From an optimization exercise on the open Yosys and OpenROAD flow, aimed at small area; shortcuts taken in it are not production practice. The RTL was checked by simulation tests, not by an equivalence proof against the original design. The series may have gaps, and a smaller design here may also do less where the tests do not look. The clock cells of runs 5 to 7 come from the design's own scripts or RTL, not from TritonCTS. The flow treats the clock pin as an ideal source. Dropping or thinning the clock tree relies on that and would not hold on a real chip.

===== flow/run.sh =====
#!/bin/bash
# synth_recipe.tcl (not shown) runs the flow's synth.tcl, then flattens the netlist and writes it again
# the make line also repeats each setting of config.mk as NAME=value (left out here)
make -C /OpenROAD-flow-scripts/flow DESIGN_CONFIG=/design/flow/config.mk WORK_HOME=/design/flow/orfs CLKGATE_MAP_FILE= SYNTH_SCRIPT=/design/flow/synth_recipe.tcl finish

===== flow/constraint.sdc =====
create_clock -name core_clock -period 10.0 [get_ports {clock}]
set_input_delay 2.0000 -clock core_clock [delete_from_list [all_inputs] [get_ports {clock}]]
set_output_delay 2.0000 -clock core_clock [all_outputs]
set_load 0.01 [all_outputs]

===== flow/design.v =====
`timescale 1ns / 1ps
 module SPA_FPGA(
 input in0 , in1 , in2 , in3,
 input reset , run_source , run_dest , run_cost , clock,
 output out0 , out1 , out2 , out3
 );
 wire [3:0] in , out;
  assign in = {in3 , in2 , in1 , in0};
  SPA F(in ,  reset, run_source , run_dest , run_cost , clock , out); 
  assign out0 = out[0]; 
  assign out1 = out[1];
  assign out2 = out[2];
  assign out3 = out[3];
   endmodule  
   module SPA(
   input [3:0] in , 
   input reset , run_source , run_dest , run_cost, clock ,
   output reg [3:0] out
   );    
   parameter VERTICES = 4;
   parameter EDGES = 5;
   reg [4:0] D[VERTICES :0][VERTICES-1 :0][VERTICES-1 : 0];   
   reg [4:0] E[EDGES-1 :0][2 : 0];    
  reg [4:0]  i,j,k,x ;    
   parameter S0 = 5'b00000,
          S1 = 5'b00001,
          S2 = 5'b00010,
          S3 = 5'b00011,
          S4 = 5'b00100,
          S5 = 5'b00101,
          S6 = 5'b00110,
          S7 = 5'b00111,
          S8 = 5'b01000,
          S9 = 5'b01001,
          S10 = 5'b01010,
          S11 = 5'b01011,
          S12 = 5'b01100,
          S13 = 5'b01101,
          S14 = 5'b01110,
          S15 = 5'b01111,
          S16 = 5'b10000,
          S17 = 5'b10001,
          S18 = 5'b10010,
          S19 = 5'b10011,
          S20 = 5'b10100;
   reg [4:0]  next_state, state;
  reg [4:0] source , dest;    
   always @(posedge clock)
   begin
        if(reset)
             state <= S0;
         else
             state <= next_state;
         if(run_source)
             source <= {1'b0 , in} - 5'b00001;
         if(run_dest)
             dest <= {1'b0 , in} - 5'b00001;
   end
 always @(posedge clock)
 begin
        case(state)
        S0 : begin 
                    i = 0; j = 0; k = 0; x = 0; out = 0; 
             end
        S1 : begin 
                   E[x][0] = {1'b0 , in} - 5'b00001; out = 0;
             end
        S2 : begin
                  out = 0;
             end
        S3 : begin 
                    E[x][1] =  {1'b0 , in} - 5'b00001; out = 0;
                end    
        S4 : begin 
                    out = 0;
                end  
        S5 : begin
                    E[x][2] = {1'b0 , in}; out = 0;
                end
        S6 : begin x = x+1; out = 0; end
        S7 : out = 0;
        S8 : begin
                  out = 0;
                if(i == j)
                  D[0][i][j] = 0;
                else
                 D[0][i][j] = 31;
              end
        S9 : begin
                out = 0; j = j +1;
                end
        S10 : begin i = i+1; j = 0; out = 0; end
        S11 : begin
                  i = 0; j = 0; k = 0; x = 0; out = 0;
                  end
        S12 : begin D[0][E[x][0]][E[x][1]] = E[x][2]; out = 0; end
        S13 :begin  x = x + 1; out = 0; end
        S14 : k = 1;
        S15 :  begin
                     if(D[k-1][i][k-1] == 31)  
                            D[k][i][j] = D[k-1][i][j];
                     else if(D[k-1][k-1][j] == 31)  
                            D[k][i][j] = D[k-1][i][j];
                     else if({1'b0 , D[k-1][i][j]} > {1'b0 , D[k-1][i][k-1]} + {1'b0 , D[k-1][k-1][j]})
                            D[k][i][j] = D[k-1][i][k-1] + D[k-1][k-1][j];
                     else
                            D[k][i][j] = D[k-1][i][j];
                   end
          S16 : j = j + 1;
          S17 : begin j = 0; i = i + 1;end
          S18 :begin j = 0; i = 0; k = k + 1;end
          S19 : begin i = 0; j = 0; k = 0; x = 0; end
          S20 : out = D[VERTICES][source][dest];
        endcase
 end
 always @(*)
 begin
 if(state == S0)
        begin
                if(run_source)
                   next_state <= S1;
                else
                    next_state <= S0;
        end
 else if(state == S1)
        begin
                      next_state <= S2;
        end
 else if(state == S2)
        begin
                if(run_dest)
                      next_state <= S3;
                      else
                      next_state <= S2;
        end
 else if(state == S3)
        begin
                       next_state <= S4;       
        end
 else if(state == S4)
        begin
            if(run_cost)
            next_state <= S5;
            else 
            next_state <= S4;
        end
 else if(state == S5)
        begin
        if(run_cost == 1)
         next_state <= S5;
            else if(x == EDGES - 1)
               next_state <= S8;
            else
              next_state <= S6;
        end
 else if(state == S6)
        begin
           next_state <= S7;
        end
 else if(state == S7)
        begin
        if(run_source)
          next_state <= S1;
          else
          next_state <= S7;
        end
  else if(state == S8)
        begin
            if(j != VERTICES -1 )
             next_state <= S9;
             else if(i != VERTICES - 1)
             next_state <= S10;
             else
             next_state <= S11;
        end
  else if(state == S9 || state == S10)
             next_state <= S8;
  else if(state == S11)
             next_state <= S12;
  else if(state == S12)
            begin
             if( x != EDGES - 1)
              next_state <= S13;
              else
               next_state <= S14;
            end   
  else if(state == S13)
            begin
            next_state <= S12;
            end
  else if(state == S14)
            next_state <= S15;
   else if(state == S15)
            begin
             if( j != VERTICES -1)
             next_state <= S16;
             else if(i != VERTICES - 1)
             next_state <= S17;
             else if(k != VERTICES)
             next_state <= S18;
             else
             next_state <= S19;
            end
  else if(state == S16 || state == S17 || state == S18)
            next_state <= S15;
  else if(state == S19)
            begin
                if(run_cost)
                next_state <= S20;
                else
                next_state <= S19;
            end
  else
      next_state <= S19;
 end
   endmodule

===== flow/config.mk =====
export PLATFORM = sky130hd
export DESIGN_NAME = SPA_FPGA
export DESIGN_NICKNAME = SPA_FPGA
export VERILOG_FILES = /design/flow/design.v
export SDC_FILE = /design/flow/constraint.sdc
export NUM_CORES = 4
export LEC_CHECK = 0
export CAP_MARGIN = 20
export CORE_MARGIN = 2
export CORE_UTILIZATION = 25
export PLACE_DENSITY = 0.45
export SLEW_MARGIN = 20

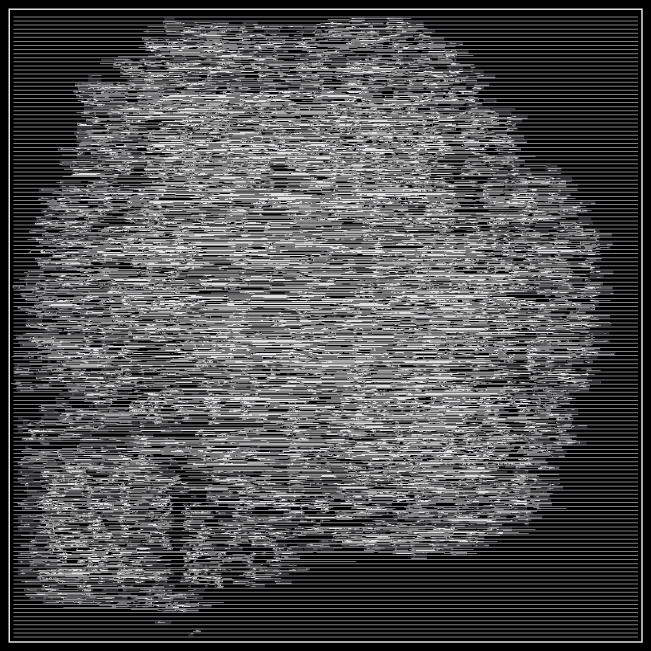
(run_1/m1.png)
(1.5 px per µm) Supply wires on this layer in grey.
longest straight run	112 µm
wire length on this layer	125 mm
main direction	horizontal
nets with wire on the layer	4,642
share of all routed wire	40%
met1 Usage GRT: 44.6%
vias: 49,000

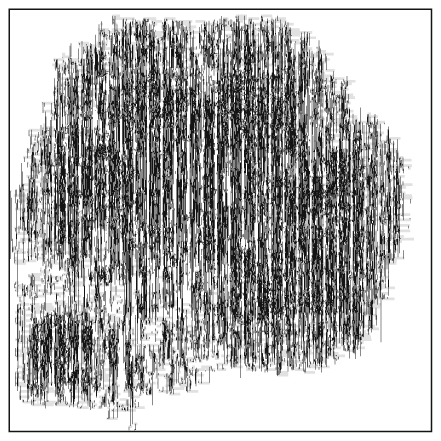
(run_1/m2.png)
(1 px per µm)
longest straight run	153 µm
nets with wire on the layer	3,906
main direction	vertical
grt met2 use: 47.9%
Total Routed Length: 315,000 µm

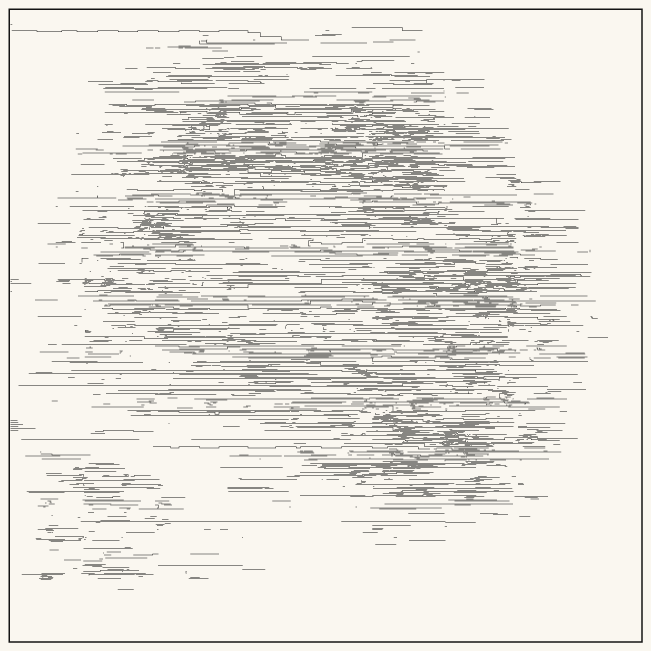
(run_1/m3.png)
(1.5 px per µm)
longest straight run	195 µm
nets with wire on the layer	1,019
GR Layer Usage met3: 13.0%

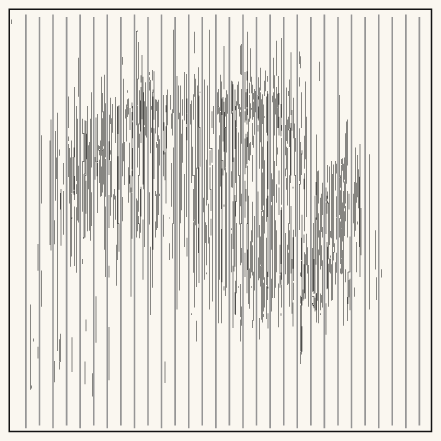
(run_1/m4.png)
(1 px per µm) Supply wires on this layer in grey.
share of all routed wire	7.8%
main direction	vertical

[run 1: kinds of logic (layout without fill, tap and decap cells)]
kind of cell               count (synthesis)  in the layout
muxes                                    509            509
adders and majority gates                 86             86
AOI/OAI and AO/OA                       1947           1947
buffers and inverters                    578            561
xor gates and xnor gates                  96             96
other                                      0             12
and+or+nand+nor                         1079           1079
DFF                                      514            514
[run 1: worst register-to-register path, delay by kind of cell (launching register included)]
kind,cells,cell delay (ns)
adder cells (fa/ha/maj),6,2.22
multiplexers,1,0.36
XOR/XNOR,3,0.87
buffers and inverters,6,1.25
flip-flops,1,0.38
AND/OR/NAND/NOR,3,1.04
AO/OA/AOI/OAI,8,3.24
[run 1: metal layers]
metal	GRT usage, %	routed length (µm)	part of all wire, %	vias to the layer above
li1	-	-	-	18900
met1	44.6	125000	40	24500
met2	47.9	124000	39	4286
met3	13.0	41100	13	1251
met4	21.7	24600	7.8	30
met5	0.410	267	0.085	-
[run 1: synthesized netlist by cell type, drive strengths merged (14+ instances only)]
cell type and n:
and3b 16, nand3 172, o22ai 50, o21ai 607, edfxtp 509, nor2b 31
mux2 40, nand3b 16, a222oi 76, nor3b 14, a311oi 14, a221o 14
a2111oi 62, a31oi 107, buf 140, nand4 35, xor2 38, mux2i 463
nor3 65, a22oi 272, a221oi 101, a41oi 14, o211ai 23, and2 18
nor2 207, ha 73, a32oi 41, and3 40, nand2 390, a22o 98
nand2b 26, a211oi 78, a21o 25, xnor2 49, nor4 16, inv 65
a21oi 240, clkbuf 369, a32o 17
[run 1: state kept, by name, indices dropped and copies added, names as in the netlist]
name	cells
F.source	5
F.i	5
F.k	5
F.dest	5
F.D	400
F.x	5
F.out	4
F.E	75
F.j	5
F.state	5
[run 1: per-stage QoR]
step / hold slack [ns] / util (%) / cells / cell area [µm²]
6_report: 0.630 / 29.1 / 7114 / 50200
5_1_grt: 0.676 / 29.1 / 7103 / 50100
4_1_cts: 0.638 / 29.0 / 7100 / 50000
3_5_place_dp: 0.632 / 27.8 / 6982 / 47800
3_3_place_gp: 0.607 / 27.8 / 6982 / 47800
2_1_floorplan: 0.580 / - / 4809 / 43400
[run 1: cell type report]
cell class	instances	area (µm²)
clock buffer	77	1710
sequential	514	15400
inverter	69	259
antenna	12	30.0
tap	2310	2890
timing repair buffer	374	3200
fill	18200	122000
multi-input combinational	3717	26300
clock inverter	41	414
[run 1: worst paths after layout]
check,startpoint,endpoint,slack [ns],depth (start not counted)
worst max-delay path,F.k[0],F.D[29][1],0.27,27
worst min-delay path,F.x[4],F.x[4],0.63,2
worst max register to register,F.k[0],F.D[29][1],0.27,27
worst min register to register,F.x[4],F.x[4],0.63,2
==> results.sh, run 1 <==
export IMPL_slew_headroom_pct=15.0
export IMPL_antenna_found_initial=32
export IMPL_critPathArrivalTime_ns=10.07
export IMPL_synth_adder_area_share_pct=2.70
export IMPL_core_area_um2=172000
export IMPL_dr_first_iter_drc_count=9587
export IMPL_worst_pin_slew_ns=1.24
export IMPL_synth_xor_area_share_pct=2.33
export IMPL_max_freq_mhz=103
export IMPL_cp_end_kind="register"
export IMPL_grt_pass1_vias=45100
export IMPL_pre_cts_ws_ns=0.441
export IMPL_wl_per_cell_um=44.3
export IMPL_rows=152
export IMPL_crit_top_cell="ha_1"
export IMPL_finClkSkew_ns=0.0277
export IMPL_layout_drive_gt1_share_pct=13.3
export IMPL_critPathBufInv=6
export IMPL_synth_top_family_by_area="compound AO/OA/AOI/OAI gates"
export IMPL_cts_hold_fix_buffers=0
export IMPL_finalSetupViolations=0
export IMPL_cts_buffers_inserted=67
export IMPL_clockBufferDepth=3
export IMPL_cts_resized=0
export IMPL_fp_dieW_um=421
export IMPL_clock_latency_ns=0.72
export IMPL_crit_slowest_cell="a2111oi_0"
export IMPL_hold_viol=0
export IMPL_synthCells=4809
export IMPL_synthToLayoutAreaGrowth_pct=15.5
export IMPL_timing_final_crit_share_pct=97.3
export IMPL_syn_num_nets=4904
export IMPL_avgSynthCellArea_um2=9.03
export IMPL_final_nets=4838
export IMPL_yosys_area_share_simple_pct=11.7
export IMPL_yosysWarnings=3
export IMPL_portBuffers=12
export IMPL_ys_seq_area_share_pct=35.4
export IMPL_grt_pass1_wl_um=420000
export IMPL_synth_edf_count=509
export IMPL_synth_flop_cell="edfxtp_1"
export IMPL_die_y_um=421
export IMPL_outcome="timing/DRC/antenna clean"
export IMPL_drv_cap=0
export IMPL_synth_compound_area_share_pct=30.4
export IMPL_worstSetupPathType="reg2reg"
export IMPL_dr_pass1_iters=12
export IMPL_synth_cell_types=94
export IMPL_cp_required_ns=10.34
export IMPL_ioPinCount=13
export IMPL_grt_total_usage_pct=34.5
export IMPL_layout_common_cells="515 x o21ai_0, 509 x edfxtp_1, 462 x mux2i_1"
export IMPL_min_period_ns=9.73
export IMPL_grt_max_degree=68
export IMPL_mostFrequentLayoutCell="o21ai_0"
export IMPL_netlist_area_um2=43400
export IMPL_gr_total_overflow=0
export IMPL_via_per_inst=6.89
export IMPL_clkSinkCount=514
export IMPL_start_util_pct=25.2
export IMPL_ys_ff_latch=514
export IMPL_setup_slack_ns=0.268
export IMPL_hp_class="reg2reg"
export IMPL_rsz0062_at_grt="false"
export IMPL_remaining_drc_errors=0
export IMPL_fp_dieArea_um2=177000
export IMPL_cp_top_family="compound AO/OA/AOI/OAI gates"
export IMPL_tns_ns=0
export IMPL_cts_root_buffer="clkbuf_16"
export IMPL_async_flop_share_pct=0
export IMPL_yosys_area_top_type="edfxtp_1"
export IMPL_slew_violations=0
export IMPL_synthMuxAreaShare_pct=12.0
export IMPL_cts_clk_slew_worst_paths_ns=0.06
export IMPL_ant_nets=0
export IMPL_place_congestion=1.12
export IMPL_cp_start_kind="register"
export IMPL_cts_setup_buffers=0
export IMPL_dp_hpwl_um=229000
export IMPL_htreeDepth=3
export IMPL_critPathMaxFanout=34
export IMPL_cts_tree="yes"
export IMPL_synth_top_area_share_pct=35.2
export IMPL_max_stage_delay_ns=1.05
export IMPL_ys_top_cells_by_area="edfxtp_1 35%, mux2i_1 11%, o21ai_0 6.0%"
==> run 1 -> run 2 <==
==> flow/design.v (replaced) <==
`timescale 1ns / 1ps
module SPA_FPGA(
  input in0, in1, in2, in3,
  input reset, run_source, run_dest, run_cost, clock,
  output out0, out1, out2, out3
);
  wire [3:0] in = {in3, in2, in1, in0};
  reg [19:0] r0, r1, r2, r3;    
  reg [6:0]  h;
  reg [1:0]  j;
  reg        f;                 
  reg [4:0]  a;                 
  reg [3:0]  o;
  reg [1:0]  src, dst;
  wire compute = h[5];
  wire query   = h[6];
  wire load    = ~h[6] & ~h[5];
  wire ph      = h[0];
  wire [1:0] ii = h[2:1];
  wire [1:0] kk = h[4:3];
  wire init    = ~h[6] & ~h[5] & ~h[2] & ~h[0];
  wire [1:0] rsel = compute ? ii : src;
  wire [1:0] csel = compute ? kk : dst;
  wire match = (j == csel);
  reg [4:0] rm, km;
  always @(*) begin
    case (rsel)
      2'd0: rm = r0[4:0];
      2'd1: rm = r1[4:0];
      2'd2: rm = r2[4:0];
      default: rm = r3[4:0];
    endcase
    case (kk)
      2'd0: km = r0[4:0];
      2'd1: km = r1[4:0];
      2'd2: km = r2[4:0];
      default: km = r3[4:0];
    endcase
  end
  wire [5:0] sum = {1'b0, a} + {1'b0, km};
  wire relax = sum < {1'b0, rm};
  wire wload = f & ~run_cost & match & ~query;
  wire we = wload | (compute & ph & relax);
  wire [4:0] wd = compute ? sum[4:0] : a;
  function [4:0] tail(input [1:0] n, input [4:0] head);
    if (we && rsel == n) tail = wd;
    else if (init) tail = (j == n) ? 5'd0 : 5'd31;
    else tail = head;
  endfunction
  always @(posedge clock) begin
    r0 <= {tail(2'd0, r0[4:0]), r0[19:5]};
    r1 <= {tail(2'd1, r1[4:0]), r1[19:5]};
    r2 <= {tail(2'd2, r2[4:0]), r2[19:5]};
    r3 <= {tail(2'd3, r3[4:0]), r3[19:5]};
    if (reset) j <= 2'd0;
    else j <= j + 2'd1;
    if (reset) h <= 7'd26;
    else if (wload | (j == 2'd3 & ~h[6] & (h[5] | (&h[4:0])))) h <= h + 7'd1;
    f <= ~reset & (run_cost | (f & ~match & ~query));
    if (load & run_cost) a <= {1'b0, in};
    else if (match & (query | (compute & ~ph))) a <= rm;
    if (reset) o <= 4'd0;
    else if (f & query) o <= a[3:0];
    if (run_source) src <= in[1:0];
    if (run_dest) dst <= in[1:0];
  end
  assign {out3, out2, out1, out0} = o;
endmodule
--- a/flow/config.mk
+++ b/flow/config.mk
@@ -5,8 +5,9 @@
 export SDC_FILE = /design/flow/constraint.sdc
 export NUM_CORES = 4
 export LEC_CHECK = 0
+export ABC_AREA = 1
 export CAP_MARGIN = 20
 export CORE_MARGIN = 2
-export CORE_UTILIZATION = 25
-export PLACE_DENSITY = 0.45
+export CORE_UTILIZATION = 45
+export PLACE_DENSITY = 0.6
 export SLEW_MARGIN = 20
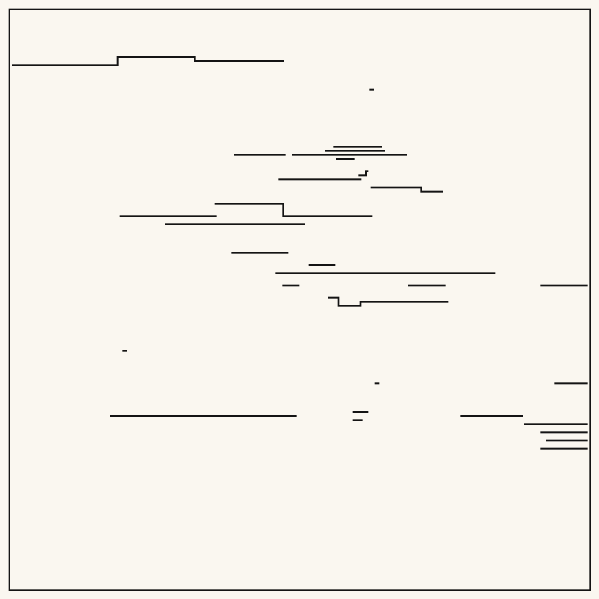
(run_2/m3.png)
(6 px per µm)
wire length on this layer	359 µm
main direction	horizontal
nets with wire on the layer	22
vias: 2,739
Total Routed Length: 7960 µm
GR Layer Usage met3: 4.19%

==> run 2 against run 1 <==
Register-to-register slack gained 5.9 ns. Worst hold slack got worse by 0.31 ns. Synthesized area down 91%. Core utilization grew 22 points. Still clean. Sequential cell count is 411 lower. Sequential share of layout area is 20 points higher. Worst setup slack gained 5.9 ns. Die area shrank 95%. Final cell count shrank 92%.
==> results.sh, run 2 <==
export IMPL_outcome="timing/DRC/antenna clean"
export IMPL_netlist_area_um2=3860
export IMPL_mostFrequentLayoutCell="nand2_1"
export IMPL_fp_dieW_um=96.6
export IMPL_slew_violations=0
export IMPL_timing_final_crit_share_pct=38.3
export IMPL_r2r_cells=20
export IMPL_fp_dieArea_um2=9330
export IMPL_die_y_um=96.6
export IMPL_grt_pass1_wl_um=12800
export IMPL_synthMuxAreaShare_pct=0
export IMPL_crit_top_cell="nand2_1"
export IMPL_wl_per_cell_um=14.2
export IMPL_slew_headroom_pct=35.5
export IMPL_synth_adder_area_share_pct=5.39
export IMPL_cp_start_kind="register"
export IMPL_hp_class="reg2reg"
export IMPL_cts_setup_buffers=0
export IMPL_synth_top_area_share_pct=49.3
export IMPL_ioPinCount=13
export IMPL_clockBufferDepth=2
export IMPL_htreeDepth=3
export IMPL_synth_edf_count=8
export IMPL_gr_total_overflow=0
export IMPL_multiInputGateArea_um2=1430
export IMPL_hold_viol=0
export IMPL_pre_cts_ws_ns=6.19
export IMPL_synth_most_common_cell="nand2_1"
export IMPL_final_nets=477
export IMPL_yosysWarnings=1
export IMPL_cp_required_ns=10.26
export IMPL_cts_tree="yes"
export IMPL_min_period_ns=3.83
export IMPL_critPathBufInv=3
export IMPL_synth_xor_area_share_pct=0.909
export IMPL_cp_top_family="simple AND/OR/NAND/NOR gates"
export IMPL_grt_pass1_vias=2613
export IMPL_cp_end_kind="register"
export IMPL_avgSynthCellArea_um2=8.84
export IMPL_cp_depth=20
export IMPL_max_freq_mhz=261
export IMPL_worstPathCellList="inv_1, nor2_1, nand2_1, nand3_1, o21ai_0, inv_1, ha_1, inv_1, fa_1, o21ai_0, xor2_1, ha_1, nor4_1, o21ai_0, a21oi_1, nand2_2, nand2_4, nand2_1, nand2_1, nand2_1"
export IMPL_cts_root_buffer="clkbuf_8"
export IMPL_dp_hpwl_um=5810
export IMPL_setup_slack_ns=6.17
export IMPL_synthCells=436
export IMPL_synth_flop_cell="dfxtp_1"
export IMPL_core_area_um2=8260
export IMPL_crit_slowest_cell="dfxtp_1"
export IMPL_portBuffers=12
export IMPL_start_util_pct=46.7
export IMPL_clkSinkCount=103
export IMPL_grt_total_usage_pct=18.9
export IMPL_ys_ff_latch=103
export IMPL_worst_pin_slew_ns=0.957
export IMPL_layout_common_cells="103 x nand2_1, 95 x dfxtp_1, 56 x inv_1"
export IMPL_place_congestion=0.839
export IMPL_finalSetupViolations=0
export IMPL_worstSetupPathType="reg2reg"
export IMPL_dr_pass1_iters=6
export IMPL_ant_nets=0
export IMPL_drv_cap=0
export IMPL_rows=33
export IMPL_clock_latency_ns=0.37
export IMPL_diodes=0
export IMPL_remaining_drc_errors=0
export IMPL_synth_compound_area_share_pct=10.1
export IMPL_cts_hold_fix_buffers=0
export IMPL_yosys_area_top_type="dfxtp_1"
export IMPL_max_stage_delay_ns=0.53
export IMPL_finClkSkew_ns=0.0144
export IMPL_syn_num_nets=461
export IMPL_via_per_inst=4.87
export IMPL_async_flop_share_pct=0
export IMPL_tns_ns=0
export IMPL_register_area_um2=2140
export IMPL_synthTopCellsByCount="103 x nand2_1, 95 x dfxtp_1, 56 x inv_1"
export IMPL_nFillCells=805
export IMPL_critPathMaxFanout=24
export IMPL_antenna_found_initial=0
export IMPL_ys_top_cells_by_area="dfxtp_1 49%, nand2_1 10%, o21ai_0 6.6%"
export IMPL_synth_top_family_by_area="simple AND/OR/NAND/NOR gates"
export IMPL_critPathArrivalTime_ns=4.09
export IMPL_synthToLayoutAreaGrowth_pct=10.5
export IMPL_synth_cell_types=33
export IMPL_cts_buffers_inserted=9
export IMPL_finalNonFillerCells=562
export IMPL_yosys_area_share_simple_pct=20.7
export IMPL_cts_resized=0
export IMPL_rsz0062_at_grt="false"
export IMPL_dr_first_iter_drc_count=124
export IMPL_holdPathStages=0
export IMPL_placed_cells=546
export IMPL_grt_max_degree=25
export IMPL_layout_drive_gt1_share_pct=8.53
export IMPL_cts_clk_slew_worst_paths_ns=0.10
export IMPL_ys_seq_area_share_pct=55.5
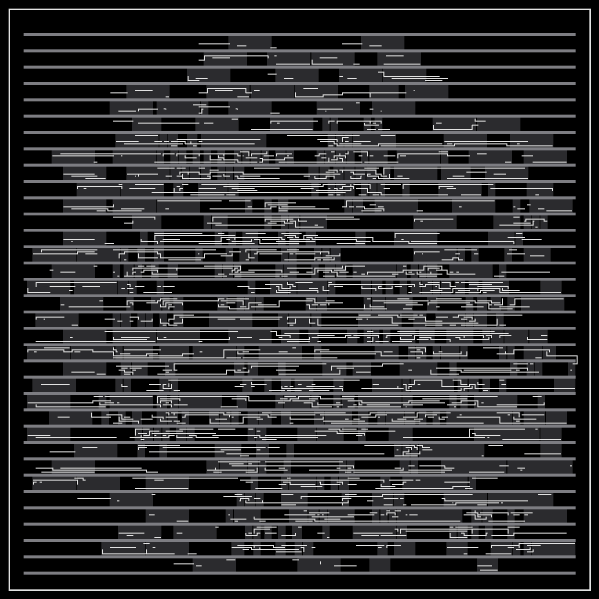
(run_2/m1.png)
(6 px per µm) Supply wires on this layer in grey.
share of all routed wire	51%
longest straight run	37.3 µm
nets with wire on the layer	448
main direction	horizontal
wire length on this layer	4,080 µm
met1 Usage GRT: 26.8%

-- run 2: final timing paths --
kind	from	end	slack (ns)
setup / recovery	h[3]	r2[17]	6.17
hold / removal	r0[16]	r0[11]	0.32
setup reg to reg	h[3]	r2[17]	6.17
hold reg to reg	r0[16]	r0[11]	0.32
-- run 2: routing by layer --
layer / up-vias / track usage, % / part of all wire, %
li1: 1429 / - / -
met1: 1250 / 26.8 / 51
met2: 49 / 28.4 / 43
met3: 11 / 4.19 / 4.5
met4: 0 / 6.57 / 1.7
met5: - / 0 / 0
-- run 2: cell type report --
class	instances	share of cell area, %
Inverter	60	5.28
Clock buffer	11	3.32
Multi-Input combinational cell	265	33.5
Clock inverter	5	1.56
Sequential cell	103	50.2
Timing Repair Buffer	13	2.99
Tap cell	105	3.08
-- run 2: metrics by stage --
| step | hold WS (ns) | instance area [µm²] | util, % |
|---|---|---|---|
| CTS | 0.329 | 4260 | 51.6 |
| floorplan | 0.310 | 3860 | - |
| finish | 0.323 | 4260 | 51.6 |
| detailed placement | 0.312 | 4060 | 49.1 |
| global placement | 0.310 | 4060 | 49.1 |
| global route | 0.332 | 4260 | 51.6 |
-- run 2: cells by family after synthesis --
kind of cell / count (synthesis)
AND/OR/NAND/NOR: 174
flip-flops: 103
AO/OA/AOI/OAI: 71
buffers and inverters: 68
adder cells (fa/ha/maj): 16
XOR/XNOR: 4
-- run 2: worst register-to-register path, stage by stage, from the launching register on --
cell and delay [ns]:
dfxtp_1 0.53, inv_1 0.13, nor2_1 0.27, nand2_1 0.09, nand3_1 0.08, o21ai_0 0.08, inv_1 0.06, ha_1 0.17
inv_1 0.06, fa_1 0.39, o21ai_0 0.25, xor2_1 0.13, ha_1 0.22, nor4_1 0.34, o21ai_0 0.14, a21oi_1 0.17
nand2_2 0.10, nand2_4 0.20, nand2_1 0.18, nand2_1 0.10, nand2_1 0.05
==> run_2/m2.png <==
(4 px per µm)
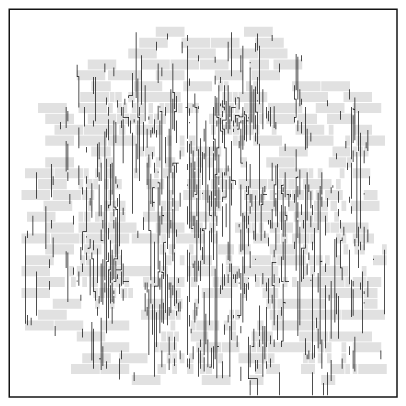

## Run 3: files that changed since run 2, shown whole
removed: flow/run.sh
==> flow/design.v <==
`timescale 1ns / 1ps
module SPA_FPGA(
  input in0, in1, in2, in3,
  input reset, run_source, run_dest, run_cost, clock,
  output out0, out1, out2, out3
);
  wire [3:0] in = {in3, in2, in1, in0};
  reg [19:0] r0, r1, r2, r3;    
  reg [6:0]  h;
  reg [1:0]  j;
  reg        f;                 
  reg [4:0]  a;                 
  reg [3:0]  o;
  reg [1:0]  src, dst;
  wire compute = h[5];
  wire query   = h[6];
  wire pre     = ~h[6] & ~h[5];           
  wire load    = pre;
  wire ph      = h[0];
  wire [1:0] ii = h[2:1];
  wire [1:0] kk = h[4:3];
  wire init1   = pre & ~h[2] & ~h[1] & ~h[0];    
  wire init2   = pre & ~h[2] & ~h[1] &  h[0];    
  wire wait31  = pre &  h[2] &  h[1] &  h[0];    
  wire [1:0] rsel = init2 ? j : compute ? ii : src;
  wire [1:0] csel = compute ? kk : dst;
  wire match = (j == csel);
  reg [4:0] rm, km;
  always @(*) begin
    case (rsel)
      2'd0: rm = r0[4:0];
      2'd1: rm = r1[4:0];
      2'd2: rm = r2[4:0];
      default: rm = r3[4:0];
    endcase
    case (kk)
      2'd0: km = r0[4:0];
      2'd1: km = r1[4:0];
      2'd2: km = r2[4:0];
      default: km = r3[4:0];
    endcase
  end
  wire [5:0] sum = {1'b0, a} + {1'b0, km};
  wire relax = sum < {1'b0, rm};
  wire wload = f & ~run_cost & match & ~query;
  reg [4:0] v;
  always @(*) begin
    if (init1) v = 5'd31;
    else if (init2) v = 5'd0;
    else if (compute & ph & relax) v = sum[4:0];
    else if (wload) v = a;
    else v = rm;
  end
  always @(posedge clock) begin
    r0 <= {(init1 | rsel == 2'd0) ? v : r0[4:0], r0[19:5]};
    r1 <= {(init1 | rsel == 2'd1) ? v : r1[4:0], r1[19:5]};
    r2 <= {(init1 | rsel == 2'd2) ? v : r2[4:0], r2[19:5]};
    r3 <= {(init1 | rsel == 2'd3) ? v : r3[4:0], r3[19:5]};
    if (reset) j <= 2'd0;
    else j <= j + 2'd1;
    if (reset) h <= 7'd24;
    else if (wload | (j == 2'd3 & (compute | init1 | init2 | wait31))) h <= h + 7'd1;
    f <= ~reset & (run_cost | (f & ~match & ~query));
    if (load & run_cost) a <= {1'b0, in};
    else if (match & (query | (compute & ~ph))) a <= rm;
    if (reset) o <= 4'd0;
    else if (f & query) o <= a[3:0];
    if (run_source) src <= in[1:0];
    if (run_dest) dst <= in[1:0];
  end
  assign {out3, out2, out1, out0} = o;
endmodule
==> flow/flow/run.sh <==
#!/bin/bash
# Own layout flow: the standard synthesis, its combinational logic re-mapped by
# ABC for area (flip-flops kept as they are, the result proven equal to the
# standard netlist), then the standard layout steps with smaller port buffers
# and a clock tree without dummy loads.
# Each tool's output goes to a log_*.log file in the work folder.
set -euo pipefail
W=$(pwd)
LIB=$FLOW_HOME/platforms/$FLOW_PLATFORM/lib/sky130_fd_sc_hd__tt_025C_1v80.lib
R=$W/orfs/results/$FLOW_PLATFORM/SPA_FPGA/base

bash standard.sh synth > log_1_synth.log 2>&1
cp $R/1_2_yosys.v std_synth.v
python3 flow/seqcells.py $LIB seqcells.txt
bash flow/remap.sh $LIB std_synth.v seqcells.txt > log_2_remap.log 2>&1
BEST=$(python3 flow/pick.py $LIB remap_*.v 2> log_2_pick.log)
if [[ -n "$BEST" ]] && bash flow/eqcheck.sh $LIB seqcells.txt std_synth.v $BEST > log_3_eqcheck.log 2>&1; then
  cp $BEST $R/1_2_yosys.v
  rm -f $R/1_synth.odb
else
  echo "re-mapping not used" >> log_3_eqcheck.log
fi

export BUFFER_PORTS_ARGS="-buffer_cell sky130_fd_sc_hd__buf_1"
export CTS_ARGS="-sink_clustering_enable -repair_clock_nets -dont_use_dummy_load"
bash standard.sh finish > log_4_layout.log 2>&1
==> flow/flow/cutff.py <==
# cutff.py seqcells.txt in.v out.v : replace each flip-flop instance by ports
# (Q -> input, every other pin but CLK -> output), for a combinational equivalence check
import re, sys
seq = set(open(sys.argv[1]).read().split())
t = open(sys.argv[2]).read()
inst_re = re.compile(r'^\s*(sky130_fd_sc_hd__\w+)\s+(\\\S+|\w+)\s*\((.*?)\);', re.M | re.S)
ports, decl, assigns = [], [], []
def key(n):
    return re.sub(r'[^A-Za-z0-9_]', '_', n.lstrip('\\'))
def repl(m):
    cell, name, body = m.group(1), m.group(2), m.group(3)
    if cell not in seq:
        return m.group(0)
    k = key(name)
    for pin, net in re.findall(r'\.(\w+)\s*\(\s*(.*?)\s*\)\s*(?:,|$)', body, re.S):
        if pin == 'CLK' or net == '':
            continue
        if pin in ('Q', 'Q_N'):
            p = f'ffq_{k}_{pin}'; ports.append(p); decl.append(f'  input {p};')
            assigns.append(f'  assign {net} = {p} ;')
        else:
            p = f'ffd_{k}_{pin}'; ports.append(p); decl.append(f'  output {p};')
            assigns.append(f'  assign {p} = {net} ;')
    return ''
t2 = inst_re.sub(repl, t)
t2 = re.sub(r'(module\s+\S+\s*\()', lambda m: m.group(1) + ', '.join(ports) + ', ', t2, count=1)
t2 = t2.replace('endmodule', '\n'.join(decl + assigns) + '\nendmodule', 1)
open(sys.argv[3], 'w').write(t2)
==> flow/flow/eqcheck.sh <==
#!/bin/bash
# Prove the re-mapped netlist equal to the standard one, flip-flops cut into ports.
# usage: eqcheck.sh liberty seqcells.txt std.v new.v
set -euo pipefail
LIB=$1
python3 flow/cutff.py $2 $3 eq_std.v
python3 flow/cutff.py $2 $4 eq_new.v
cat > eqcheck.ys <<YS
read_liberty -ignore_miss_func $LIB
read_verilog eq_std.v
rename $FLOW_TOP gold
read_verilog eq_new.v
rename $FLOW_TOP gate
hierarchy -check
flatten gold gate
miter -equiv -flatten gold gate miter
hierarchy -top miter
sat -verify -prove trigger 0 miter
YS
yosys -s eqcheck.ys
==> flow/flow/pick.py <==
# pick.py liberty cand1.v cand2.v ... : print the candidate netlist with the least cell area
# (only netlists made wholly of library cells count)
import re, sys
lib = open(sys.argv[1]).read()
area = {}
for p in re.split(r'\n\s*cell\s*\(\s*"?', lib)[1:]:
    name = re.match(r'(\w+)', p).group(1)
    a = re.search(r'\barea\s*:\s*([\d.]+)', p)
    if a:
        area[name] = float(a.group(1))
best = None
for f in sys.argv[2:]:
    try:
        t = open(f).read()
    except OSError:
        continue
    if '>>' in t or 'endmodule' not in t:
        continue
    cells = re.findall(r'^\s*(sky130_fd_sc_hd__\w+)\s', t, re.M)
    tot = sum(area[c] for c in cells)
    print(f'{f} {tot:.2f}', file=sys.stderr)
    if best is None or tot < best[0]:
        best = (tot, f)
print(best[1] if best else '')
==> flow/flow/remap.sh <==
#!/bin/bash
# Re-map the combinational logic of the standard synthesis netlist with ABC,
# keeping every flip-flop instance (name and cell type) as it is. Several ABC
# scripts are tried; each result is written to remap_N.v.
# usage: remap.sh liberty in.v seqcells.txt
set -euo pipefail
LIB=$1; IN=$2; SEQ=$(cat $3)
N=0
for S in "+strash;dch,-f;amap;topo" \
         "+strash;dc2;dch,-f;amap;topo" \
         "+strash;ifraig;dc2;dch,-f;amap;topo" \
         "+strash;dc2;dc2;dch,-f;amap;topo" \
         "+strash;dc2;&get,-n;&dch,-f;&nf,-R,1000;&put" \
         "+strash;&get,-n;&dch,-f;&nf,-R,1000;&put"; do
  N=$((N+1))
  cat > remap_$N.ys <<YS
read_liberty -ignore_miss_func $LIB
setattr -mod -set blackbox 1 $SEQ
read_verilog $IN
hierarchy -top $FLOW_TOP
flatten
opt_clean -purge
abc -liberty $LIB -dont_use *lpflow* -dont_use *probe* -script "$S"
opt_clean -purge
hilomap -singleton -hicell sky130_fd_sc_hd__conb_1 HI -locell sky130_fd_sc_hd__conb_1 LO
splitnets
opt_clean -purge
select $FLOW_TOP
write_verilog -noattr -nohex -nodec -selected remap_$N.v
YS
  echo "== script $N: $S"
  yosys -s remap_$N.ys || true
done
==> flow/flow/seqcells.py <==
# seqcells.py liberty out.txt : names of the library's sequential cells
import re, sys
lib = open(sys.argv[1]).read()
seq = []
for p in re.split(r'\n\s*cell\s*\(\s*"?', lib)[1:]:
    name = re.match(r'(\w+)', p).group(1)
    if re.search(r'\n\s*(ff|latch|statetable)\s*\(', p):
        seq.append(name)
open(sys.argv[2], 'w').write(' '.join(seq) + '\n')
==> flow/standard.sh <==
#!/bin/bash
# synth_recipe.tcl (not shown) runs the flow's synth.tcl, then flattens the netlist and writes it again
# the make line also repeats each setting of config.mk as NAME=value (left out here)
make -C /OpenROAD-flow-scripts/flow DESIGN_CONFIG=/design/flow/config.mk WORK_HOME=/design/flow/orfs CLKGATE_MAP_FILE= SYNTH_SCRIPT=/design/flow/synth_recipe.tcl "${@:-finish}"
==> flow/config.mk <==
export PLATFORM = sky130hd
export DESIGN_NAME = SPA_FPGA
export DESIGN_NICKNAME = SPA_FPGA
export VERILOG_FILES = /design/flow/design.v
export SDC_FILE = /design/flow/constraint.sdc
export NUM_CORES = 4
export LEC_CHECK = 0
export ABC_AREA = 0
export CAP_MARGIN = 20
export CORE_MARGIN = 2
export CORE_UTILIZATION = 45
export PLACE_DENSITY = 0.6
export SLEW_MARGIN = 20
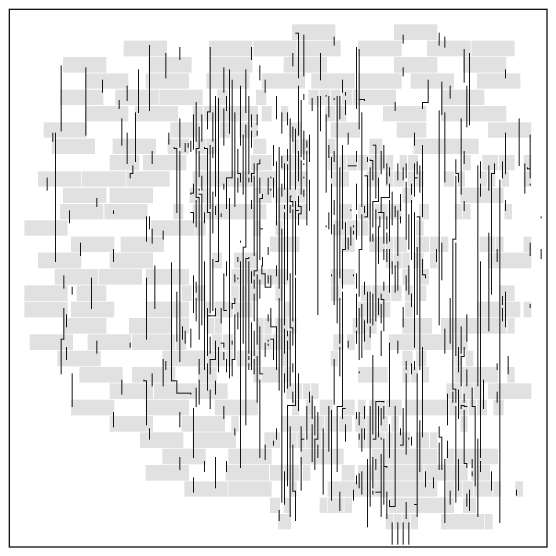
(run_3/m2.png)
(6 px per µm)
main direction	vertical
share of all routed wire	45%
longest straight run	57.1 µm
grt met2 use: 28.6%
Total Routed Length: 6800 µm
vias: 2,382

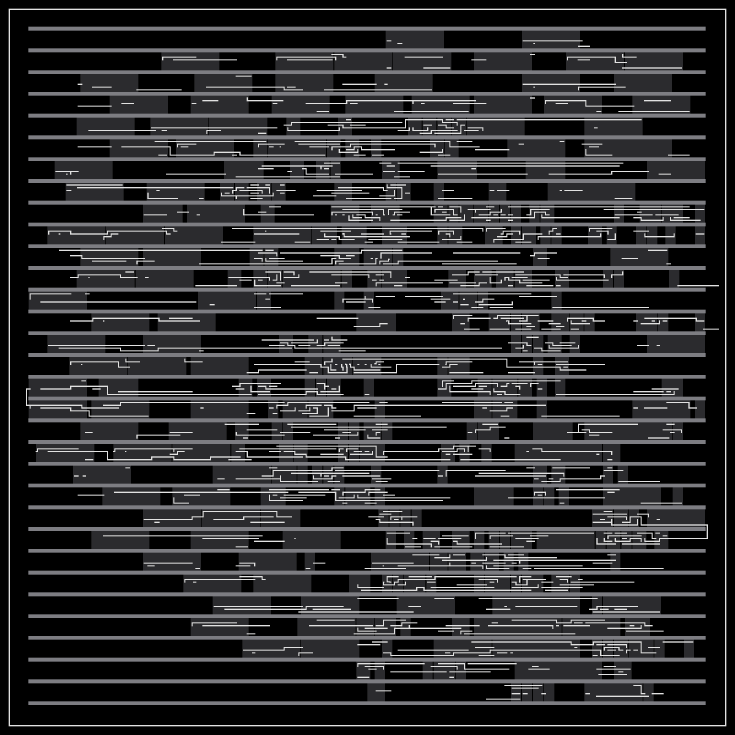
(run_3/m1.png)
(8 px per µm) Supply wires on this layer in grey.
nets with wire on the layer	341
main direction	horizontal
wire length on this layer	3,310 µm
met1 Usage GRT: 25.2%

==> run 3 against run 2 <==
Maximum frequency shrank 19%. Still clean. Sequential cell count did not move. Register-to-register slack worse by 0.88 ns. Non-clock buffer count is 1 lower. First-iteration DRC count grew 37%. Clock skew grew 0.013 ns. Count of clock-buffer cells in the layout decreased by 2. Synthesized area decreased by 15%.
==> results.sh, run 3 <==
export IMPL_outcome="timing/DRC/antenna clean"
export IMPL_grt_pass1_wl_um=10900
export IMPL_avgSynthCellArea_um2=10.1
export IMPL_wl_per_cell_um=15.3
export IMPL_post_route_util_pct=50.1
export IMPL_mostFrequentLayoutCell="dfxtp_1"
export IMPL_netlist_area_um2=3280
export IMPL_critPathArrivalTime_ns=4.92
export IMPL_synthCells=324
export IMPL_hold_viol=0
export IMPL_yosysWarnings=1
export IMPL_dp_hpwl_um=4980
export IMPL_cts_setup_buffers=0
export IMPL_layout_drive_gt1_share_pct=2.61
export IMPL_drv_cap=0
export IMPL_cts_resized=0
export IMPL_cp_required_ns=10.21
export IMPL_die_y_um=89.4
export IMPL_dr_pass1_iters=5
export IMPL_min_period_ns=4.71
export IMPL_cts_root_buffer="clkbuf_8"
export IMPL_hp_class="reg2reg"
export IMPL_slew_headroom_pct=40.1
export IMPL_max_stage_delay_ns=0.55
export IMPL_grt_pass1_vias=2165
export IMPL_reg2reg_to="r3[15]"
export IMPL_cts_hold_fix_buffers=0
export IMPL_cp_end_kind="register"
export IMPL_tns_ns=0
export IMPL_cp_start_kind="register"
export IMPL_clkSinkCount=103
export IMPL_antenna_found_initial=0
export IMPL_dr_first_iter_drc_count=170
export IMPL_place_congestion=0.890
export IMPL_start_util_pct=46.0
export IMPL_cts_buffers_inserted=9
export IMPL_core_area_um2=7140
export IMPL_crit_slowest_cell="o21ai_0"
export IMPL_crit_top_cell="nor2_1"
export IMPL_htreeDepth=3
export IMPL_place_area_um2=3450
export IMPL_via_per_inst=5.36
export IMPL_grt_max_degree=20
export IMPL_worstPathCellList="or3_1, nor2_1, a21oi_1, o22ai_1, clkinv_1, nor2_1, clkinv_1, o221ai_1, nor2_1, nor2_1, nand2_1, nor3_1, o211ai_1, o21ai_0, o21ai_0, o21ai_0, o221ai_1"
export IMPL_portBuffers=12
export IMPL_worstSetupPathType="reg2reg"
export IMPL_fp_dieArea_um2=7990
export IMPL_critPathMaxFanout=7
export IMPL_crit_path_end="r3[15]"
export IMPL_critPathBufInv=2
export IMPL_rows=31
export IMPL_grt_total_usage_pct=18.8
export IMPL_rsz0062_at_grt="false"
export IMPL_gr_total_overflow=0
export IMPL_remaining_drc_errors=0
export IMPL_cts_tree="yes"
export IMPL_finalSetupViolations=0
export IMPL_startpoint="h[6]"
export IMPL_timing_final_crit_share_pct=47.1
export IMPL_clock_latency_ns=0.37
export IMPL_r2r_start="h[6]"
export IMPL_regToRegSetupSlack_ns=5.29
export IMPL_design_area_um2=3570
export IMPL_syn_num_nets=333
export IMPL_fp_dieW_um=89.4
export IMPL_max_freq_mhz=212
export IMPL_cp_depth=17
export IMPL_final_nets=356
export IMPL_diodes=0
export IMPL_synthToLayoutAreaGrowth_pct=8.93
export IMPL_cp_top_family="compound AO/OA/AOI/OAI gates"
export IMPL_nFillCells=687
export IMPL_clockBufferDepth=2
export IMPL_finClkSkew_ns=0.0274
export IMPL_ioPinCount=13
export IMPL_slew_violations=0
export IMPL_r2r_cells=17
export IMPL_layout_common_cells="95 x dfxtp_1, 47 x o21ai_0, 41 x nor2_1"
export IMPL_worst_pin_slew_ns=0.895
export IMPL_ant_nets=0
export IMPL_cts_clk_slew_worst_paths_ns=0.08
run 3: cell type report:
cell class,instances,area [µm²],area share [%]
Inverter,32,120,3.36
Multi-Input combinational cell,189,1020,28.5
Timing Repair Buffer,12,45.0,1.26
Sequential cell,103,2140,60.0
Tap cell,99,124,3.47
Clock buffer,9,124,3.47
run 3: per-stage QoR:
stage	setup WS, ns	instances	hold WS (ns)
6_report	5.29	444	0.328
3_3_place_gp	5.47	435	0.310
5_1_grt	4.72	444	0.333
2_1_floorplan	6.30	324	0.310
4_1_cts	5.39	444	0.330
3_5_place_dp	5.39	435	0.312
run 3: how the worst min path moves through the flow:
stage	start	to	cells after the start
2_1_floorplan	r0[5]	r0[0]	0
3_3_place_gp	r3[16]	r3[11]	0
3_5_place_dp	r0[7]	r0[2]	0
4_1_cts	r0[16]	r0[11]	0
5_1_grt	r1[16]	r1[11]	0
6_report	r3[16]	r3[11]	0
run 3: per-layer routing:
layer / track usage (%) / wire length [µm] / vias to the layer above
met4: 5.56 / 85 / 0
met5: 0 / 0 / -
met3: 6.56 / 367 / 10
li1: - / - / 1199
met2: 28.6 / 3040 / 89
met1: 25.2 / 3310 / 1084
==> run 3 -> run 4 <==
--- a/flow/design.v
+++ b/flow/design.v
@@ -6,22 +6,22 @@
 );
   wire [3:0] in = {in3, in2, in1, in0};
   reg [19:0] r0, r1, r2, r3;    
-  reg [6:0]  h;
+  reg [5:0]  h;
   reg [1:0]  j;
   reg        f;                 
   reg [4:0]  a;                 
   reg [3:0]  o;
   reg [1:0]  src, dst;
-  wire compute = h[5];
-  wire query   = h[6];
-  wire pre     = ~h[6] & ~h[5];           
+  wire compute = ~h[5];                          
+  wire query   = h[5] & ~h[4];                   
+  wire pre     = h[5] & h[4];                    
   wire load    = pre;
   wire ph      = h[0];
   wire [1:0] ii = h[2:1];
   wire [1:0] kk = h[4:3];
   wire init1   = pre & ~h[2] & ~h[1] & ~h[0];    
   wire init2   = pre & ~h[2] & ~h[1] &  h[0];    
-  wire wait31  = pre &  h[2] &  h[1] &  h[0];    
+  wire wait63  = pre &  h[2] &  h[1] &  h[0];    
   wire [1:0] rsel = init2 ? j : compute ? ii : src;
   wire [1:0] csel = compute ? kk : dst;
   wire match = (j == csel);
@@ -58,13 +58,13 @@
     r3 <= {(init1 | rsel == 2'd3) ? v : r3[4:0], r3[19:5]};
     if (reset) j <= 2'd0;
     else j <= j + 2'd1;
-    if (reset) h <= 7'd24;
-    else if (wload | (j == 2'd3 & (compute | init1 | init2 | wait31))) h <= h + 7'd1;
+    if (reset) h <= 6'd56;
+    else if (wload | (j == 2'd3 & (compute | init1 | init2 | wait63))) h <= h + 6'd1;
     f <= ~reset & (run_cost | (f & ~match & ~query));
     if (load & run_cost) a <= {1'b0, in};
     else if (match & (query | (compute & ~ph))) a <= rm;
-    if (reset) o <= 4'd0;
-    else if (f & query) o <= a[3:0];
+    if (~query) o <= 4'd0;
+    else if (f) o <= a[3:0];
     if (run_source) src <= in[1:0];
     if (run_dest) dst <= in[1:0];
   end
--- a/flow/config.mk
+++ b/flow/config.mk
@@ -8,6 +8,6 @@
 export ABC_AREA = 0
 export CAP_MARGIN = 20
 export CORE_MARGIN = 2
-export CORE_UTILIZATION = 45
-export PLACE_DENSITY = 0.6
+export CORE_UTILIZATION = 70
+export PLACE_DENSITY = 0.85
 export SLEW_MARGIN = 20
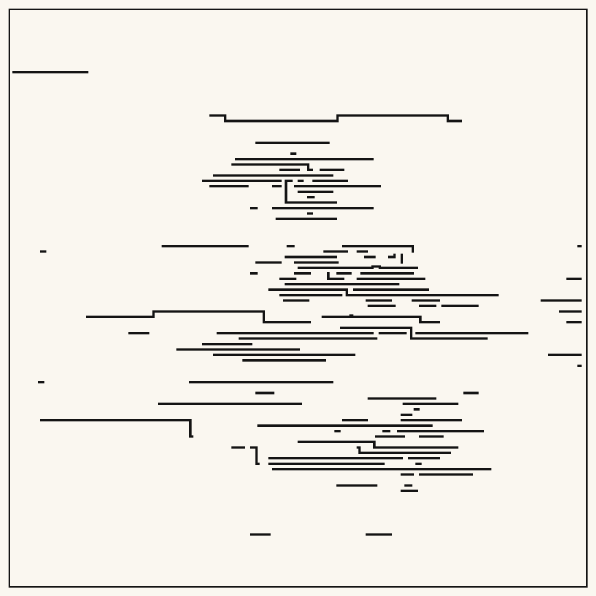
(run_4/m3.png)
(8 px per µm)
main direction	horizontal
share of all routed wire	10%
longest straight run	27.1 µm
Total Routed Length: 7200 µm
GR Layer Usage met3: 9.58%

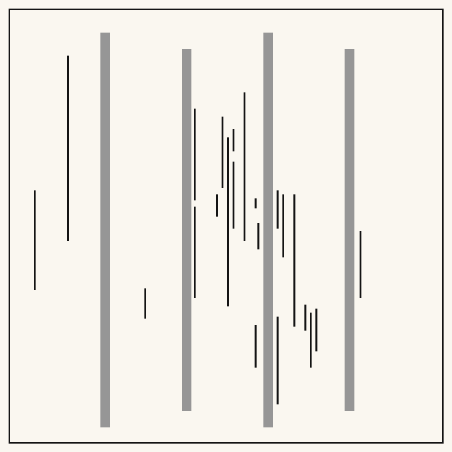
(run_4/m4.png)
(6 px per µm) Supply wires on this layer in grey.
share of all routed wire	3.6%
main direction	vertical
wire length on this layer	258 µm
longest straight run	30.6 µm
nets with wire on the layer	20
vias: 2,584

==> run 4 against run 3 <==
Still clean on timing, DRC and antenna. Final cell count fell by 12%. Core utilization is 29 points higher. Global-route usage is 11 points higher. Count of clock-buffer cells in the layout stayed put. Non-clock buffer count did not move. Cell area is 2.7% lower. Routed wire length increased by 6.0%. Maximum frequency down 6.5%. Worst hold slack got worse by 0.017 ns. Clock skew shrank 0.0035 ns. Highest routed layer unchanged.
==> results.sh, run 4 <==
export IMPL_outcome="timing/DRC/antenna clean"
export IMPL_antenna_found_initial=0
export IMPL_worstPathCellList="clkinv_1, or3_1, nor2_1, nor2b_1, o32ai_1, clkinv_1, nor2_1, clkinv_1, o221ai_1, a22oi_1, o311ai_0, a2111oi_0, nor2_1, clkinv_1, o21ai_0, o21ai_0"
export IMPL_remaining_drc_errors=0
export IMPL_cts_tree="yes"
export IMPL_cts_resized=0
export IMPL_core_area_um2=4410
export IMPL_worst_pin_slew_ns=1.02
export IMPL_clock_latency_ns=0.36
export IMPL_slew_headroom_pct=31.5
export IMPL_clockBufferDepth=2
export IMPL_fp_dieW_um=72.0
export IMPL_diodes=0
export IMPL_portBuffers=12
export IMPL_critPathBufInv=4
export IMPL_start_util_pct=73.4
export IMPL_syn_num_nets=327
export IMPL_finalSetupViolations=0
export IMPL_final_nets=350
export IMPL_dp_hpwl_um=5110
export IMPL_ant_nets=0
export IMPL_netlist_area_um2=3240
export IMPL_grt_pass1_wl_um=11500
export IMPL_grt_pass1_vias=2406
export IMPL_crit_top_cell="clkinv_1"
export IMPL_critPathArrivalTime_ns=5.23
export IMPL_cts_root_buffer="clkbuf_8"
export IMPL_slew_violations=0
export IMPL_grt_max_degree=21
export IMPL_cp_end_kind="register"
export IMPL_die_y_um=72.0
export IMPL_gr_total_overflow=0
export IMPL_cts_hold_fix_buffers=0
export IMPL_mostFrequentLayoutCell="dfxtp_1"
export IMPL_tns_ns=0
export IMPL_cp_start_kind="register"
export IMPL_avgSynthCellArea_um2=10.2
export IMPL_finClkSkew_ns=0.0239
export IMPL_cp_required_ns=10.18
export IMPL_synthToLayoutAreaGrowth_pct=7.30
export IMPL_post_route_util_pct=78.7
export IMPL_cp_top_family="compound AO/OA/AOI/OAI gates"
export IMPL_dr_first_iter_drc_count=334
export IMPL_wl_per_cell_um=18.4
export IMPL_htreeDepth=3
export IMPL_layout_drive_gt1_share_pct=2.95
export IMPL_min_period_ns=5.04
export IMPL_cts_buffers_inserted=9
export IMPL_hold_viol=0
export IMPL_place_congestion=1.04
export IMPL_rows=24
export IMPL_clkSinkCount=102
export IMPL_fp_dieArea_um2=5190
export IMPL_drv_cap=0
export IMPL_rsz0062_at_grt="false"
export IMPL_synthCells=318
export IMPL_dr_pass1_iters=12
export IMPL_yosysWarnings=1
export IMPL_max_freq_mhz=198
export IMPL_crit_slowest_cell="o221ai_1"
export IMPL_worstSetupPathType="reg2reg"
export IMPL_cts_setup_buffers=0
export IMPL_hp_class="reg2reg"
export IMPL_critPathMaxFanout=10
export IMPL_cts_clk_slew_worst_paths_ns=0.09
export IMPL_layout_common_cells="94 x dfxtp_1, 52 x nor2_1, 34 x a21oi_1"
export IMPL_timing_final_crit_share_pct=50.4
export IMPL_ioPinCount=13
export IMPL_grt_total_usage_pct=30.1
export IMPL_via_per_inst=6.61
export IMPL_max_stage_delay_ns=0.55
[run 4: metal layers]
| layer | global-route usage [%] | wire length [µm] | vias to the layer above |
|---|---|---|---|
| met2 | 45.9 | 3240 | 178 |
| met4 | 14.9 | 258 | 0 |
| met1 | 39.2 | 2950 | 1175 |
| met5 | 0 | 0 | - |
| li1 | - | - | 1186 |
| met3 | 9.58 | 753 | 45 |
[run 4: worst paths after layout]
path,cells after the start,startpoint,endpoint,slack [ns]
min,0,r3[17],r3[12],0.31
max reg2reg,16,h[4],r0[16],4.96
min reg2reg,0,r3[17],r3[12],0.31
max,16,h[4],r0[16],4.96
[run 4: per-stage QoR]
stage	setup slack, ns	instances	cell area, µm²	hold slack [ns]
4_1_cts	5.18	391	3470	0.314
2_1_floorplan	6.00	318	3240	0.310
3_5_place_dp	5.20	382	3350	0.312
3_3_place_gp	5.46	382	3350	0.310
5_1_grt	4.57	391	3470	0.313
6_report	4.96	391	3470	0.311
[run 4: layout make-up]
class	instances	area [µm²]
Multi-Input combinational cell	192	1030
Fill cell	295	940
Sequential cell	102	2120
Timing Repair Buffer	12	45.0
Clock buffer	9	124
Inverter	24	90.1
Tap cell	52	65.1
[run 4: worst register-to-register path: stages (launching register included)]
cell and delay, ns:
dfxtp_1 0.51, clkinv_1 0.28, or3_1 0.46, nor2_1 0.19, nor2b_1 0.07, o32ai_1 0.39, clkinv_1 0.16, nor2_1 0.15
clkinv_1 0.30, o221ai_1 0.55, a22oi_1 0.17, o311ai_0 0.46, a2111oi_0 0.17, nor2_1 0.25, clkinv_1 0.18, o21ai_0 0.37
o21ai_0 0.21
==> run 4 -> run 5 <==
--- a/flow/flow/run.sh
+++ b/flow/flow/run.sh
@@ -2,7 +2,7 @@
 # Own layout flow: the standard synthesis, its combinational logic re-mapped by
 # ABC for area (flip-flops kept as they are, the result proven equal to the
 # standard netlist), then the standard layout steps with smaller port buffers
-# and a clock tree without dummy loads.
+# and a one-level clock tree built by hand (flow/cts_manual.tcl).
 # Each tool's output goes to a log_*.log file in the work folder.
 set -euo pipefail
 W=$(pwd)
@@ -22,5 +22,8 @@
 fi
 
 export BUFFER_PORTS_ARGS="-buffer_cell sky130_fd_sc_hd__buf_1"
-export CTS_ARGS="-sink_clustering_enable -repair_clock_nets -dont_use_dummy_load"
+export PRE_CTS_TCL=$W/flow/cts_manual.tcl
+export CTS_MANUAL_PORT=clock
+export CTS_MANUAL_N=3
+export CTS_MANUAL_BUF=sky130_fd_sc_hd__clkbuf_16
 bash standard.sh finish > log_4_layout.log 2>&1
==> flow/flow/cts_manual.tcl (new file) <==
# Hook run before CTS (PRE_CTS_TCL): a one-level clock tree built by hand.
# The clock sinks are split into CTS_MANUAL_N clusters of near-equal size by
# recursive bisection (alternating x and y); each cluster gets one buffer of type
# CTS_MANUAL_BUF at its centroid, driven from the clock port. Every sink is then
# one buffer from the port, so all registers see the same insertion delay.
# TritonCTS is then told to leave the tree as it is.

proc cts_manual_split {sinks n axis} {
  if {$n <= 1} { return [list $sinks] }
  set s [lsort -integer -index $axis $sinks]
  set n1 [expr {$n / 2}]
  set cut [expr {([llength $s] * $n1 + $n / 2) / $n}]
  set a [lrange $s 0 [expr {$cut - 1}]]
  set b [lrange $s $cut end]
  set next [expr {3 - $axis}]
  return [concat [cts_manual_split $a $n1 $next] [cts_manual_split $b [expr {$n - $n1}] $next]]
}

proc cts_manual_build {} {
  set block [ord::get_db_block]
  set clk [$block findNet $::env(CTS_MANUAL_PORT)]
  set master [[ord::get_db] findMaster $::env(CTS_MANUAL_BUF)]
  set sinks {}
  foreach it [$clk getITerms] {
    set inst [$it getInst]
    set bb [$inst getBBox]
    lappend sinks [list $it [expr {([$bb xMin] + [$bb xMax]) / 2}] [expr {([$bb yMin] + [$bb yMax]) / 2}]]
  }
  set w [$master getWidth]
  set h [$master getHeight]
  # taller than wide: start with a cut across y (axis 2), else across x (axis 1)
  set core [$block getCoreArea]
  set axis [expr {[$core dx] >= [$core dy] ? 1 : 2}]
  set n 0
  foreach g [cts_manual_split $sinks $::env(CTS_MANUAL_N) $axis] {
    set sx 0; set sy 0
    foreach e $g { set sx [expr {$sx + [lindex $e 1]}]; set sy [expr {$sy + [lindex $e 2]}] }
    set cx [expr {$sx / [llength $g] - $w / 2}]
    set cy [expr {$sy / [llength $g] - $h / 2}]
    set inst [odb::dbInst_create $block $master "clkbuf_manual_$n"]
    set net [odb::dbNet_create $block "clknet_manual_$n"]
    $net setSigType CLOCK
    [$inst findITerm A] connect $clk
    [$inst findITerm X] connect $net
    foreach e $g {
      set it [lindex $e 0]
      $it disconnect
      $it connect $net
    }
    $inst setLocation [expr {int($cx)}] [expr {int($cy)}]
    $inst setPlacementStatus PLACED
    incr n
  }
  $clk setSigType CLOCK
  puts "cts_manual: $n buffers of $::env(CTS_MANUAL_BUF) for [llength $sinks] sinks"
}

cts_manual_build
proc clock_tree_synthesis {args} {
  puts "cts_manual: clock_tree_synthesis skipped, the tree is built by hand"
}
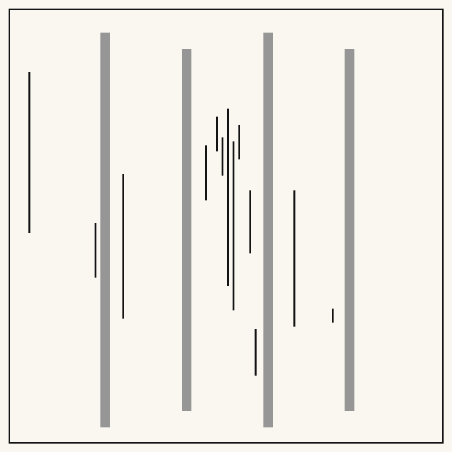
(run_5/m4.png)
(6 px per µm) Supply wires on this layer in grey.
nets with wire on the layer	12
longest straight run	29.2 µm
wire length on this layer	184 µm
vias: 2,533
Total Routed Length: 7180 µm

==> run 5 against run 4 <==
Critical path depth is the same. Register-to-register slack better by 0.02 ns. Core utilization shrank 1.1 points.
==> results.sh, run 5 <==
export IMPL_critPathMaxFanout=10
export IMPL_hold_viol=0
export IMPL_worst_pin_slew_ns=1.03
export IMPL_final_nets=344
export IMPL_max_freq_mhz=199
export IMPL_synthCells=318
export IMPL_holdPathStages=0
export IMPL_cts_setup_buffers=0
export IMPL_tns_ns=0
export IMPL_dp_hpwl_um=5110
export IMPL_cts_clk_slew_worst_paths_ns=0.12
export IMPL_slew_headroom_pct=30.9
export IMPL_slew_violations=0
export IMPL_layout_common_cells="94 x dfxtp_1, 52 x nor2_1, 34 x a21oi_1"
export IMPL_grt_pass1_vias=2392
export IMPL_fp_dieW_um=72.0
export IMPL_remaining_drc_errors=0
export IMPL_fp_dieArea_um2=5190
export IMPL_ioPinCount=13
export IMPL_grt_max_degree=35
export IMPL_netlist_area_um2=3240
export IMPL_finalSetupViolations=0
export IMPL_avgSynthCellArea_um2=10.2
export IMPL_grt_total_usage_pct=28.4
export IMPL_die_y_um=72.0
export IMPL_mostFrequentLayoutCell="dfxtp_1"
export IMPL_diodes=0
export IMPL_cts_hold_fix_buffers=0
export IMPL_cp_start_kind="register"
export IMPL_rows=24
export IMPL_place_congestion=1.04
export IMPL_min_period_ns=5.02
export IMPL_portBuffers=12
export IMPL_syn_num_nets=327
export IMPL_cp_end_kind="register"
export IMPL_start_util_pct=73.4
export IMPL_cp_required_ns=10.03
export IMPL_core_area_um2=4410
export IMPL_timing_final_crit_share_pct=50.2
export IMPL_synthToLayoutAreaGrowth_pct=5.80
export IMPL_outcome="timing/DRC/antenna clean"
export IMPL_via_per_inst=6.58
export IMPL_cts_resized=0
export IMPL_ant_nets=0
export IMPL_grt_pass1_wl_um=11600
export IMPL_dr_pass1_iters=6
export IMPL_critPathArrivalTime_ns=5.05
export IMPL_worstSetupPathType="reg2reg"
export IMPL_r2r_cells=16
export IMPL_dr_first_iter_drc_count=341
export IMPL_clock_latency_ns=0.18
export IMPL_antenna_found_initial=0
export IMPL_drv_cap=0
export IMPL_yosysWarnings=1
export IMPL_wl_per_cell_um=18.7
export IMPL_rsz0062_at_grt="false"
export IMPL_finClkSkew_ns=0.0198
export IMPL_hp_class="reg2reg"
export IMPL_layout_drive_gt1_share_pct=1.20
export IMPL_gr_total_overflow=0
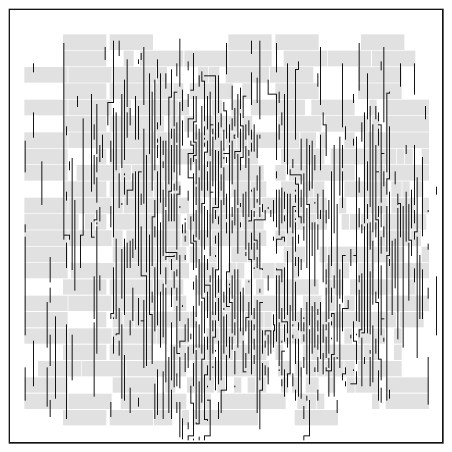
(run_5/m2.png)
(6 px per µm)
wire length on this layer	3,340 µm
share of all routed wire	47%
grt met2 use: 47.0%

## run 5: path summary, 6_finish.rpt
kind / endpoint / start / slack [ns]
min: r0[2] / r0[7] / 0.31
max: r0[17] / h[4] / 4.98
max reg2reg: r0[17] / h[4] / 4.98
min reg2reg: r0[2] / r0[7] / 0.31
## run 5: through the flow
step	cell area, µm²	worst slack, ns	cells	util (%)	hold WS [ns]
after CTS	3420	5.17	385	77.6	0.312
after global placement	3350	5.46	382	75.9	0.310
after global routing	3430	4.53	385	77.6	0.323
after floorplan	3240	6.00	318	-	0.310
final	3430	4.98	385	77.6	0.315
after detailed placement	3350	5.20	382	75.9	0.312
## run 5: metal layers
layer,part of all wire [%],vias to the layer above,global-route usage [%]
met5,0,-,0
met4,2.6,0,7.34
met3,9.5,28,4.44
met1,41,1175,39.4
met2,47,154,47.0
li1,-,1176,-
## run 5: area by class of cell
| type | instances | area (µm²) |
|---|---|---|
| repair buffers | 12 | 45.0 |
| fillers | 300 | 988 |
| flip-flops and latches | 102 | 2120 |
| well taps | 52 | 65.1 |
| plain buffers | 3 | 75.1 |
| multi-input cells | 192 | 1030 |
| inverters | 24 | 90.1 |
## run 5: worst max-delay path: stages, from the launching register on
cell and delay [ns]:
dfxtp_1 0.53, clkinv_1 0.29, or3_1 0.46, nor2_1 0.20, nor2b_1 0.07, o32ai_1 0.39, clkinv_1 0.17, nor2_1 0.16
clkinv_1 0.30, o221ai_1 0.50, a22oi_1 0.15, o2111ai_1 0.16, a21oi_1 0.09, a2111oi_0 0.63, nor2_1 0.20, o22ai_1 0.39
o21ai_0 0.17
==> run_5/m1.png <==
(10 px per µm) Supply wires on this layer in grey.
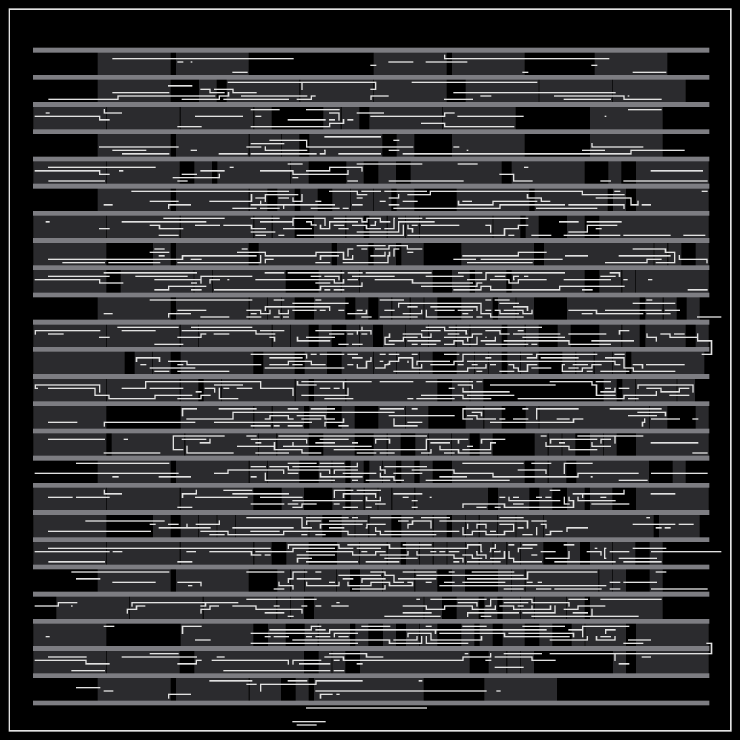

==> run 5 -> run 6 <==
--- a/flow/flow/remap.sh
+++ b/flow/flow/remap.sh
@@ -11,7 +11,12 @@
          "+strash;ifraig;dc2;dch,-f;amap;topo" \
          "+strash;dc2;dc2;dch,-f;amap;topo" \
          "+strash;dc2;&get,-n;&dch,-f;&nf,-R,1000;&put" \
-         "+strash;&get,-n;&dch,-f;&nf,-R,1000;&put"; do
+         "+strash;&get,-n;&dch,-f;&nf,-R,1000;&put" \
+         "+strash;dc2;drw;dch,-f;amap,-m;topo" \
+         "+strash;ifraig;dc2;dch,-f;amap,-m;topo" \
+         "+strash;ifraig;dc2;resub,-K,8;dch,-f;amap,-m;topo" \
+         "+strash;&get,-n;&syn2;&put;dch,-f;amap;topo" \
+         "+strash;&get,-n;&deepsyn,-T,20;&put;dch,-f;amap;topo"; do
   N=$((N+1))
   cat > remap_$N.ys <<YS
 read_liberty -ignore_miss_func $LIB
--- a/flow/config.mk
+++ b/flow/config.mk
@@ -8,6 +8,6 @@
 export ABC_AREA = 0
 export CAP_MARGIN = 20
 export CORE_MARGIN = 2
-export CORE_UTILIZATION = 70
-export PLACE_DENSITY = 0.85
+export CORE_UTILIZATION = 80
+export PLACE_DENSITY = 0.88
 export SLEW_MARGIN = 20
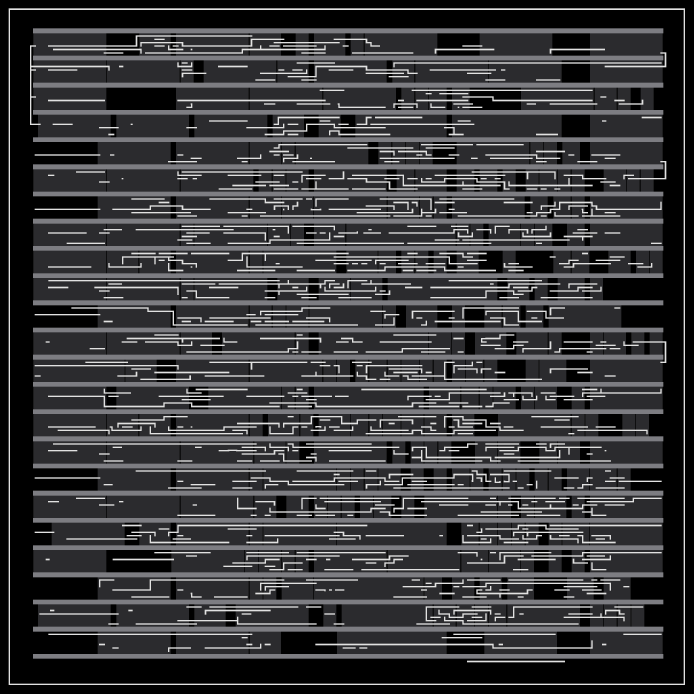
(run_6/m1.png)
(10 px per µm) Supply wires on this layer in grey.
share of all routed wire	35%
nets with wire on the layer	314
longest straight run	26.7 µm
Total Routed Length: 7790 µm
met1 Usage GRT: 43.9%
vias: 2,544

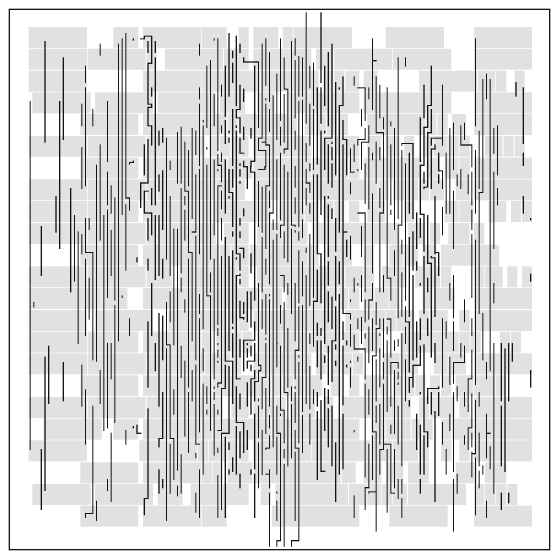
(run_6/m2.png)
(8 px per µm)
nets with wire on the layer	301
main direction	vertical
wire length on this layer	3,630 µm
longest straight run	43.5 µm
share of all routed wire	47%
grt met2 use: 61.5%

==> run 6 against run 5 <==
Critical path depth rose by 3. Die area fell by 13%. First-iteration DRC count fell by 1.5%. Still clean on timing, DRC and antenna. Register-to-register slack got worse by 0.58 ns. Critical endpoint is now r0[15].
==> results.sh, run 6 <==
export IMPL_synthToLayoutAreaGrowth_pct=5.69
export IMPL_finalSetupViolations=0
export IMPL_min_period_ns=5.60
export IMPL_grt_pass1_vias=2364
export IMPL_synthCells=308
export IMPL_place_area_um2=3320
export IMPL_design_area_um2=3390
export IMPL_final_nets=334
export IMPL_ioPinCount=13
export IMPL_worst_pin_slew_ns=0.867
export IMPL_slew_headroom_pct=42.0
export IMPL_dr_pass1_iters=5
export IMPL_placed_cells=370
export IMPL_diodes=0
export IMPL_drv_cap=0
export IMPL_cts_clk_slew_worst_paths_ns=0.12
export IMPL_outcome="timing/DRC/antenna clean"
export IMPL_wl_per_cell_um=20.9
export IMPL_core_area_um2=3940
export IMPL_fp_dieW_um=67.4
export IMPL_setup_slack_ns=4.40
export IMPL_critPathArrivalTime_ns=5.60
export IMPL_max_freq_mhz=178
export IMPL_portBuffers=12
export IMPL_fp_dieArea_um2=4540
export IMPL_finClkSkew_ns=0.0179
export IMPL_yosysWarnings=1
export IMPL_cts_setup_buffers=0
export IMPL_grt_pass1_wl_um=12000
export IMPL_rsz0062_at_grt="false"
export IMPL_ant_nets=0
export IMPL_grt_total_usage_pct=35.9
export IMPL_slew_violations=0
export IMPL_dp_hpwl_um=5530
export IMPL_syn_num_nets=317
export IMPL_antenna_found_initial=0
export IMPL_cp_required_ns=10.00
export IMPL_cts_resized=0
export IMPL_place_congestion=1.00
export IMPL_clock_latency_ns=0.18
export IMPL_start_util_pct=81.5
export IMPL_mostFrequentLayoutCell="dfxtp_1"
export IMPL_critPathMaxFanout=9
export IMPL_die_y_um=67.4
export IMPL_avgSynthCellArea_um2=10.4
export IMPL_timing_final_crit_share_pct=56.0
export IMPL_remaining_drc_errors=0
export IMPL_layout_common_cells="94 x dfxtp_1, 51 x clkinv_1, 31 x nor2_1"
export IMPL_netlist_area_um2=3210
export IMPL_via_per_inst=6.82
export IMPL_pre_cts_ws_ns=4.89
export IMPL_grt_max_degree=35
export IMPL_tns_ns=0
export IMPL_cp_end_kind="register"
export IMPL_dr_first_iter_drc_count=336
export IMPL_hp_class="reg2reg"
export IMPL_finalNonFillerCells=373
export IMPL_rows=23
export IMPL_cts_hold_fix_buffers=0
export IMPL_cp_start_kind="register"
export IMPL_gr_total_overflow=0
export IMPL_worstSetupPathType="reg2reg"
export IMPL_layout_drive_gt1_share_pct=0.929
export IMPL_hold_viol=0
export IMPL_nFillCells=190
==> run 6: layer usage <==
layer | vias to the layer above | global-route usage (%) | wire length (µm)
met5 | - | 0 | 0
li1 | 1128 | - | -
met1 | 1121 | 43.9 | 2730
met3 | 59 | 4.83 | 900
met4 | 0 | 19.6 | 531
met2 | 236 | 61.5 | 3630
==> run 6: path summary, 6_finish.rpt <==
path | to | start | slack [ns] | depth (start not counted)
max | r0[15] | h[4] | 4.40 | 19
min reg2reg | r1[9] | r1[14] | 0.32 | 0
max reg2reg | r0[15] | h[4] | 4.40 | 19
min | r1[9] | r1[14] | 0.32 | 0
==> run 6: final cells by class <==
type	instances	area (µm²)	area share (%)
inverters	51	191	5.64
flip-flops and latches	102	2120	62.5
repair buffers	12	45.0	1.33
plain buffers	3	75.1	2.21
well taps	50	62.6	1.84
multi-input cells	155	898	26.5
==> run 6: metrics by stage <==
step | utilization (%) | hold WS (ns)
after CTS | 86.1 | 0.312
after floorplan | - | 0.310
after detailed placement | 84.2 | 0.312
after global routing | 86.1 | 0.335
final | 86.1 | 0.321
after global placement | 84.2 | 0.310
==> run 6: critical path, cell delays in order (launching register included) <==
cell       delay (ns)
dfxtp_1          0.49
clkinv_1         0.29
nor3_1           0.51
a21oi_1          0.17
o22ai_1          0.37
clkinv_1         0.20
nor2_1           0.47
clkinv_1         0.34
o22ai_1          0.21
a221oi_1         0.14
nand2_1          0.14
nand3_1          0.08
o221ai_1         0.07
nand3_1          0.10
o221ai_1         0.07
o2111ai_1        0.14
a21oi_1          0.39
nor2_1           0.20
a221oi_1         0.78
o221ai_1         0.23
==> run 6 -> run 7 <==
==> flow/flow/remap.sh (replaced) <==
#!/bin/bash
# Re-map the combinational logic of the standard synthesis netlist with ABC,
# keeping every flip-flop instance (name and cell type) as it is. Several ABC
# scripts are tried, among them &deepsyn with several seeds (four at a time);
# each result is written to remap_N.v (its log to remap_N.log).
# usage: remap.sh liberty in.v seqcells.txt
set -uo pipefail
LIB=$1; IN=$2; SEQ=$(cat $3)

run_one() {   # run_one N script
  cat > remap_$1.ys <<YS
read_liberty -ignore_miss_func $LIB
setattr -mod -set blackbox 1 $SEQ
read_verilog $IN
hierarchy -top $FLOW_TOP
flatten
opt_clean -purge
abc -liberty $LIB -dont_use *lpflow* -dont_use *probe* -script "$2"
opt_clean -purge
hilomap -singleton -hicell sky130_fd_sc_hd__conb_1 HI -locell sky130_fd_sc_hd__conb_1 LO
splitnets
opt_clean -purge
select $FLOW_TOP
write_verilog -noattr -nohex -nodec -selected remap_$1.v
YS
  echo "== script $1: $2" > remap_$1.log
  timeout 300 yosys -s remap_$1.ys >> remap_$1.log 2>&1 || rm -f remap_$1.v
}

N=0
for S in "+strash;dch,-f;amap;topo" \
         "+strash;dc2;dch,-f;amap;topo" \
         "+strash;ifraig;dc2;dch,-f;amap;topo" \
         "+strash;dc2;dc2;dch,-f;amap;topo" \
         "+strash;dc2;&get,-n;&dch,-f;&nf,-R,1000;&put" \
         "+strash;&get,-n;&dch,-f;&nf,-R,1000;&put" \
         "+strash;dc2;drw;dch,-f;amap,-m;topo" \
         "+strash;ifraig;dc2;dch,-f;amap,-m;topo" \
         "+strash;ifraig;dc2;resub,-K,8;dch,-f;amap,-m;topo" \
         "+strash;&get,-n;&syn2;&put;dch,-f;amap;topo"; do
  N=$((N+1))
  run_one $N "$S"
done
for SEED in 0 1 2 3 4 5 6 7; do
  N=$((N+1))
  run_one $N "+strash;&get,-n;&deepsyn,-T,25,-S,$SEED;&put;dch,-f;amap;topo" &
  if (( SEED % 4 == 3 )); then wait; fi
done
wait
cat remap_*.log
--- a/flow/config.mk
+++ b/flow/config.mk
@@ -5,7 +5,7 @@
 export SDC_FILE = /design/flow/constraint.sdc
 export NUM_CORES = 4
 export LEC_CHECK = 0
-export ABC_AREA = 0
+export ABC_AREA = 1
 export CAP_MARGIN = 20
 export CORE_MARGIN = 2
 export CORE_UTILIZATION = 80
==> run 7 against run 6 <==
Worst hold slack gained 0.0093 ns. Synthesized area shrank 1.8%. Register-to-register slack got worse by 0.78 ns. Worst setup slack worse by 0.78 ns. Cell area shrank 1.7%. Die area shrank 1.7%. Still clean.
==> results.sh, run 7 <==
export IMPL_antenna_found_initial=0
export IMPL_cts_resized=0
export IMPL_critPathArrivalTime_ns=6.49
export IMPL_fp_dieW_um=66.8
export IMPL_grt_max_degree=35
export IMPL_place_area_um2=3260
export IMPL_outcome="timing/DRC/antenna clean"
export IMPL_finalSetupViolations=0
export IMPL_fp_dieArea_um2=4460
export IMPL_hp_start="r3[8]"
export IMPL_finClkSkew_ns=0.0196
export IMPL_slew_headroom_pct=11.0
export IMPL_cts_clk_slew_worst_paths_ns=0.12
export IMPL_tns_ns=0
export IMPL_portBuffers=12
export IMPL_layout_drive_gt1_share_pct=1.00
export IMPL_rsz0062_at_grt="false"
export IMPL_via_per_inst=7.88
export IMPL_grt_pass1_vias=2614
export IMPL_mostFrequentLayoutCell="dfxtp_1"
export IMPL_start_util_pct=84.9
export IMPL_netlist_area_um2=3150
export IMPL_dr_first_iter_drc_count=823
export IMPL_cp_start_kind="register"
export IMPL_finalNonFillerCells=348
export IMPL_r2r_start="h[5]"
export IMPL_place_congestion=1.09
export IMPL_design_area_um2=3340
export IMPL_wl_per_cell_um=27.5
export IMPL_final_nets=311
export IMPL_worstSetupPathType="reg2reg"
export IMPL_cts_hold_fix_buffers=0
export IMPL_slew_violations=0
export IMPL_synthCells=285
export IMPL_gr_total_overflow=0
export IMPL_hold_viol=0
export IMPL_dr_pass1_iters=13
export IMPL_die_y_um=66.8
export IMPL_core_area_um2=3720
export IMPL_clock_latency_ns=0.18
export IMPL_min_period_ns=6.38
export IMPL_pre_cts_ws_ns=4.69
export IMPL_setup_slack_ns=3.62
export IMPL_placed_cells=345
export IMPL_reg2reg_to="r1[16]"
export IMPL_ant_nets=0
export IMPL_dp_hpwl_um=5710
export IMPL_layout_common_cells="94 x dfxtp_1, 43 x nor2_1, 23 x clkinv_1"
export IMPL_ioPinCount=13
export IMPL_critPathMaxFanout=10
export IMPL_cts_setup_buffers=0
export IMPL_holdWs_ns=0.331
export IMPL_diodes=0
export IMPL_hp_class="reg2reg"
export IMPL_worst_pin_slew_ns=1.33
export IMPL_drv_cap=0
export IMPL_yosysWarnings=1
export IMPL_post_route_util_pct=89.8
export IMPL_rows=22
export IMPL_max_freq_mhz=157
export IMPL_cp_required_ns=10.11
export IMPL_grt_total_usage_pct=46.8
export IMPL_synthToLayoutAreaGrowth_pct=5.83
export IMPL_regToRegSetupSlack_ns=3.62
export IMPL_timing_final_crit_share_pct=63.8
export IMPL_r2r_cells=20
export IMPL_grt_pass1_wl_um=14900
export IMPL_syn_num_nets=294
export IMPL_avgSynthCellArea_um2=11.1
export IMPL_holdPathStages=0
export IMPL_remaining_drc_errors=0
export IMPL_cp_end_kind="register"
export IMPL_hold_path_endpoint="r3[3]"
## run 7: how the worst max path moves through the flow
stage	from	to	slack [ns]	cells past startpoint
4_1_cts	h[5]	r1[19]	4.17	20
3_3_place_gp	h[5]	r3[16]	5.16	20
5_1_grt	h[5]	r1[16]	3.59	20
2_1_floorplan	h[5]	r0[19]	5.89	20
6_report	h[5]	r1[16]	3.62	20
3_5_place_dp	h[5]	r1[19]	4.69	20
## run 7: area by class of cell
cell class	count	area (µm²)
sequential	102	2120
fill	116	378
buffer	3	75.1
tap	48	60.1
timing repair buffer	12	45.0
multi-input combinational	160	950
inverter	23	86.3
## run 7: routing by layer
metal,wire length (µm),track usage (%)
met5,0,0
met3,1430,15.9
met4,1030,34.7
met1,3020,56.9
met2,4080,68.6
## run 7: worst max-delay path, cell delays in order (launching register included)
cell and delay (ns):
dfxtp_1 0.45, clkinv_1 0.29, nor2_1 0.25, nand2_1 0.13, nor2_1 0.37, clkinv_1 0.24, o22ai_1 0.37, clkinv_1 0.19
nor2_1 0.48, a22o_1 0.25, a221oi_1 0.10, nor2_1 0.17, nand2_1 0.07, nand2_1 0.07, o21ai_0 0.09, a222oi_1 0.39
o21ai_0 0.29, nand2b_1 0.30, and3_1 0.29, a2111oi_1 1.19, o22a_1 0.31
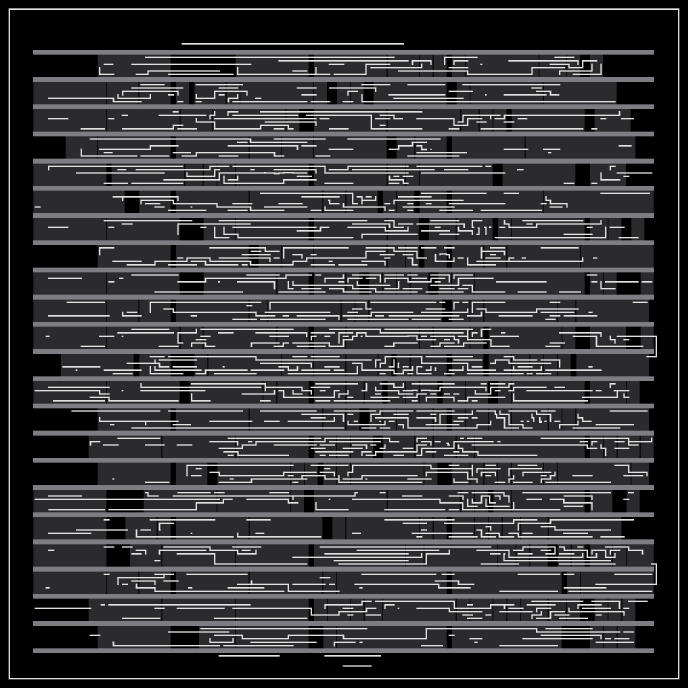
(run_7/m1.png)
(10 px per µm) Supply wires on this layer in grey.
nets with wire on the layer	298
wire length on this layer	3,020 µm
longest straight run	25.3 µm
main direction	horizontal
share of all routed wire	32%
met1 Usage GRT: 56.9%
Total Routed Length: 9560 µm

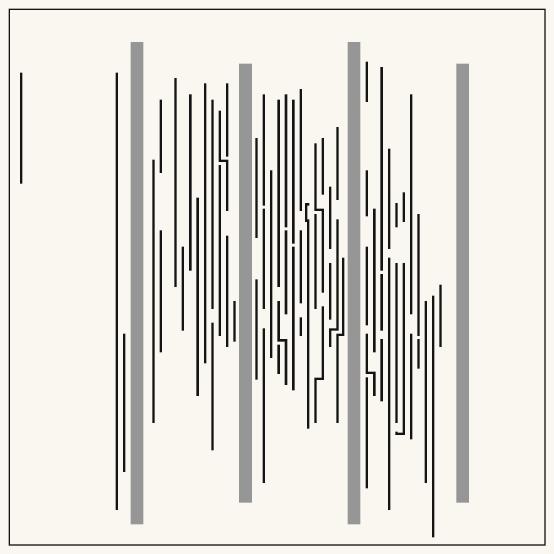
(run_7/m4.png)
(8 px per µm) Supply wires on this layer in grey.
longest straight run	54.4 µm
main direction	vertical
wire length on this layer	1,030 µm
share of all routed wire	11%
vias: 2,741

static timing again, ports no longer ideal:
In the flow no input, the clock included, has a driving cell. The finished layouts below were timed again as built, in two steps. Step 1 assumes that a clkbuf_16 drives the clock port and a buf_2 every other input. Step 2 also shifts input and output timing later by t, the mid clock arrival at the registers, as if the neighbouring blocks saw the same clock. Slacks: no drivers / after step 1 / after step 2; pairs: no drivers / after step 1.
run | t (ns) | setup WS [ns] | worst hold slack (ns) | worst register clock-pin slew, ns | pins driven straight from the clock port
run 1 | 0.796 | 0.268 / 0.268 / 0.268 | 0.630 / 0.630 / 0.630 | 0.07 / 0.07 | 1
run 2 | 0.395 | 6.173 / 6.173 / 6.173 | 0.323 / 0.323 / 0.323 | 0.10 / 0.10 | 1
run 3 | 0.386 | 5.288 / 5.288 / 5.288 | 0.328 / 0.328 / 0.328 | 0.10 / 0.10 | 1
run 4 | 0.374 | 4.958 / 4.958 / 4.958 | 0.311 / 0.311 / 0.311 | 0.09 / 0.09 | 1
run 5 | 0.228 | 4.979 / 4.979 / 4.979 | 0.315 / 0.315 / 0.315 | 0.12 / 0.12 | 3
run 6 | 0.231 | 4.396 / 4.396 / 4.396 | 0.321 / 0.321 / 0.321 | 0.12 / 0.12 | 3
run 7 | 0.236 | 3.620 / 3.620 / 3.620 | 0.331 / 0.331 / 0.331 | 0.12 / 0.12 | 3
After both steps setup and hold are still met in every run listed.
